What follows belongs to an exercise in optimizing a design on an open flow for small area; a production flow would make more cautious choices. RTL that was checked went through simulation tests only; none was proved equivalent to the original. Some runs may be left out. An edit can pass the tests and still lose a function that they never use. Only the layout flow was run in run 2; the RTL was not checked for function there.

Fig. 1: run 1, nets reached from selected ports
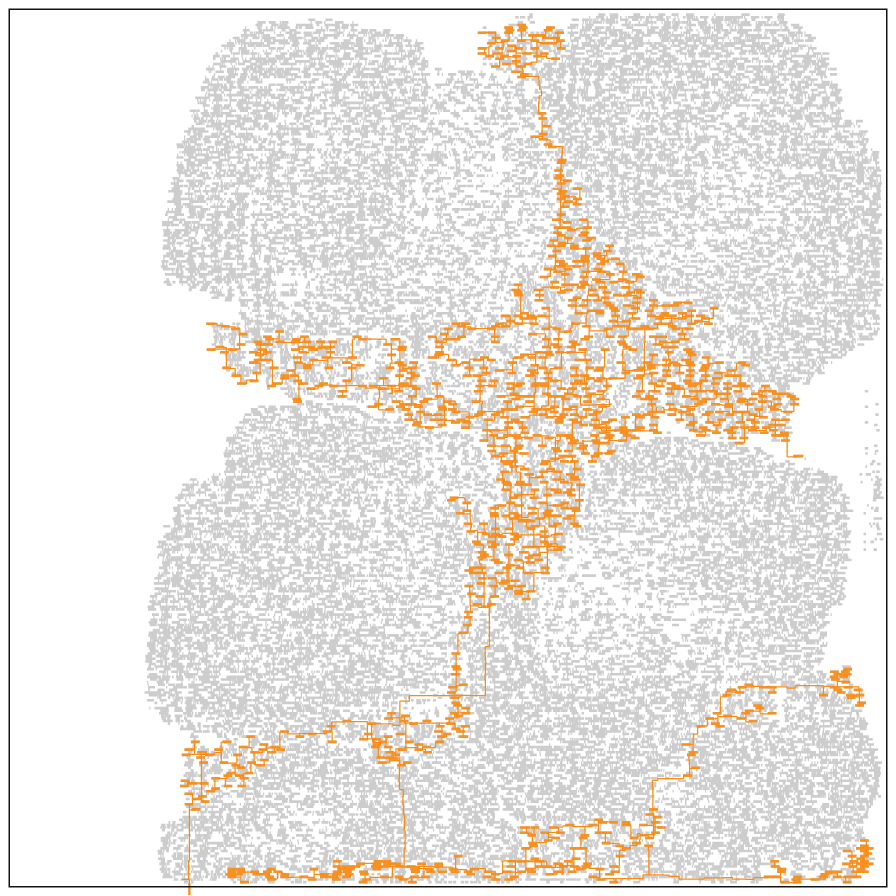
Fig. 2: run 1, where the registers sit
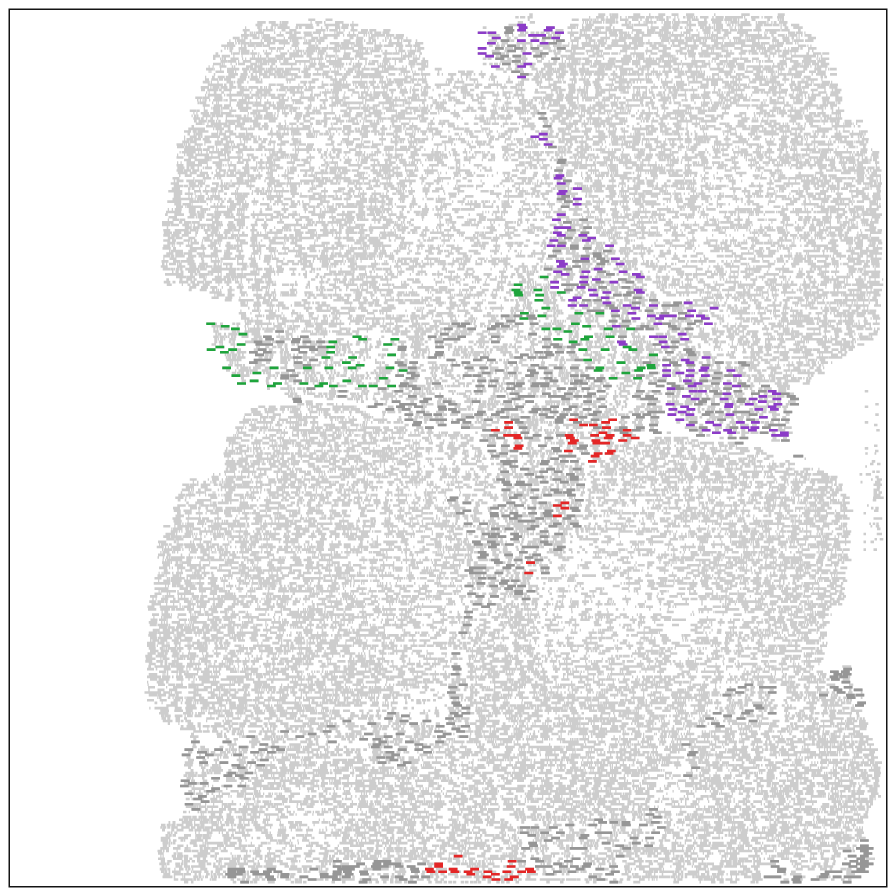
Fig. 3: run 1, cell density map
The die is cut into 23 by 23 equal tiles; black is low, pale yellow is high, 0 to 100% covered.
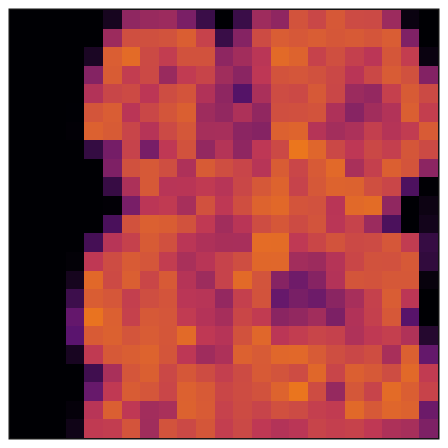
Fig. 4: run 1, placed standard cells
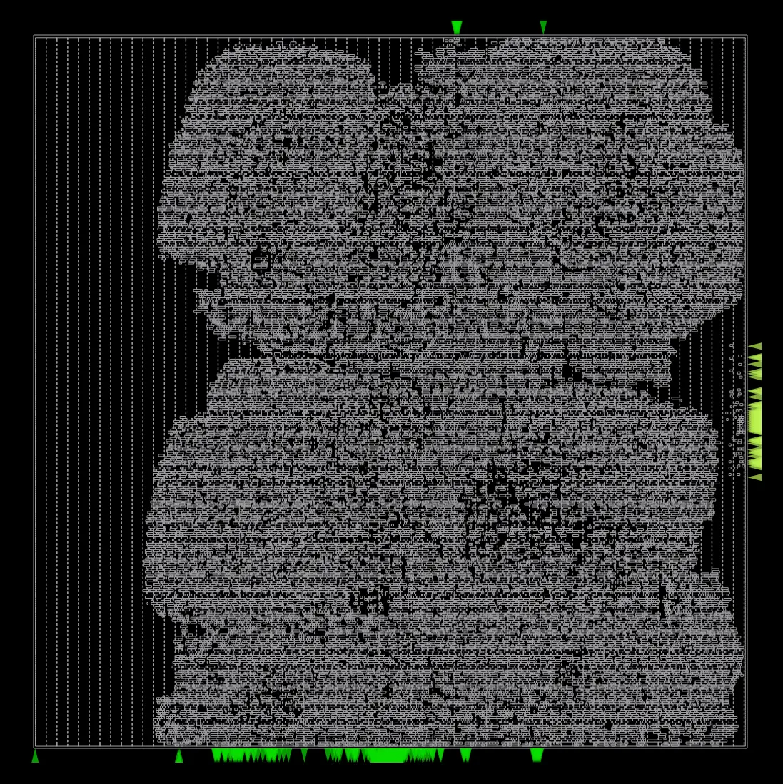
`design.v`:
```
module dff
#(
    parameter WIDTH = 32
)
(
    input wire clk, rst, en,
    input wire [WIDTH-1:0] in,
    output reg [WIDTH-1:0] out
);
    always @(posedge clk, negedge rst) begin
        if (!rst)
            out<=0;
        else if (en)
            out<= in;
    end
endmodule
module shift_reg
#(
    parameter len = 2*2,
    parameter WIDTH = 32
)
(
    input wire clk, rst, en,
    input wire [WIDTH-1:0] serial_in,
    output wire [len*WIDTH-1:0] out
);
wire [WIDTH-1:0] dff_in [0:len-1];
wire [WIDTH-1:0] dff_out [0:len-1];
wire [WIDTH-1:0] shift_wire [0:len];
genvar i;
generate
    for ( i = 0; i<len ; i=i+1) begin
        assign out [i*WIDTH +: WIDTH] = dff_out [i];
        assign dff_in [i] = shift_wire[i+1];
    end
endgenerate
assign shift_wire [len] = serial_in;
generate
    for ( i = 0; i<len ; i=i+1) begin
        dff #(
            .WIDTH(WIDTH)
        )mat_reg
        (
            .clk(clk), .rst(rst), .en(en),
            .in(dff_in[i]),
            .out(shift_wire[i])
        );
        assign dff_out[i] = shift_wire[i];
    end
endgenerate
endmodule
module mac
#(
    parameter X_WIDTH = 43,
    parameter X_FRAC = 32,
    parameter Y_WIDTH = 43,
    parameter Y_FRAC = 32,
    parameter OUT_WIDTH = 43,
    parameter OUT_FRAC = 32
)
(
    input wire clk, rst, en, clr,
    input wire signed [X_WIDTH-1:0] x,
    input wire signed [Y_WIDTH-1:0] y,
    output wire signed [OUT_WIDTH-1:0] out
);
wire signed [X_WIDTH+Y_WIDTH-1:0] product;
assign product = x*y;
wire signed [OUT_WIDTH-1:0] acc;
wire signed [OUT_WIDTH-1:0] feedback;
assign feedback = (clr)? product[OUT_FRAC +: OUT_WIDTH] : product[OUT_FRAC +: OUT_WIDTH]+acc;
dff#(
    .WIDTH(OUT_WIDTH)
) accumulator
(
    .clk(clk), .rst(rst), .en(en),
    .in(feedback),
    .out(acc)
);
assign out = feedback;
endmodule
module vect_adder
#(
    parameter WIDTH = 43,
    parameter FRAC = 32
)
(
    input wire [2*WIDTH-1:0] vect_a,
    input wire [2*WIDTH-1:0] vect_b,
    output wire [2*WIDTH-1:0] vect_out
);
genvar i, j;
wire signed [WIDTH-1:0] a_wires  [0:2-1];
wire signed [WIDTH-1:0] b_wires [0:2-1];
wire signed [WIDTH-1:0] out_wires [0:2-1];
generate
    for(i = 0; i<2; i=i+1) begin
        assign a_wires [i] = vect_a[i* WIDTH+:WIDTH];
        assign b_wires [i] = vect_b[i* WIDTH+:WIDTH];
        assign vect_out [i* WIDTH+:WIDTH] = out_wires [i];
    end    
endgenerate
generate
    for(i = 0; i<2; i=i+1) begin
        assign out_wires[i] = a_wires[i] + b_wires[i];
    end 
endgenerate
endmodule
module vect_mul
#(
    parameter MAT_WIDTH = 43,
    parameter MAT_FRAC = 32,
    parameter VECT_WIDTH = 43,
    parameter VECT_FRAC = 32
)
(
    input wire clk, rst, en, clr,
    input wire [2*2*MAT_WIDTH-1:0] mat,
    input wire [2*VECT_WIDTH-1:0] vect,
    input wire [7:0] N_config,
    output wire [2*VECT_WIDTH-1:0] out,
    output wire ready
);
wire signed [MAT_WIDTH-1:0] mat_multiplexed [0:2-1];
wire signed [VECT_WIDTH-1:0] vect_multiplexed;
wire signed [VECT_WIDTH-1:0] out_wires [0:2-1];
genvar i, j;
generate
    for (i = 0; i<2 ; i=i+1) begin
        assign out[i*VECT_WIDTH+:VECT_WIDTH] = out_wires[i];
    end
endgenerate
reg [7:0] count;
always @(posedge clk, negedge rst) begin
    if (!rst)
        count <= 0;
    else if(en)
        count <= (clr)? 0 :
                 (count == N_config)? count : count+1;
end
reg busy;
always @(posedge clk, negedge rst) begin
    if (!rst)
        busy <= 0;
    else if(en)
        busy <= (clr)? 1'b1 :
                (count == N_config)? 1'b0 : busy;
end
wire col_valid;
assign col_valid = (count<2) && (count<N_config) && !clr;
assign vect_multiplexed = col_valid? vect [count*VECT_WIDTH+:VECT_WIDTH]:0;
generate
    for (i = 0; i<2 ; i = i+1) begin
        assign mat_multiplexed[i] = col_valid?mat [((i*2)+count)*MAT_WIDTH +: MAT_WIDTH]:0;
        mac 
        #(
            .X_WIDTH(MAT_WIDTH),
            .X_FRAC(MAT_FRAC),
            .Y_WIDTH(VECT_WIDTH),
            .Y_FRAC(VECT_FRAC),
            .OUT_WIDTH(VECT_WIDTH),
            .OUT_FRAC(VECT_FRAC)
        )mac_vect
        (
            .clk(clk), .rst(rst), .en(en), .clr(clr),
            .x(mat_multiplexed[i]),
            .y(vect_multiplexed),
            .out(out_wires[i])
        );
    end
endgenerate
assign ready = (busy && count == N_config && !clr)? 1 : 0;
endmodule
module compute_blk
#(
    parameter PARAMETER_WIDTH = 43,
    parameter STATE_WIDTH = 43,
    parameter STATE_FRAC = 32,
    parameter PARAMETER_FRAC = 32
)
(
    input wire clk, rst, en, step, clear,
    input wire [2*2*PARAMETER_WIDTH-1:0]Ah_on,
    input wire [2*PARAMETER_WIDTH-1:0]Bh_on,
    input wire [2*2*PARAMETER_WIDTH-1:0]Ah_off,
    input wire [2*PARAMETER_WIDTH-1:0]Bh_off,
    input wire [2*2*PARAMETER_WIDTH-1:0]C,
    input wire [7:0] size,
    input wire signed [13:0] adc_ch1,
    input wire signed [13:0] adc_ch2,
    output wire [13:0] dac_ch1,
    output wire [13:0] dac_ch2,
    output wire signed [STATE_WIDTH-1:0] OUT1,
    output wire signed [STATE_WIDTH-1:0] OUT2,
    output wire comp_ready    
);
localparam signed [31:0] dac_scaling = 32'sh3333_3333;   
reg [2*STATE_WIDTH-1:0] x_reg;
wire [2*STATE_WIDTH-1:0] x_new;
wire x_new_ready;
wire res_ready;
always @(posedge clk, negedge rst) begin
    if (!rst)
        x_reg<=0;
    else if (clear)
        x_reg<=0;
    else if (en && x_new_ready)
        x_reg <= x_new; 
end
wire [2*2*PARAMETER_WIDTH-1:0] Ah;
wire [2*PARAMETER_WIDTH-1:0] Bh;
wire switch_on;
assign switch_on = (adc_ch1 > 14'h20D)? 1:0;
reg switch_reg;
reg delay_step;
always @(posedge clk, negedge rst) begin
    if (!rst) begin
        switch_reg <= 0;
    end
    else if (en && step) begin
        switch_reg <= switch_on;
    end
end
assign Ah = (switch_reg)? Ah_on : Ah_off;
assign Bh = (switch_reg)? Bh_on : Bh_off;
always @(posedge clk, negedge rst) begin
    if (!rst) begin
        delay_step <= 0;
    end
    else if (en) begin
        delay_step <= step;
    end
end
wire [2*STATE_WIDTH-1:0] Ax;
wire [2*STATE_WIDTH-1:0] Cx;
vect_mul #(
    .MAT_WIDTH(PARAMETER_WIDTH),
    .MAT_FRAC(PARAMETER_FRAC),
    .VECT_WIDTH(STATE_WIDTH),
    .VECT_FRAC(STATE_FRAC)
)ax_mul
(
    .clk(clk), .rst(rst), .en(en), .clr(delay_step),
    .mat(Ah),
    .vect(x_reg),
    .N_config(size),
    .out(Ax),
    .ready(x_new_ready)
);
vect_adder #(
    .WIDTH(STATE_WIDTH),
    .FRAC(STATE_FRAC)
)x_add
(
    .vect_a(Ax),
    .vect_b(Bh),
    .vect_out(x_new)
);
vect_mul#(
    .MAT_WIDTH(PARAMETER_WIDTH),
    .MAT_FRAC(PARAMETER_FRAC),
    .VECT_WIDTH(STATE_WIDTH),
    .VECT_FRAC(STATE_FRAC)
)cx_mul
(
    .clk(clk), .rst(rst), .en(en), .clr(delay_step),
    .mat(C),
    .vect(x_reg),
    .N_config(size),
    .out(Cx),
    .ready(res_ready)
);
wire [2*STATE_WIDTH-1:0] out_wires;
assign out_wires = Cx;
reg signed [STATE_WIDTH-1:0] out_1_reg, out_2_reg;
always @(posedge clk or negedge rst) begin
    if (!rst) begin
        out_1_reg <= 0;
        out_2_reg <= 0;
    end else if (en && res_ready) begin
        out_1_reg <= out_wires[0+:STATE_WIDTH];
        out_2_reg <= out_wires[STATE_WIDTH+:STATE_WIDTH];
    end
end
assign OUT1 = out_1_reg;
assign OUT2 = out_2_reg;
reg signed [2*STATE_WIDTH-1:0] out_1_scaled_reg, out_2_scaled_reg;
always @(posedge clk or negedge rst) begin
    if (!rst) begin
        out_1_scaled_reg <= 0;
        out_2_scaled_reg <= 0;
    end else if (en) begin
        out_1_scaled_reg <= out_1_reg * dac_scaling;
        out_2_scaled_reg <= out_2_reg * dac_scaling;
    end
end
reg signed [STATE_WIDTH-1-STATE_FRAC:0] out_1_int_reg, out_2_int_reg;
reg out_1_sign, out_2_sign;
reg [12:0] out_1_mag, out_2_mag;
always @(posedge clk or negedge rst) begin
    if (!rst) begin
        out_1_int_reg <= 0;
        out_2_int_reg <= 0;
        out_1_sign <= 0;
        out_2_sign <= 0;
        out_1_mag <= 0;
        out_2_mag <= 0;
    end else if (en) begin
        out_1_sign <= out_1_scaled_reg[2*STATE_WIDTH-1];
        out_2_sign <= out_2_scaled_reg[2*STATE_WIDTH-1];
        out_1_int_reg <= out_1_scaled_reg[STATE_WIDTH+STATE_FRAC-1 -: (STATE_WIDTH - STATE_FRAC)];
        out_2_int_reg <= out_2_scaled_reg[STATE_WIDTH+STATE_FRAC-1 -: (STATE_WIDTH - STATE_FRAC)];
        out_1_mag <= out_1_scaled_reg[2*STATE_FRAC-1 -: 13];
        out_2_mag <= out_2_scaled_reg[2*STATE_FRAC-1 -: 13];
    end
end
reg [13:0] dac_ch1_reg, dac_ch2_reg;
always @(posedge clk or negedge rst) begin
    if (!rst) begin
        dac_ch1_reg <= 14'd0;
        dac_ch2_reg <= 14'd0;
    end else if (en) begin
        if (!out_1_sign && out_1_int_reg > 0)
            dac_ch1_reg <= 14'sh1FFF;
        else if (out_1_sign && out_1_int_reg < -1)
            dac_ch1_reg <= 14'sh2000;
        else
            dac_ch1_reg <= {out_1_sign, out_1_mag};
        if (!out_2_sign && out_2_int_reg > 0)
            dac_ch2_reg <= 14'sh1FFF;
        else if (out_2_sign && out_2_int_reg < -1)
            dac_ch2_reg <= 14'sh2000;
        else
            dac_ch2_reg <= {out_2_sign, out_2_mag};
    end
end
assign dac_ch1 = dac_ch1_reg;
assign dac_ch2 = dac_ch2_reg;
reg [3:0] ready_pipeline;
always @(posedge clk or negedge rst) begin
    if (!rst)
        ready_pipeline <= 4'd0;
    else if (clear)
        ready_pipeline <= 4'd0;
    else
        ready_pipeline <= {ready_pipeline[2:0], x_new_ready && res_ready};
end
reg comp_ready_reg;
always @(posedge clk or negedge rst) begin
    if (!rst)
        comp_ready_reg <= 1'b0;
    else if (clear || (en && step))
        comp_ready_reg <= 1'b0;
    else if (ready_pipeline[3])
        comp_ready_reg <= 1'b1;
end
assign comp_ready = comp_ready_reg | ready_pipeline[3];
endmodule
module axis_interface
#(
    parameter DMA_WIDTH = 64,
    parameter PARAMETER_WIDTH = 43
)
(
    input wire clk, rst, en,
    input wire [DMA_WIDTH-1:0] s_axis_tdata,
    input wire  [7:0] s_axis_tkeep,
    input wire s_axis_tlast,
    input wire s_axis_tvalid,
    output wire s_axis_tready,
    output wire data_incoming, ready,
    output wire [2*2*PARAMETER_WIDTH-1:0]Ah_on,
    output wire [2*PARAMETER_WIDTH-1:0]Bh_on,
    output wire [2*2*PARAMETER_WIDTH-1:0]Ah_off,
    output wire [2*PARAMETER_WIDTH-1:0]Bh_off,
    output wire [2*2*PARAMETER_WIDTH-1:0]C,
    output wire [7:0] size,
    output wire [7:0] pwm
);
localparam IDLE = 0;
localparam GET_TYPE = 1;
localparam RECEIVING = 2;
localparam GET_AH_ON = 1;
localparam GET_BH_ON = 2;
localparam GET_AH_OFF = 3;
localparam GET_BH_OFF = 4;
localparam GET_C = 5;
localparam GET_SIZE = 6;
localparam DEBUG = 7;
localparam PWM = 8;
wire recv_data;
reg [64-1:0] pkt_type;
reg [2:0] state;
always @(posedge clk, negedge rst) begin
    if (!rst)
        state<= IDLE;
    else if (en)
        case (state)
            IDLE: state <= (recv_data) ? GET_TYPE : state;
            GET_TYPE: state <= (s_axis_tlast && s_axis_tvalid) ? IDLE :
                               ((!s_axis_tlast) && s_axis_tvalid) ? RECEIVING : state;
            RECEIVING: state <= (s_axis_tlast && s_axis_tvalid) ? IDLE : state;
            default: state <= IDLE;
        endcase 
end
assign data_incoming = (state == IDLE) && (s_axis_tvalid==1);
assign recv_data = data_incoming;
assign s_axis_tready = ((en==1) && (state != IDLE))? 1:0;
always @(posedge clk, negedge rst) begin
    if (!rst)
        pkt_type<=0;
    else if (en && state==GET_TYPE && s_axis_tvalid)
        pkt_type<=s_axis_tdata;
end
wire Ah_on_en, Bh_on_en, Ah_off_en, Bh_off_en, C_en, size_en, pwm_en;
assign Ah_on_en = ((en==1) && (state==RECEIVING) && s_axis_tvalid && (pkt_type ==  GET_AH_ON)) ? 1 : 0;
assign Bh_on_en = ((en==1) && (state==RECEIVING) && s_axis_tvalid && (pkt_type ==  GET_BH_ON)) ? 1 : 0;
assign Ah_off_en = ((en==1) && (state==RECEIVING) && s_axis_tvalid && (pkt_type ==  GET_AH_OFF)) ? 1 : 0;
assign Bh_off_en = ((en==1) && (state==RECEIVING) && s_axis_tvalid && (pkt_type ==  GET_BH_OFF)) ? 1 : 0;
assign C_en = ((en==1) && (state==RECEIVING) && s_axis_tvalid && (pkt_type ==  GET_C)) ? 1 : 0;
assign size_en = ((en==1) && (state==RECEIVING) && s_axis_tvalid && (pkt_type ==  GET_SIZE)) ? 1 : 0;
assign pwm_en = ((en==1) && (state==RECEIVING) && s_axis_tvalid && (pkt_type ==  PWM)) ? 1 : 0;
wire [PARAMETER_WIDTH-1:0] tdata_truncated;
assign tdata_truncated = s_axis_tdata[PARAMETER_WIDTH-1:0];
shift_reg
#(
    .len(2*2),
    .WIDTH(PARAMETER_WIDTH)
) reg_Ah_on
(
    .clk(clk), .rst(rst), .en(Ah_on_en),
    .serial_in(tdata_truncated),
    .out(Ah_on)
);
shift_reg 
#(
    .len(2),
    .WIDTH(PARAMETER_WIDTH)
)reg_Bh_on
(
    .clk(clk), .rst(rst), .en(Bh_on_en),
    .serial_in(tdata_truncated),
    .out(Bh_on)
);
shift_reg
#(
    .len(2*2),
    .WIDTH(PARAMETER_WIDTH)
) reg_Ah_off
(
    .clk(clk), .rst(rst), .en(Ah_off_en),
    .serial_in(tdata_truncated),
    .out(Ah_off)
);
shift_reg 
#(
    .len(2),
    .WIDTH(PARAMETER_WIDTH)
)reg_Bh_off
(
    .clk(clk), .rst(rst), .en(Bh_off_en),
    .serial_in(tdata_truncated),
    .out(Bh_off)
);
shift_reg
#(
    .len(2*2),
    .WIDTH(PARAMETER_WIDTH)
)reg_C
(
    .clk(clk), .rst(rst), .en(C_en),
    .serial_in(tdata_truncated),
    .out(C)
);
wire [DMA_WIDTH-1:0] size_64;
shift_reg 
#(
    .len(1),
    .WIDTH(DMA_WIDTH)
)reg_size
(
    .clk(clk), .rst(rst), .en(size_en),
    .serial_in(s_axis_tdata),
    .out(size_64)
);
assign size = size_64 [7:0];
wire [DMA_WIDTH-1:0] pwm_64;
shift_reg 
#(
    .len(1),
    .WIDTH(DMA_WIDTH)
)reg_pwm
(
    .clk(clk), .rst(rst), .en(pwm_en),
    .serial_in(s_axis_tdata),
    .out(pwm_64)
);
assign pwm = pwm_64 [7:0];
assign ready = (state ==  IDLE)? 1:0;
endmodule       
module phil_core
(
    input wire clk,
    input wire rst_n,
    input wire [64-1:0] s_axis_tdata,
    input wire s_axis_tlast,
    input wire s_axis_tvalid,
    output wire s_axis_tready,
    input wire step,
    input wire [13:0] adc_ch1,
    output wire [13:0] dac_ch1,
    output wire [13:0] dac_ch2,
    output wire [43-1:0] out1,
    output wire [43-1:0] out2,
    output wire comp_ready
);
wire data_incoming, load_done;
wire [2*2*43-1:0]Ah_on;
wire [2*43-1:0]Bh_on;
wire [2*2*43-1:0]Ah_off;
wire [2*43-1:0]Bh_off;
wire [2*2*43-1:0]C;
wire [7:0] size;
wire [7:0] pwm;
axis_interface axis_interface
(
    .clk(clk), .rst(rst_n), .en(1'b1),
    .data_incoming(data_incoming),
    .ready(load_done),
    .Ah_on(Ah_on),
    .Bh_on(Bh_on),
    .Ah_off(Ah_off),
    .Bh_off(Bh_off),
    .C(C),
    .size(size),
    .pwm(pwm),
    .s_axis_tdata(s_axis_tdata),
    .s_axis_tkeep(8'hFF),
    .s_axis_tlast(s_axis_tlast),
    .s_axis_tvalid(s_axis_tvalid),
    .s_axis_tready(s_axis_tready)
);
wire signed [43-1:0] cx0, cx1;
compute_blk compute_blk
(
    .clk(clk), .rst(rst_n), .en(1'b1), .step(step), .clear(data_incoming),
    .Ah_on(Ah_on),
    .Bh_on(Bh_on),
    .Ah_off(Ah_off),
    .Bh_off(Bh_off),
    .C(C),
    .size(size),
    .adc_ch1(adc_ch1),
    .adc_ch2(14'd0),
    .dac_ch1(dac_ch1),
    .dac_ch2(dac_ch2),
    .OUT1(cx0),
    .OUT2(cx1),
    .comp_ready(comp_ready)
);
assign out1 = cx0;
assign out2 = cx1;
endmodule
```
`run.sh`:
```
#!/bin/bash
# synth_recipe.tcl (not shown) runs the flow's synth.tcl, then flattens the netlist and writes it again
# the make line also repeats each setting of config.mk as NAME=value (left out here)
make -C /OpenROAD-flow-scripts/flow DESIGN_CONFIG=/design/flow/config.mk WORK_HOME=/design/flow/orfs CLKGATE_MAP_FILE= SYNTH_SCRIPT=/design/flow/synth_recipe.tcl finish
```
`config.mk`:
```
export PLATFORM = sky130hd
export DESIGN_NAME = phil_core
export DESIGN_NICKNAME = phil_core
export VERILOG_FILES = /design/flow/design.v
export SDC_FILE = /design/flow/constraint.sdc
export NUM_CORES = 8
export LEC_CHECK = 0
export CAP_MARGIN = 20
export CORE_MARGIN = 2
export CORE_UTILIZATION = 40
export SLEW_MARGIN = 20
```
`constraint.sdc`:
```
create_clock -name core_clock -period 25.0 [get_ports {clk}]
set_input_delay 5.0000 -clock core_clock [delete_from_list [all_inputs] [get_ports {clk}]]
set_output_delay 5.0000 -clock core_clock [all_outputs]
set_load 0.01 [all_outputs]
```
==> key figures, run 1 <==
Run status
  • Status: complete, no violations

Drt
  • Detailed-route vias per instance: 5.53
  • DRC viols: 0
  • Routed wire length per instance: 29.3 um
  • Antenna violation net count after detailed routing: 0

Die
  • Core Area: 832000 um2
  • Top Ports: 199
  • Row count: 335
  • Starting density of the core: 0.401

Synthesis
  • Yosys warnings: 9
  • Cell type contributing the most total cell area after synthesis: fa_1
  • Leading register cell type out of synthesis: dfrtp_1
  • Area share of the largest cell type after synthesis: 0.506
  • Count of flip-flops with a built-in enable after synthesis: 0
  • Seq/Total Area, Yosys: 0.0938
  • #FFs+latches synth: 1251
  • Synthesized Nets: 45632

Timing
  • Setup repair after global routing missed its margin: false
  • Final critical path time including I/O delays and setup: 19980 ps
  • Final-layout setup total negative slack: 0 ps

Global routing
  • Global-route total usage across every layer: 0.323
  • Maximum number of pins on one net before global-route repair: 183
  • Overflow left after global routing: 0

Setup path
  • Number of cells on the worst reg-to-reg path: 63
  • Required time of the critical path: 25750 ps
  • Critical path startpoint category: flip-flop
  • Crit path to: compute_blk.x_reg[38]
  • Startpoint-to-endpoint class of the critical path: reg -> reg

Placement
  • Post-detailed-placement half-perimeter wirelength: 1060000 um

CTS
  • CTS tree: built
  • H-Tree Depth: 4
  • Post-cts gate resize count: 0
  • TritonCTS Sinks: 1251
  • Clock-pin slew on the worst setup and hold paths: 60 ps

Cells and area
  • Synth-to-layout area growth: 7.05%
Back to the opening pictures, Fig. 1:
Key: orange = rst_n [bits 1, direction input, edge bottom, end cells 1251, wire 11400 um]

Back to the opening pictures, Fig. 2:
Key: green = compute_blk.ax_mul.genblk2.mac_vect.accumulator.out [sequential cells 86, where middle]; purple = axis_interface.reg_Ah_on.genblk2.mat_reg.out [sequential cells 172]; red = axis_interface.pkt_type [sequential cells 64]
Another 929 sequential cells are not colored.

Back to the opening pictures, Fig. 3:
The mean over all tiles is 41%. 19% of the tiles are nearly empty. The fullest tile reaches 69%. The emptiest ninth of the die: left middle.

Back to the opening pictures, Fig. 4:
TAP cells: 11121
flip-flop and latch count: 1251

run 1: Yosys cell counts, types with 17 or more instances:
| library cell | n |
|---|---|
| o211ai_1 | 30 |
| nand2_1 | 5302 |
| a211o_1 | 17 |
| mux2i_1 | 159 |
| or2_2 | 22 |
| o21bai_1 | 43 |
| dfrtp_1 | 1251 |
| o21ai_1 | 38 |
| o21ai_0 | 526 |
| o21a_1 | 156 |
| mux2_2 | 1140 |
| xor2_1 | 205 |
| a211oi_1 | 44 |
| a21oi_1 | 423 |
| xnor2_1 | 440 |
| buf_2 | 100 |
| mux4_2 | 43 |
| inv_1 | 8844 |
| clkbuf_1 | 1278 |
| nand4_1 | 69 |
| nand3_1 | 131 |
| a21o_1 | 277 |
| ha_1 | 1975 |
| and3_1 | 51 |
| o31ai_1 | 39 |
| buf_1 | 137 |
| nor4_1 | 33 |
| nor2b_1 | 88 |
| nor2_1 | 3051 |
| a31oi_1 | 57 |
| fa_1 | 8442 |
| or3_1 | 35 |
| nor3_1 | 181 |
| nand2b_1 | 125 |
| and4_1 | 19 |
| and2_1 | 102 |
run 1: worst max-delay path, delay by kind of cell (launching register included):
family	cells	cell delay (ps)
AOI/OAI and AO/OA	22	5920
adders and majority gates	13	5870
and+or+nand+nor	16	4210
buffers and inverters	9	2200
xor gates and xnor gates	3	930
DFF	1	430
run 1: layout make-up:
class / count / area (um2)
timing repair buffer: 1016 / 8200
antenna: 111 / 278
clock inverter: 77 / 1060
sequential: 1251 / 31300
fill: 81159 / 474000
inverter: 8845 / 33200
clock buffer: 208 / 4420
multi-input combinational: 23505 / 265000
tap: 11121 / 13900
run 1: metal layers:
layer	global-route usage	part of all wire	vias to the layer above
met4	0.168	0.066	76
met5	0.00241	0.00056	-
li1	-	-	101534
met1	0.429	0.39	134426
met3	0.110	0.13	3519
met2	0.467	0.42	15427
run 1: cell usage in the layout, fill, tap and decap left out, types with 55 or more instances in the layout:
cell type           n
buf_4             806
nand2b_1          124
nand3_1           125
ha_1             1973
xnor2_1           438
and2_1             70
nor3_2             61
a31oi_1            55
clkbuf_16         157
inv_1            8842
mux2_2           1139
nor2b_1            88
o21a_1            147
clkdlybuf4s50_1   182
nor2_2             80
o21ai_0           517
diode_2           111
nor3_1            119
a21oi_1           423
dfrtp_1          1241
nor2_1           2926
a21o_1            277
nand4_1            69
mux2i_1           128
xor2_1            204
nand2_1          5268
fa_1             8441
run 1: how the worst min path moves through the flow:
stage	to	start	depth (start not counted)
finish	compute_blk.out_2_mag[1]	compute_blk.out_2_scaled_reg[52]	0
global route	compute_blk.out_2_int_reg[8]	compute_blk.out_2_scaled_reg[72]	0
CTS	compute_blk.out_2_mag[1]	compute_blk.out_2_scaled_reg[52]	0
detailed placement	compute_blk.out_2_int_reg[6]	compute_blk.out_2_scaled_reg[70]	0
global placement	compute_blk.out_2_int_reg[3]	compute_blk.out_2_scaled_reg[67]	0
floorplan	compute_blk.out_1_int_reg[0]	compute_blk.out_1_scaled_reg[64]	0
run 1: metrics by stage:
step                      setup slack (ps)  utilization  hold slack, ps  cell area, um2
final                                 5020        0.430             339          357000
after global routing                  4510        0.429             348          357000
after CTS                             5300        0.429             342          357000
after detailed placement              5430        0.423             335          351000
after global placement                5380        0.422             332          351000
after floorplan                       8510            -             331          334000
run 1: cells by family (layout without fill, tap and decap cells):
family          count (synthesis)  count (layout)  synth area share
flops                        1251            1251            0.0938
xor+xnor                      647             647            0.0171
fa+ha+maj                   10418           10418             0.581
compound gates               1840            1840            0.0350
simple gates                 9256            9256             0.110
other cells                     0             111                 0
mux                          1344            1344            0.0462
buf+inv                     10376           10146             0.117
## Run 2: large edit since run 1, in outline
design.v: 563 -> 1092 lines; modules unchanged: 0
  pring: new, 25 lines
  phil_mul: new, 840 lines
  phil_dac: new, 40 lines
  phil_core: edited, 63 -> 187 lines
  removed: dff, shift_reg, mac, vect_adder, vect_mul, compute_blk, axis_interface
==> module pring as of run 2 <==
module pring
(
    input wire clk,
    input wire hb,
    input wire wr,
    input wire [13:0] wd,
    input wire ws,
    output wire [13:0] tap,
    output wire sgn
);
reg [13:0] st0, st1, st2, st3, st4, st5;
reg sa, sb;
always @(posedge clk) begin
    st0 <= st1;
    st1 <= st2;
    st2 <= st3;
    st3 <= st4;
    st4 <= st5;
    st5 <= wr ? wd : st0;
    if (wr && !hb) sa <= ws;
    if (wr &&  hb) sb <= ws;
end
assign tap = st0;
assign sgn = hb ? sb : sa;
endmodule
==> module phil_core as of run 2 <==
module phil_core
(
    input wire clk,
    input wire rst_n,
    input wire [64-1:0] s_axis_tdata,
    input wire s_axis_tlast,
    input wire s_axis_tvalid,
    output wire s_axis_tready,
    input wire step,
    input wire [13:0] adc_ch1,
    output wire [13:0] dac_ch1,
    output wire [13:0] dac_ch2,
    output wire [43-1:0] out1,
    output wire [43-1:0] out2,
    output wire comp_ready
);
reg [1:0] ph3;       
reg       hb;        
always @(posedge clk or negedge rst_n) begin
    if (!rst_n) begin
        ph3 <= 2'd0;
        hb  <= 1'b0;
    end else begin
        ph3 <= ph3[1] ? 2'd0 : ph3 + 2'd1;
        if (ph3[1]) hb <= ~hb;
    end
end
wire d0 = (ph3 == 2'd0);
wire d2 = ph3[1];
reg       lst;           
reg [2:0] ptype;         
reg [1:0] widx;          
reg       al;            
wire [2:0] tcode = (s_axis_tdata[63:3] == 61'd0 && s_axis_tdata[2:0] != 3'd7) ?
                   s_axis_tdata[2:0] : 3'd0;
wire is_ring = lst && (ptype != 3'd0) && (ptype != 3'd6);
reg hbt;
always @* begin
    case (ptype)
        3'd1, 3'd3: hbt = ~(widx[0] ^ widx[1]);   
        3'd2, 3'd4: hbt = ~widx[0];                
        default:    hbt = widx[0];                 
    endcase
end
wire wr_any = is_ring && s_axis_tvalid && (hb == hbt) && (d0 || al);
assign s_axis_tready = !lst || !is_ring || (wr_any && d2);
wire xfer = s_axis_tvalid && s_axis_tready;
wire clear = !lst && s_axis_tvalid;      
always @(posedge clk or negedge rst_n) begin
    if (!rst_n) begin
        lst <= 1'b0;
        ptype <= 3'd0;
        widx <= 2'd0;
        al <= 1'b0;
    end else begin
        al <= wr_any && !d2;
        if (xfer) begin
            if (!lst) begin
                ptype <= tcode;
                widx <= 2'd0;
                lst <= !s_axis_tlast;
            end else begin
                widx <= widx + 2'd1;
                if (s_axis_tlast) lst <= 1'b0;
            end
        end
    end
end
reg nz, ge2;
always @(posedge clk) begin
    if (lst && xfer && ptype == 3'd6) begin
        nz  <= (s_axis_tdata[7:0] != 8'd0);
        ge2 <= (s_axis_tdata[7:1] != 7'd0);
    end
end
wire [13:0] wdig = ph3[1] ? s_axis_tdata[41:28] : ph3[0] ? s_axis_tdata[27:14] : s_axis_tdata[13:0];
wire wsgn = s_axis_tdata[42];
wire wr_aon0  = wr_any && ptype == 3'd1 && !widx[0];
wire wr_aon1  = wr_any && ptype == 3'd1 &&  widx[0];
wire wr_aoff0 = wr_any && ptype == 3'd3 && !widx[0];
wire wr_aoff1 = wr_any && ptype == 3'd3 &&  widx[0];
wire wr_bon   = wr_any && ptype == 3'd2;
wire wr_boff  = wr_any && ptype == 3'd4;
wire wr_c0    = wr_any && ptype == 3'd5 && !widx[1];
wire wr_c1    = wr_any && ptype == 3'd5 &&  widx[1];
wire [13:0] t_aon0, t_aon1, t_aoff0, t_aoff1, t_bon, t_boff, t_c0, t_c1;
wire s_aon0, s_aon1, s_aoff0, s_aoff1, s_bon, s_boff, s_c0, s_c1;
pring r_aon0 (.clk(clk), .hb(hb), .wr(wr_aon0), .wd(wdig), .ws(wsgn), .tap(t_aon0), .sgn(s_aon0));
pring r_aon1 (.clk(clk), .hb(hb), .wr(wr_aon1), .wd(wdig), .ws(wsgn), .tap(t_aon1), .sgn(s_aon1));
pring r_aoff0(.clk(clk), .hb(hb), .wr(wr_aoff0), .wd(wdig), .ws(wsgn), .tap(t_aoff0), .sgn(s_aoff0));
pring r_aoff1(.clk(clk), .hb(hb), .wr(wr_aoff1), .wd(wdig), .ws(wsgn), .tap(t_aoff1), .sgn(s_aoff1));
pring r_bon  (.clk(clk), .hb(hb), .wr(wr_bon), .wd(wdig), .ws(wsgn), .tap(t_bon), .sgn(s_bon));
pring r_boff (.clk(clk), .hb(hb), .wr(wr_boff), .wd(wdig), .ws(wsgn), .tap(t_boff), .sgn(s_boff));
pring r_c0   (.clk(clk), .hb(hb), .wr(wr_c0), .wd(wdig), .ws(wsgn), .tap(t_c0), .sgn(s_c0));
pring r_c1   (.clk(clk), .hb(hb), .wr(wr_c1), .wd(wdig), .ws(wsgn), .tap(t_c1), .sgn(s_c1));
reg pend, run;
reg [2:0] k;
reg selon;
wire go = run || (pend && d0);
wire [2:0] kk = run ? k : 3'd0;
wire kend = go && d2;
always @(posedge clk or negedge rst_n) begin
    if (!rst_n) begin
        pend <= 1'b0;
        run <= 1'b0;
        k <= 3'd0;
    end else begin
        if (pend && d0) begin
            pend <= 1'b0;
            run <= 1'b1;
            k <= 3'd0;
        end else if (kend) begin
            k <= k + 3'd1;
            if (k == 3'd7) run <= 1'b0;
        end
        if (step) pend <= 1'b1;
    end
end
always @(posedge clk) if (step) selon <= (adc_ch1 > 14'd525);
wire [13:0] t_a0 = selon ? t_aon0 : t_aoff0;
wire [13:0] t_a1 = selon ? t_aon1 : t_aoff1;
wire        s_a0 = selon ? s_aon0 : s_aoff0;
wire        s_a1 = selon ? s_aon1 : s_aoff1;
wire [13:0] pc = kk[2] ? (kk[1] ? t_a1 : t_a0) : (kk[1] ? t_c1 : t_c0);
wire        ps = kk[2] ? (kk[1] ? s_a1 : s_a0) : (kk[1] ? s_c1 : s_c0);
reg pprev;
always @(posedge clk) pprev <= pc[13];
reg [42:0] XP, XQ;      
reg sw;                 
reg xz;                 
wire xj = kk[2] ? kk[1] : hb;                 
wire xuse = !xz && (xj ? ge2 : nz);
wire [42:0] xop = (xj ^ sw) ? XQ : XP;
wire [42:0] xm = xuse ? xop : 43'd0;
reg [42:0] H;
wire [42:0] F = sw ? XQ : XP;
wire addA = d2 && (kk == 3'd1 || kk == 3'd3 || kk == 3'd6 || kk == 3'd7);
wire addB = (kk == 3'd4 || kk == 3'd5);
wire [42:0] addv = (kk == 3'd6) ? F : H;
wire [13:0] bd = selon ? t_bon : t_boff;
wire        bs = selon ? s_bon : s_boff;
wire [14:0] bdig = {d2 & bs, bd};
wire [42:0] ex;
assign ex[27:0]  = addA ? addv[27:0] : 28'd0;
assign ex[42:28] = addA ? addv[42:28] : (addB ? bdig : 15'd0);
reg [43:0] R;
wire [43:0] rin = d0 ? 44'd0 : R;
wire [57:0] sm;
phil_mul mul (.pc(pc), .ps(ps), .pprev(pprev & !d0), .d2(d2), .x(xm), .r(rin), .ex(ex), .s(sm));
always @(posedge clk) R <= sm[57:14];
wire [42:0] T = sm[46:4];
reg [42:0] o1, o2;
reg [13:0] q1, q2;
reg crdy;
wire [13:0] dq;
phil_dac dac (.y(H), .q(dq));
always @(posedge clk) begin
    if (kend && kk <= 3'd4) H <= T;
    if (kend && kk == 3'd2) begin o1 <= H; q1 <= dq; end
    if (kend && kk == 3'd4) begin o2 <= H; q2 <= dq; end
    if (kend && (((kk == 3'd5 || kk == 3'd6) && !sw) || (kk == 3'd7 && sw))) XP <= T;
    if (kend && (((kk == 3'd5 || kk == 3'd6) &&  sw) || (kk == 3'd7 && !sw))) XQ <= T;
end
always @(posedge clk or negedge rst_n) begin
    if (!rst_n) begin
        sw <= 1'b0;
        xz <= 1'b1;
        crdy <= 1'b0;
    end else begin
        if (kend && kk == 3'd7) begin
            sw <= sw ^ ~hb;
            xz <= 1'b0;
        end
        if (kend && kk == 3'd4) crdy <= 1'b1;
        if (step) crdy <= 1'b0;
        if (clear) begin
            xz <= 1'b1;
            crdy <= 1'b0;
        end
    end
end
assign out1 = o1;
assign out2 = o2;
assign dac_ch1 = q1;
assign dac_ch2 = q2;
assign comp_ready = crdy;
endmodule
==> module phil_dac as of run 2 <==
module phil_dac
(
    input wire [42:0] y,
    output wire [13:0] q
);
wire sg = y[42];
wire z = ~|y[31:0];
wire [18:0] kk = {{8{~sg}}, ~y[42:32]};
wire [19:0] c;
assign c[0] = z;
genvar i;
generate for (i = 0; i < 19; i = i + 1) begin : cch
    assign c[i+1] = (y[i] & kk[i]) | (y[i] & c[i]) | (kk[i] & c[i]);
end endgenerate
wire c19 = c[19];
wire inc = sg & c19;
wire dec = ~sg & ~c19;
wire [23:0] a = y[42:19];
wire [24:0] t;           
assign t[0] = inc | dec;
wire [23:0] v;
generate for (i = 0; i < 24; i = i + 1) begin : incdec
    assign v[i] = a[i] ^ t[i];
    assign t[i+1] = t[i] & (inc ? a[i] : ~a[i]);
end endgenerate
wire vneg = v[23];
wire vhi_pos = ($signed(v) >= 24'sd40960);
wire vlo_neg = ($signed(v) < -24'sd40960);
wire satp = ~sg & vhi_pos;
wire satn = sg & vlo_neg;
wire [2:0] r [0:17];
wire [15:0] u;
assign r[16] = v[16] ? 3'd4 : 3'd0;
generate for (i = 15; i >= 0; i = i - 1) begin : dv
    wire [3:0] tt = {r[i+1], v[i]};
    assign u[i] = (tt >= 4'd5);
    assign r[i] = (tt >= 4'd5) ? tt - 4'd5 : tt[2:0];
end endgenerate
assign q = satp ? 14'h1FFF : satn ? 14'h2000 : {sg, u[12:0]};
endmodule
--- a/config.mk
+++ b/config.mk
@@ -6,4 +6,5 @@
 export NUM_CORES = 8
 export LEC_CHECK = 0
+export ABC_AREA = 1
 export CAP_MARGIN = 20
 export CORE_MARGIN = 2
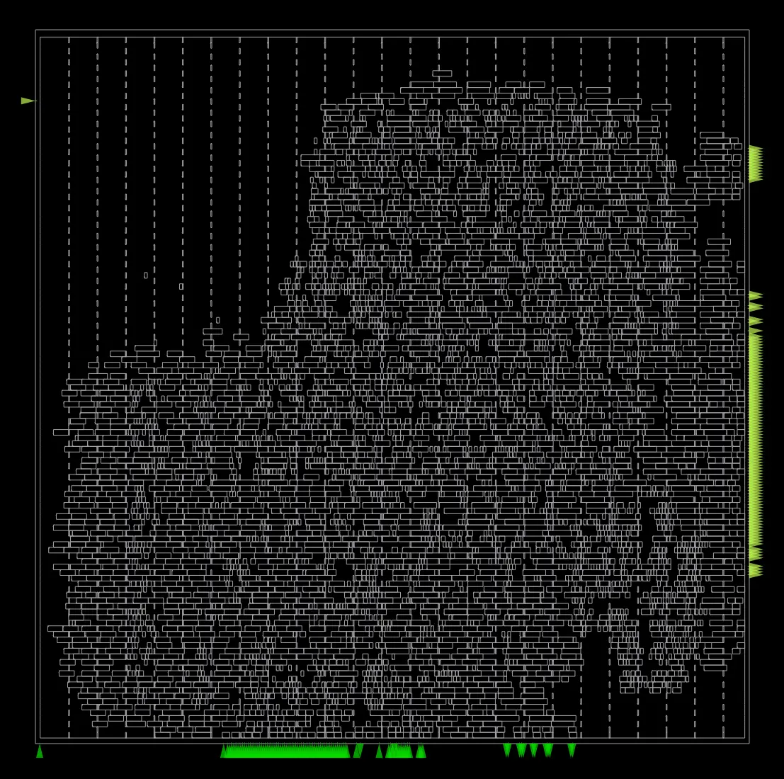
Fig. 5. Placed standard cells (run 2).
flip-flop and latch count: 997
Core Area: 116000 um2
sequential portion of the cell area: 0.417

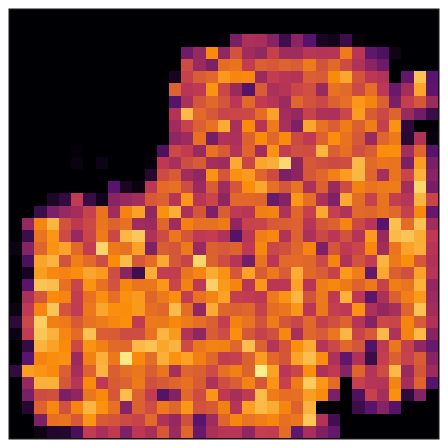
Fig. 6. Cell density map (run 2).
The die is cut into 35 by 35 equal tiles; black is low, pale yellow is high, 0 to 100% covered.
The fullest tile reaches 96%. 13% of the tiles are over 75% full. The emptiest ninth of the die: top left. The mean over all tiles is 44%.

==> run 2 against run 1 <==
  * Core utilization grew 3.8 points
  * Register-to-register slack got worse by 4300 ps
  * Maximum frequency down 18%
  * Critical endpoint is now R[42]
  * Clock-buffer cell count is 77 lower
  * Hold slack lost 47 ps
  * Clock skew shrank 31 ps
  * Via count decreased by 87%
  * Still clean
  * Cell area decreased by 85%
==> key figures, run 2 <==
Synthesis
  • Cell types with the highest counts after synthesis: inv_1 (750), dfxtp_1 (717), nand2_1 (459), fa_1 (387), xor2_1 (322)
  • Leading register cell type out of synthesis: dfxtp_1
  • #FFs+latches synth: 997 (-20%)
  • Area share of the largest cell type after synthesis: 0.306 (-0.200)
  • Count of flip-flops with a built-in enable after synthesis: 262 (+262)
  • Count leader, synth: inv_1

Setup path
  • Critical path startpoint category: flip-flop
  • Startpoint-to-endpoint class of the critical path: reg -> reg

Global routing
  • Maximum number of pins on one net before global-route repair: 58 (-68%)
  • Overflow left after global routing: 0 (unchanged)

CTS
  • CTS tree: built
  • Clock-pin slew on the worst setup and hold paths: 60 ps (about the same)

Cells and area
  • Leading cell type in the layout, fill and taps excluded: inv_1
  • Synth-to-layout area growth: 16.0%
  • N_diodes: 0 (-100%)
  • Total non-filler cell area in the finished layout: 54400 um2 (-85%)
  • Highest-count cells in the layout ignoring fill and taps: inv_1 (746), dfxtp_1 (717), nand2_1 (458), fa_1 (387), xor2_1 (322)

Run status
  • Status: complete, no violations

Placement
  • Instance area at placement: 50900 um2 (-86%)

Die
  • Top Ports: 199 (unchanged)
  • Starting density of the core: 0.403 (+0.00192)

Timing
  • Final-layout setup total negative slack: 0 ps (unchanged)
  • Setup repair after global routing missed its margin: false

Drt
  • Detailed-route vias per instance: 5.11 (-7.6%)
  • DRC viols: 0 (unchanged)
## run 2: repair_timing
action | CTS | global route
endpoints found under the setup margin | 0 | 2
hold buffers | 0 | 0
gates resized for setup | 0 | 12
## run 2: per-layer routing
| metal | vias to the layer above | GRT usage | share of wire |
|---|---|---|---|
| met5 | - | 0 | 0 |
| met4 | 0 | 0.0814 | 0.041 |
| met3 | 246 | 0.0392 | 0.079 |
| met2 | 1276 | 0.341 | 0.45 |
| met1 | 15699 | 0.294 | 0.43 |
| li1 | 14680 | - | - |
## run 2: final cells by class
type / instances / area [um2]
clock buffers: 131 / 2770
clock inverters: 53 / 642
fillers: 10629 / 61800
inverters: 766 / 2880
multi-input cells: 2458 / 20600
flip-flops and latches: 997 / 22700
well taps: 1524 / 1910
repair buffers: 317 / 2900
## run 2: stage by stage
stage | utilization | std cells | hold WS [ps] | setup slack (ps)
floorplan | - | 4450 | 310 | 2110
global placement | 0.438 | 6062 | 310 | 693
detailed placement | 0.438 | 6062 | 312 | 569
CTS | 0.467 | 6246 | 295 | 475
global route | 0.468 | 6246 | 293 | 22.5
finish | 0.468 | 6246 | 292 | 734
## run 2: cell families after synthesis
group | after synthesis | share of synthesized area
AO/OA/AOI/OAI | 711 | 0.0939
XOR/XNOR | 327 | 0.0617
adder cells (fa/ha/maj) | 471 | 0.188
buffers and inverters | 995 | 0.0803
flip-flops | 997 | 0.484
multiplexers | 24 | 0.00577
AND/OR/NAND/NOR | 925 | 0.0867
## run 2: final timing paths
kind | to | start | slack (ps) | depth (start not counted)
max | R[42] | k[2] | 730 | 76
min | r_bon.st0[1] | r_bon.st1[1] | 290 | 0
max reg2reg | R[42] | k[2] | 730 | 76
min reg2reg | r_bon.st0[1] | r_bon.st1[1] | 290 | 0
max in group asynchronous | sw | rst_n | 19530 | 1
min in group asynchronous | crdy | rst_n | 4830 | 1
==> run 3: changes to the inputs <==
--- a/design.v
+++ b/design.v
@@ -889,8 +889,8 @@
     assign t[i+1] = t[i] & (inc ? a[i] : ~a[i]);
 end endgenerate
 wire vneg = v[23];
-wire vhi_pos = ($signed(v) >= 24'sd40960);
-wire vlo_neg = ($signed(v) < -24'sd40960);
+wire vhi_pos = ~v[23] & (v[22:0] >= 23'd40960);
+wire vlo_neg = v[23] & (v[22:0] < 23'd8347648);    
 wire satp = ~sg & vhi_pos;
 wire satn = sg & vlo_neg;
 wire [2:0] r [0:17];
--- a/config.mk
+++ b/config.mk
@@ -9,4 +9,5 @@
 export CAP_MARGIN = 20
 export CORE_MARGIN = 2
 export CORE_UTILIZATION = 40
+export CTS_BUF_LIST = sky130_fd_sc_hd__clkbuf_4
 export SLEW_MARGIN = 20
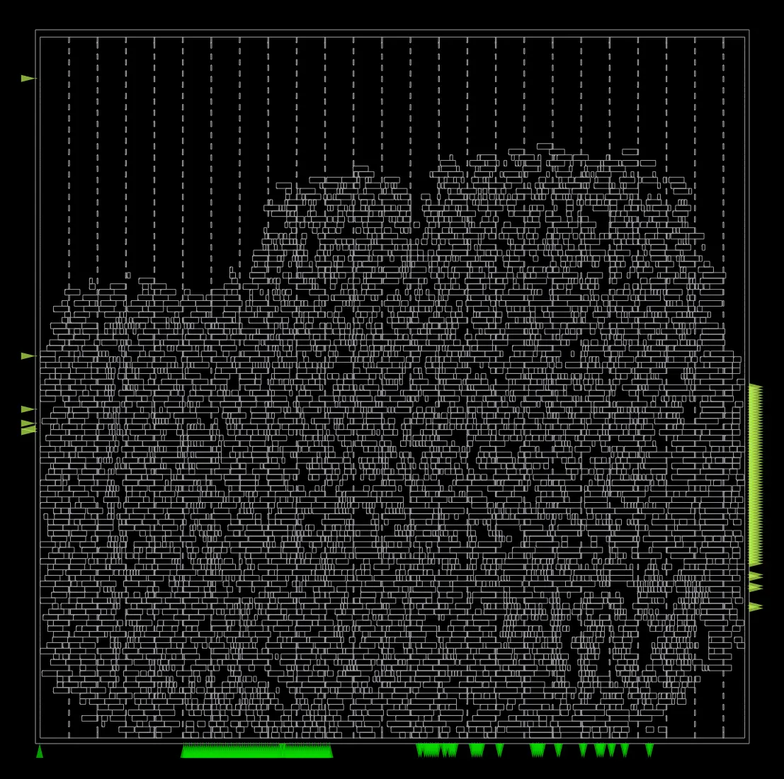
Fig. 7. Placed standard cells (run 3).
sequential portion of the cell area: 0.418
utilization after layout: 0.467
TAP cells: 1524

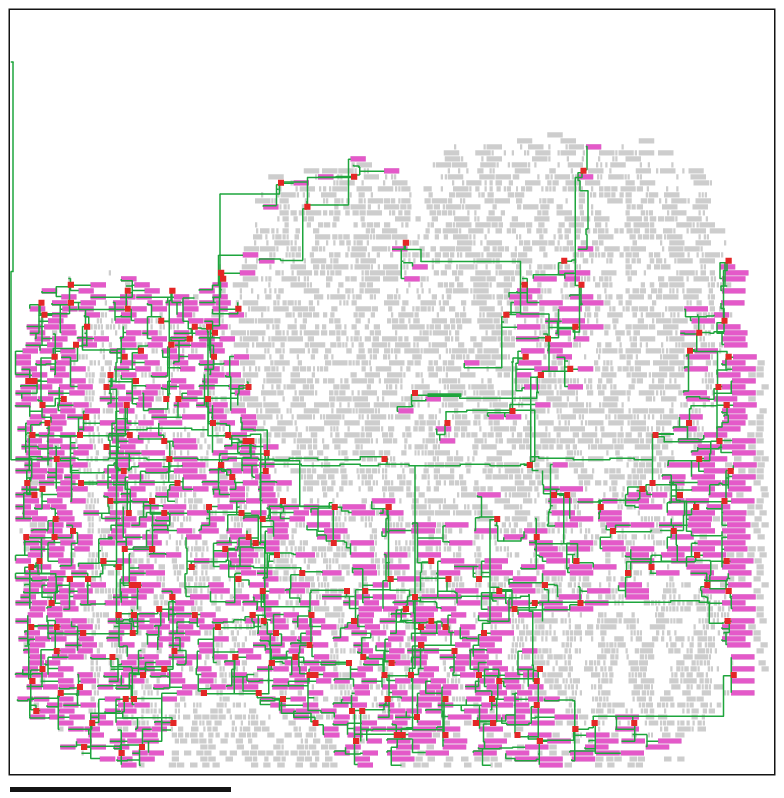
Fig. 8. Routed clock nets over the placement (run 3).
The bar under the picture is 100 um long.
Key: green = clock wires [length 12100 um]; red = clock-net drivers [count 231]; magenta = flip-flops [count 997]
There are 232 routed clock nets.

==> run 3 against run 2 <==
  * Global-route usage increased by 0.71 points
  * Area after synthesis is essentially flat
  * Non-clock buffer count grew 38
  * Largest cell class unchanged
  * Highest routed layer is now met5
==> key figures, run 3 <==
Run status
  • Status: complete, no violations

Synthesis
  • #FFs+latches synth: 997 (unchanged)
  • Area share of the largest cell type after synthesis: 0.306 (about the same)
  • Leading register cell type out of synthesis: dfxtp_1
  • Count leader, synth: inv_1
  • Count of flip-flops with a built-in enable after synthesis: 262 (unchanged)
  • Cell types with the highest counts after synthesis: inv_1 (734), dfxtp_1 (717), nand2_1 (465), fa_1 (387), xor2_1 (322)
  • Yosys warnings: 3

Cells and area
  • Highest-count cells in the layout ignoring fill and taps: inv_1 (729), dfxtp_1 (717), nand2_1 (462), fa_1 (387), clkbuf_4 (325)
  • Synth-to-layout area growth: 15.8%
  • Number of non-filler instances in the completed layout: 6526 (+4.5%)
  • Leading cell type in the layout, fill and taps excluded: inv_1

Setup path
  • Startpoint-to-endpoint class of the critical path: reg -> reg
  • Critical path startpoint category: flip-flop
  • Worst setup path startpoint: k[2]
  • Crit-path most repeated cell: fa_1
  • R2R Path Start: k[2]

Global routing
  • Overflow left after global routing: 0 (unchanged)
  • Maximum number of pins on one net before global-route repair: 59 (+1.7%)

CTS
  • Clock-pin slew on the worst setup and hold paths: 60 ps (about the same)
  • CTS Hold Buffers Added: 0 (unchanged)
  • CTS tree: built

Min path
  • Source of the worst hold timing path: r_aoff0.st3[13]

Placement
  • Instance count after placement with tap cells included: 6118 (+0.92%)

Die
  • Core Area: 116000 um2 (unchanged)
  • Top Ports: 199 (unchanged)
  • Chip width: 346 um

Drt
  • Detailed-route vias per instance: 5.12 (+0.22%)
  • DRC viols: 0 (unchanged)

Timing
  • Final worst setup slack: 903 ps (+169 ps)
  • Setup repair after global routing missed its margin: false
-- run 3: cell types whose count changed after synthesis, moves of 6 or more --
cell and change:
o21ai_1 -6, nand3_1 +10, a31oi_1 -7, inv_1 -16, nand2_1 +6, nor3_1 -19
a21oi_1 +27, o21ai_0 +13, nand4_1 -7, o221ai_1 -7, mux2_2 -17, nor2_1 +24
nand2_2 +10
-- run 3: final timing paths --
kind                                         to  slack (ps)  cells past startpoint
min in group asynchronous               widx[0]        3820                      1
worst min-delay path            r_aoff0.st2[13]         270                      0
max in group asynchronous                    xz       20770                      1
worst min register to register  r_aoff0.st2[13]         270                      0
worst max register to register            R[42]         900                     78
worst max-delay path                      R[42]         900                     78
-- run 3: per-layer routing --
| metal | wire (um) | up-vias | track usage |
|---|---|---|---|
| met5 | 34 | - | 0 |
| met4 | 6280 | 4 | 0.108 |
| met3 | 10100 | 317 | 0.0459 |
| met2 | 61500 | 1487 | 0.357 |
| met1 | 55000 | 16362 | 0.286 |
| li1 | - | 15235 | - |
-- run 3: cells by family (layout without fill, tap and decap cells) --
kind of cell | after synthesis | after routing | synth area share
fa+ha+maj | 469 | 469 | 0.187
flops | 997 | 997 | 0.484
xor+xnor | 325 | 325 | 0.0608
buf+inv | 979 | 1508 | 0.0788
other cells | 0 | 4 | 0
simple gates | 956 | 956 | 0.0913
compound gates | 736 | 736 | 0.0963
mux | 7 | 7 | 0.00168
-- run 3: cell type report --
| type | instances | area, um2 |
|---|---|---|
| Timing Repair Buffer | 355 | 3210 |
| Clock inverter | 78 | 526 |
| Tap cell | 1524 | 1910 |
| Sequential cell | 997 | 22700 |
| Inverter | 750 | 2820 |
| Clock buffer | 325 | 2440 |
| Antenna cell | 4 | 10.0 |
| Fill cell | 10885 | 62000 |
| Multi-Input combinational cell | 2493 | 20700 |
-- run 3: critical path, delay by kind of cell, from the launching register on --
kind / cells / cell delay [ps]
buf+inv: 15 / 1460
flops: 1 / 490
xor+xnor: 1 / 120
fa+ha+maj: 56 / 20990
compound gates: 2 / 300
simple gates: 4 / 590
-- run 3: repair_timing --
action	4_1_cts	5_1_grt
resized for setup	0	9
endpoints found under the setup margin	0	3
buffers inserted	0	1
-- run 3: stage by stage --
| stage | hold WS, ps | utilization | cell area (um2) |
|---|---|---|---|
| finish | 272 | 0.467 | 54200 |
| global route | 263 | 0.467 | 54200 |
| CTS | 256 | 0.466 | 54200 |
| detailed placement | 312 | 0.441 | 51200 |
| global placement | 310 | 0.441 | 51200 |
| floorplan | 310 | - | 46900 |
==> run 4: changes to the inputs <==
--- a/config.mk
+++ b/config.mk
@@ -9,5 +9,4 @@
 export CAP_MARGIN = 20
 export CORE_MARGIN = 2
 export CORE_UTILIZATION = 40
-export CTS_BUF_LIST = sky130_fd_sc_hd__clkbuf_4
 export SLEW_MARGIN = 20
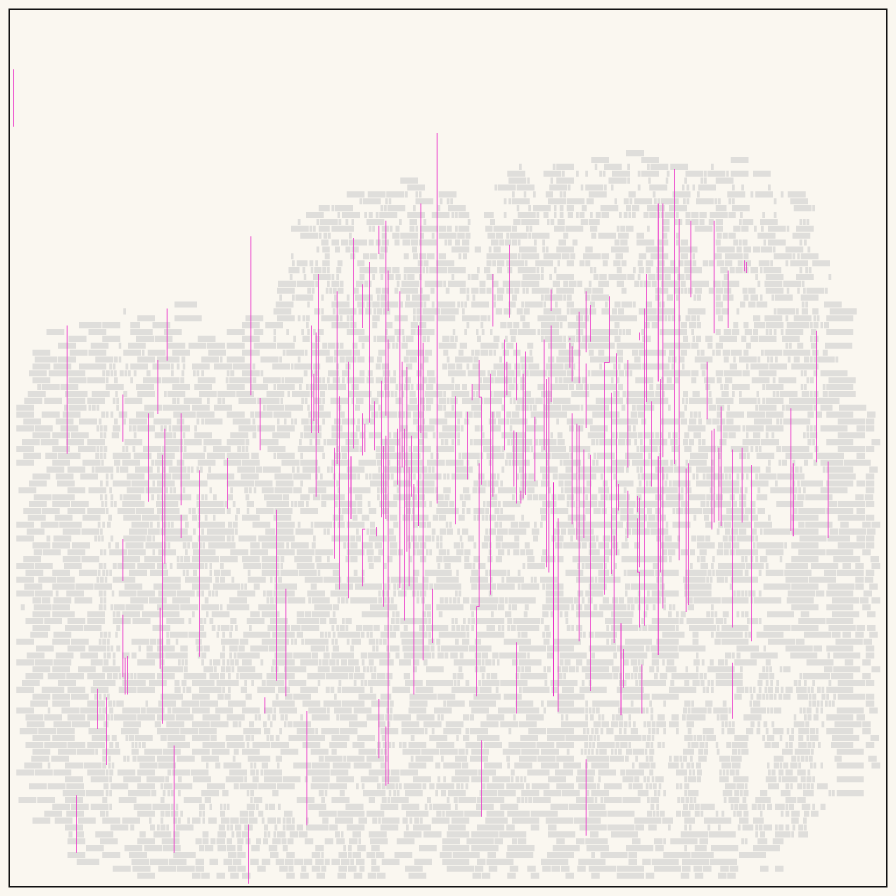
Fig. 9. M4 wires (run 4).
The layer holds 5.1% of the routed length. 107 nets have wire on it.

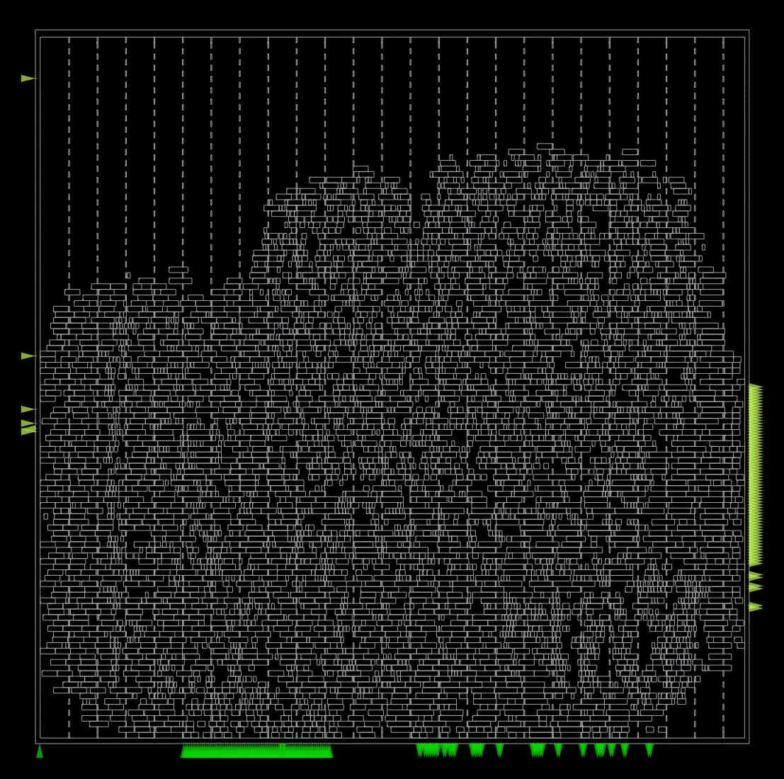
Fig. 10. Placed standard cells (run 4).
number of fill cells in the layout: 10657
row count: 125
number of non-filler instances in the completed layout: 6296
sequential portion of the cell area: 0.415
utilization after layout: 0.470

==> run 4 against run 3 <==
  * Flip-flop and latch count did not move
  * Largest cell class unchanged
  * Clock-buffer cell count down 199
  * Non-clock buffer count unchanged
  * First-iteration DRC count is 4.2% higher
  * Hold slack improved by 38 ps
  * Critical path depth is 1 higher
  * Core utilization rose by 0.30 points
==> key figures, run 4 <==
Synthesis
  • Yosys warnings: 3 (unchanged)
  • Arithmetic-cell share of the synthesized area counting full adders, half adders and majority gates: 0.187 (unchanged)
  • Count leader, synth: inv_1
  • Count of flip-flops with a built-in enable after synthesis: 262 (unchanged)
  • XOR/XNOR Fraction of Synth Area: 0.0608 (unchanged)
  • Mux cell area share after synthesis: 0.00168 (unchanged)
  • Post-synthesis compound-gate area fraction: 0.0963 (unchanged)
  • Main combinational cell family by area after synthesis: adder cells
  • Area share of the largest cell type after synthesis: 0.306 (unchanged)

CTS
  • CTS tree: built
  • CTS Hold Buffers Added: 0 (unchanged)

Die
  • Top Ports: 199 (unchanged)
  • Chip width: 346 um (unchanged)

Setup path
  • Critical path buffer and inverter count: 16 (+1)
  • Startpoint-to-endpoint class of the critical path: reg -> reg
  • Cell family with the largest share of critical-path delay: adder cells
  • Critical path startpoint category: flip-flop

Cells and area
  • Synth-to-layout area growth: 16.5%
  • Highest-count cells in the layout ignoring fill and taps: inv_1 (729), dfxtp_1 (717), nand2_1 (462), fa_1 (387), xor2_1 (322)

Global routing
  • Met2 track utilization from global routing: 0.353 (-0.00413)
  • Most heavily used metal layer in global routing: met2

Drt
  • DRC viols: 0 (unchanged)
  • Detailed-route vias per instance: 5.17 (+1.0%)

Run status
  • Status: complete, no violations

Timing
  • Setup repair after global routing missed its margin: false

Placement
  • Instance area at placement: 51200 um2 (unchanged)
-- run 4: metrics by stage --
stage,worst slack [ps],cells
6_report,865,6296
3_3_place_gp,485,6117
3_5_place_dp,496,6118
2_1_floorplan,2120,4469
5_1_grt,12.2,6295
4_1_cts,378,6294
-- run 4: per-layer routing --
metal,wire length (um),vias to the layer above,part of all wire
li1,-,14794,-
met1,55300,16074,0.42
met2,60500,1359,0.46
met3,9270,332,0.070
met4,6750,6,0.051
met5,62,-,0.00047
-- run 4: final cells by class --
| cell class | count | area (um2) |
|---|---|---|
| Antenna cell | 1 | 2.50 |
| Inverter | 750 | 2820 |
| Timing Repair Buffer | 355 | 3210 |
| Multi-Input combinational cell | 2493 | 20700 |
| Tap cell | 1524 | 1910 |
| Clock buffer | 126 | 2740 |
| Sequential cell | 997 | 22700 |
| Clock inverter | 50 | 577 |
| Fill cell | 10657 | 61600 |
-- run 4: cells by family after synthesis --
family	after synthesis
flops	997
buf+inv	979
simple gates	956
compound gates	736
fa+ha+maj	469
xor+xnor	325
mux	7
-- run 4: final timing paths --
path | startpoint | end | slack (ps) | cells after the start
min | r_boff.st2[1] | r_boff.st1[1] | 310 | 0
max | k[2] | R[42] | 870 | 79
max reg2reg | k[2] | R[42] | 870 | 79
min in group asynchronous | rst_n | al | 4300 | 1
max in group asynchronous | rst_n | xz | 20330 | 1
min reg2reg | r_boff.st2[1] | r_boff.st1[1] | 310 | 0
-- run 4: what timing repair did --
action | CTS | global route
setup buffers | 0 | 1
endpoints found under the setup margin | 0 | 3
gates resized for setup | 0 | 9
==> run 5: changes to the inputs <==
--- a/config.mk
+++ b/config.mk
@@ -9,4 +9,6 @@
 export CAP_MARGIN = 20
 export CORE_MARGIN = 2
 export CORE_UTILIZATION = 40
+export CTS_BUF_LIST = sky130_fd_sc_hd__clkbuf_8
+export CTS_CLUSTER_SIZE = 25
 export SLEW_MARGIN = 20
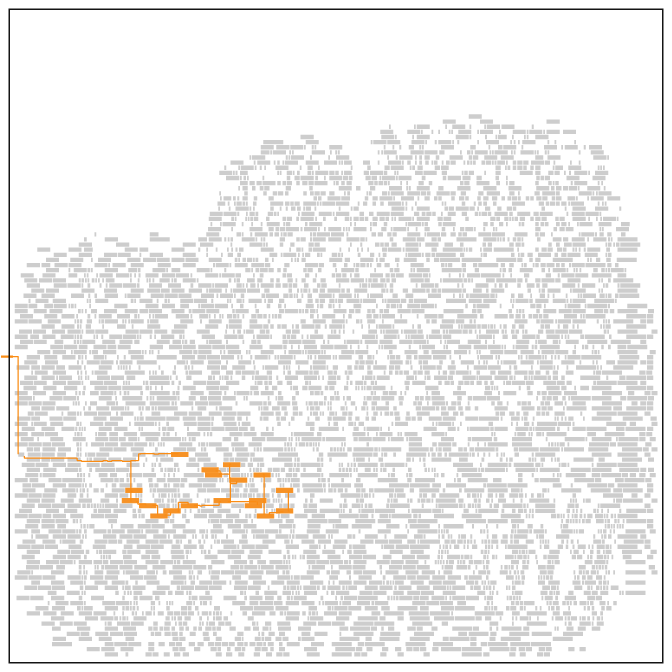
Fig. 11. Nets reached from selected ports (run 5).
Key: orange = rst_n [bits 1, direction input, edge left, end cells 18, wire 313 um]

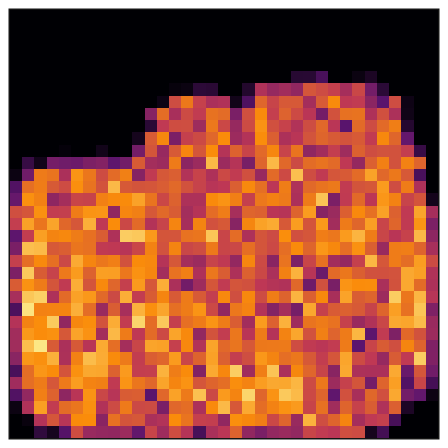
Fig. 12. Cell density map (run 5).
The die is cut into 35 by 35 equal tiles; black is low, pale yellow is high, 0 to 100% covered.
13% of the tiles are over 75% full. The mean over all tiles is 44%. The emptiest ninth of the die: top left.

==> run 5 against run 4 <==
  * Still clean on timing, DRC and antenna
  * Core utilization barely moved
  * Cell count grew 1.5%
  * Synthesized cell count unchanged
  * Hold slack lost 2.2 ps
  * Largest cell class unchanged
  * Highest routed layer unchanged
==> key figures, run 5 <==
Placement
  • Final estimated routing congestion in global placement: 0.917
  • Post-detailed-placement half-perimeter wirelength: 96400 um
  • Dpl ws: 496 ps (unchanged)

Cells and area
  • Max FFs per register: 44
  • Number of fill cells in the layout: 10732 (+0.70%)
  • Highest-count cells in the layout ignoring fill and taps: inv_1 (771), dfxtp_1 (717), nand2_1 (462), fa_1 (387), xor2_1 (322)
  • Leading cell type in the layout, fill and taps excluded: inv_1
  • Synth-to-layout area growth: 16.4% (about the same)

Drt
  • DRC viols: 0 (unchanged)
  • Detailed-route vias per instance: 5.13 (-0.89%)
  • Number of vias in the routed layout: 32774
  • Violation count after the first detailed-route iteration: 2834
  • Antenna violation net count after detailed routing: 0
  • Final Routed Wirelength: 133000 um

Synthesis
  • Top cells by area, synth: dfxtp_1 (31%), edfxtp_1 (17%), fa_1 (17%)
  • Yosys warnings: 3 (unchanged)
  • Count of flip-flops with a built-in enable after synthesis: 262 (unchanged)
  • #FFs+latches synth: 997
  • Seq/Total Area, Yosys: 0.484
  • Async set-reset flop share out of synthesis: 0.0181
  • Count leader, synth: inv_1
  • Area share of the largest cell type after synthesis: 0.306 (unchanged)

Setup path
  • Startpoint-to-endpoint class of the critical path: reg -> reg
  • Type of element capturing the critical path: flip-flop
  • Critical path startpoint category: flip-flop

Global routing
  • Initial antenna violation count: 5
  • First-pass GRT wire length: 202000 um
  • Global-route total usage across every layer: 0.222

CTS
  • CTS tree: built
  • CTS Hold Buffers Added: 0 (unchanged)
  • TritonCTS Sinks: 997
  • Clock-pin slew on the worst setup and hold paths: 70 ps

Die
  • Top Ports: 199 (unchanged)
  • Row count: 125 (unchanged)
  • Chip width: 346 um (unchanged)

Timing
  • Setup repair after global routing missed its margin: false
  • Pins over their slew limit: 0
  • Max-slew headroom: 0.209
  • Final worst setup slack: 924 ps (+58.4 ps)

Run status
  • Status: complete, no violations
-- run 5: cells by family after synthesis --
group | synth area share
multiplexers | 0.00168
adder cells (fa/ha/maj) | 0.187
buffers and inverters | 0.0788
XOR/XNOR | 0.0608
flip-flops | 0.484
AND/OR/NAND/NOR | 0.0913
AO/OA/AOI/OAI | 0.0963
-- run 5: final cells by class --
cell class / instances / area, um2 / share of cell area
Antenna cell: 3 / 7.51 / 0.000138
Clock buffer: 176 / 2420 / 0.0444
Clock inverter: 95 / 847 / 0.0155
Inverter: 750 / 2820 / 0.0518
Multi-Input combinational cell: 2493 / 20700 / 0.379
Sequential cell: 997 / 22700 / 0.416
Tap cell: 1524 / 1910 / 0.0350
Timing Repair Buffer: 355 / 3210 / 0.0588
-- run 5: critical path: cells and delay by family (launching register included) --
family	cells	cell delay, ps
AND/OR/NAND/NOR	4	560
buffers and inverters	16	1430
XOR/XNOR	1	110
AO/OA/AOI/OAI	2	450
flip-flops	1	440
adder cells (fa/ha/maj)	56	21010
-- run 5: routing by layer --
layer | GRT usage | share of wire | vias to the layer above | wire, um
li1 | - | - | 14937 | -
met1 | 0.288 | 0.42 | 16087 | 55400
met2 | 0.354 | 0.46 | 1404 | 60800
met3 | 0.0457 | 0.073 | 342 | 9700
met4 | 0.111 | 0.050 | 4 | 6670
met5 | 0 | 0.00030 | - | 40
-- run 5: through the flow --
stage	hold WS (ps)	util	instances	cell area (um2)
finish	307	0.469	6393	54500
global route	303	0.469	6392	54500
CTS	291	0.469	6389	54500
detailed placement	312	0.441	6118	51200
global placement	310	0.441	6117	51200
floorplan	310	-	4469	46900
-- run 5: path summary, 6_finish.rpt --
| kind | depth (start not counted) | endpoint | slack, ps | startpoint |
|---|---|---|---|---|
| hold / removal | 0 | r_aoff0.st4[0] | 310 | r_aoff0.st5[0] |
| min in group asynchronous | 1 | lst | 4730 | rst_n |
| setup / recovery | 79 | R[42] | 920 | run |
| hold reg to reg | 0 | r_aoff0.st4[0] | 310 | r_aoff0.st5[0] |
| setup reg to reg | 79 | R[42] | 920 | run |
| max in group asynchronous | 1 | hb | 19620 | rst_n |
-- run 5: timing repair --
action,CTS,global route
buffers inserted,0,1
endpoints found under the setup margin,0,3
resized for setup,0,8
==> run 6: changes to the inputs <==
--- a/config.mk
+++ b/config.mk
@@ -9,6 +9,7 @@
 export CAP_MARGIN = 20
 export CORE_MARGIN = 2
 export CORE_UTILIZATION = 40
-export CTS_BUF_LIST = sky130_fd_sc_hd__clkbuf_8
+export CTS_BUF_LIST = sky130_fd_sc_hd__clkbuf_16
+export CTS_CLUSTER_DIAMETER = 100
 export CTS_CLUSTER_SIZE = 25
 export SLEW_MARGIN = 20
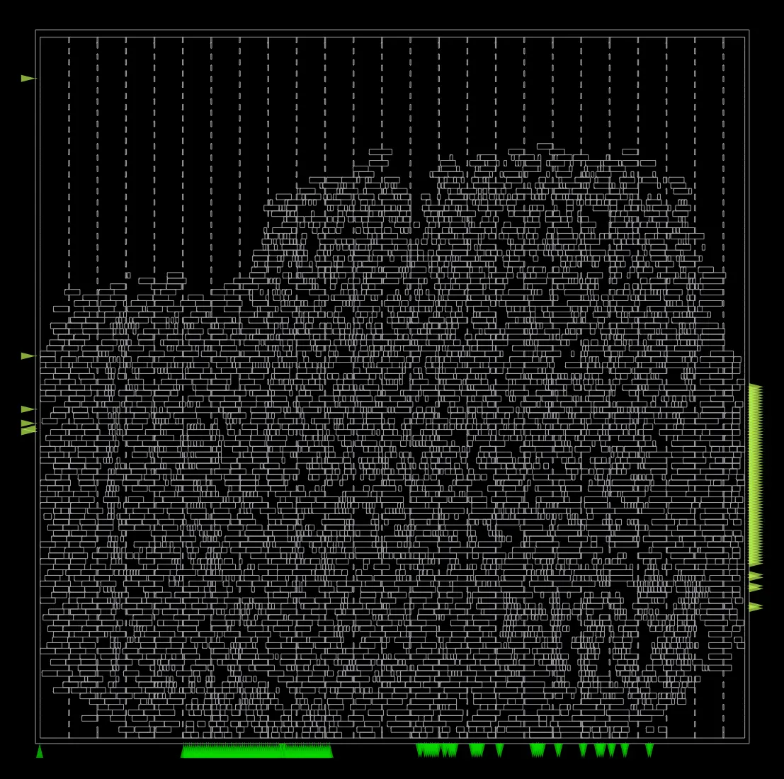
Fig. 13. Placed standard cells (run 6).
sequential portion of the cell area: 0.428
number of fill cells in the layout: 10799
utilization after layout: 0.456
number of non-filler instances in the completed layout: 6204

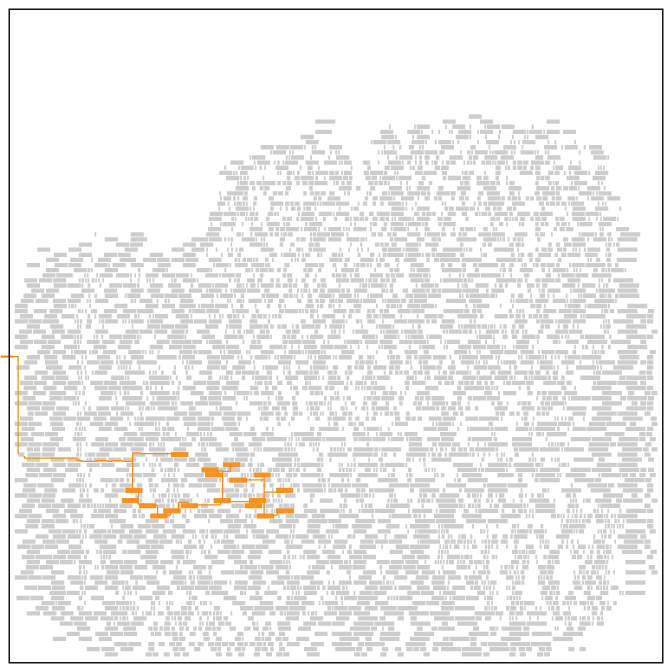
Fig. 14. Nets reached from selected ports (run 6).
Key: orange = rst_n [bits 1, direction input, edge left, end cells 18, wire 317 um]

==> run 6 against run 5 <==
  * Sequential share of layout area grew 1.3 points
  * Global-route usage shrank 0.53 points
  * Synthesized cell count is the same
  * Largest cell class unchanged
==> key figures, run 6 <==
Run status
  • Status: complete, no violations

Global routing
  • Global-route total usage across every layer: 0.217 (-0.00527)
  • Initial antenna violation count: 0 (-5)
  • First-pass GRT wire length: 198000 um (-2.0%)

Drt
  • DRC viols: 0 (unchanged)
  • Number of vias in the routed layout: 32080 (-2.1%)
  • Detailed-route vias per instance: 5.17 (+0.86%)
  • Antenna violation net count after detailed routing: 0 (unchanged)
  • Violation count after the first detailed-route iteration: 2771 (-2.2%)

Setup path
  • Critical path startpoint category: flip-flop
  • Type of element capturing the critical path: flip-flop
  • Cell family with the largest share of critical-path delay: adder cells
  • Critical path buffer and inverter count: 12 (-4)
  • Startpoint-to-endpoint class of the critical path: reg -> reg
  • Reg2reg setup slack: 840 ps (-80 ps)

Synthesis
  • Seq/Total Area, Yosys: 0.484 (unchanged)
  • Count leader, synth: inv_1
  • Async set-reset flop share out of synthesis: 0.0181 (unchanged)
  • Count of flip-flops with a built-in enable after synthesis: 262 (unchanged)
  • #FFs+latches synth: 997 (unchanged)
  • Top cells by area, synth: dfxtp_1 (31%), edfxtp_1 (17%), fa_1 (17%)

Placement
  • Final estimated routing congestion in global placement: 0.917 (unchanged)
  • Instance count after placement with tap cells included: 6118 (unchanged)

Die
  • Top Ports: 199 (unchanged)
  • Row count: 125 (unchanged)
  • Chip width: 346 um (unchanged)

CTS
  • Clock-pin slew on the worst setup and hold paths: 110 ps (+40 ps)
  • CTS tree: built
  • TritonCTS Sinks: 997 (unchanged)
  • CTS Hold Buffers Added: 0 (unchanged)

Cells and area
  • Highest-count cells in the layout ignoring fill and taps: inv_1 (746), dfxtp_1 (717), nand2_1 (462), fa_1 (387), xor2_1 (322)
  • Synth-to-layout area growth: 13.0%
  • Max FFs per register: 44 (unchanged)
  • Leading cell type in the layout, fill and taps excluded: inv_1

Timing
  • Pins over their slew limit: 0 (unchanged)
  • Max-slew headroom: 0.244 (+0.0358)
-- run 6: kinds of logic after synthesis --
family / after synthesis / share of synthesized area
buffers and inverters: 979 / 0.0788
xor gates and xnor gates: 325 / 0.0608
adders and majority gates: 469 / 0.187
and+or+nand+nor: 956 / 0.0913
muxes: 7 / 0.00168
DFF: 997 / 0.484
AOI/OAI and AO/OA: 736 / 0.0963
-- run 6: worst reg2reg max path: cells and delay by family, from the launching register on --
kind	cells	cell delay, ps
compound gates	3	590
fa+ha+maj	53	20680
simple gates	4	700
flops	1	480
xor+xnor	1	170
buf+inv	12	1410
-- run 6: metrics by stage --
step | hold WS (ps) | instance area (um2) | worst slack [ps]
3_3_place_gp | 310 | 51200 | 485
3_5_place_dp | 312 | 51200 | 496
6_report | 296 | 52900 | 839
5_1_grt | 307 | 52900 | 30.9
2_1_floorplan | 310 | 46900 | 2120
4_1_cts | 290 | 52900 | 390
-- run 6: path summary, 6_finish.rpt --
check / endpoint / cells past startpoint / from
worst min-delay path: r_boff.st1[1] / 0 / r_boff.st2[1]
max in group asynchronous: k[2] / 1 / rst_n
min in group asynchronous: al / 1 / rst_n
worst min register to register: r_boff.st1[1] / 0 / r_boff.st2[1]
worst max register to register: R[42] / 73 / k[2]
worst max-delay path: R[42] / 73 / k[2]
-- run 6: layout make-up --
| type | instances | area [um2] |
|---|---|---|
| clock buffers | 52 | 1300 |
| multi-input cells | 2493 | 20700 |
| inverters | 750 | 2820 |
| clock inverters | 32 | 354 |
| fillers | 10799 | 63300 |
| flip-flops and latches | 997 | 22700 |
| diodes | 1 | 2.50 |
| well taps | 1524 | 1910 |
| repair buffers | 355 | 3210 |
-- run 6: metal layers --
metal,up-vias,global-route usage,share of wire
met5,-,0,0
met4,0,0.0972,0.049
met2,1339,0.350,0.46
met1,15803,0.288,0.42
li1,14645,-,-
met3,293,0.0339,0.071
-- run 6: timing repair --
action	CTS	global route
setup endpoints to repair	0	3
buffers inserted	0	1
resized for setup	0	10

what the ideal ports hide:
The flow's constraints put no driver on any port. The routed layouts listed below were extracted and timed again, unchanged, in two steps.
Step 1 (the two cells are an assumption about what drives the block):
set clk [get_ports {clk}]
set_driving_cell -lib_cell sky130_fd_sc_hd__clkbuf_16 $clk
set_driving_cell -lib_cell sky130_fd_sc_hd__buf_2 [delete_from_list [all_inputs] $clk]
Step 2 times the ports against the registers' clock, not the clock port: input delays grow and output delays shrink by t, the midpoint of the rising clock arrivals with the driver on.
a / b / c = ideal ports / drivers / drivers and shift; a / b = the first two.
| run | t (ns) | slack for setup (ns) | latest minus earliest clock arrival (ns) | worst register clock-pin slew, ns | cell pins on the clock port's net |
|---|---|---|---|---|---|
| run 1 | 1.073 | 5.016 / 5.016 / 5.016 | 0.084 / 0.085 | 0.09 / 0.09 | 1 |
| run 2 | 0.740 | 0.734 / 0.734 / 0.734 | 0.053 / 0.053 | 0.07 / 0.07 | 1 |
| run 3 | 1.189 | 0.903 / 0.903 / 0.903 | 0.120 / 0.120 | 0.09 / 0.09 | 1 |
| run 4 | 0.731 | 0.865 / 0.865 / 0.865 | 0.052 / 0.052 | 0.07 / 0.07 | 1 |
| run 5 | 0.889 | 0.924 / 0.924 / 0.924 | 0.051 / 0.051 | 0.07 / 0.07 | 1 |
| run 6 | 0.734 | 0.839 / 0.839 / 0.839 | 0.071 / 0.071 | 0.11 / 0.11 | 1 |
After both steps every run listed still meets setup and hold.
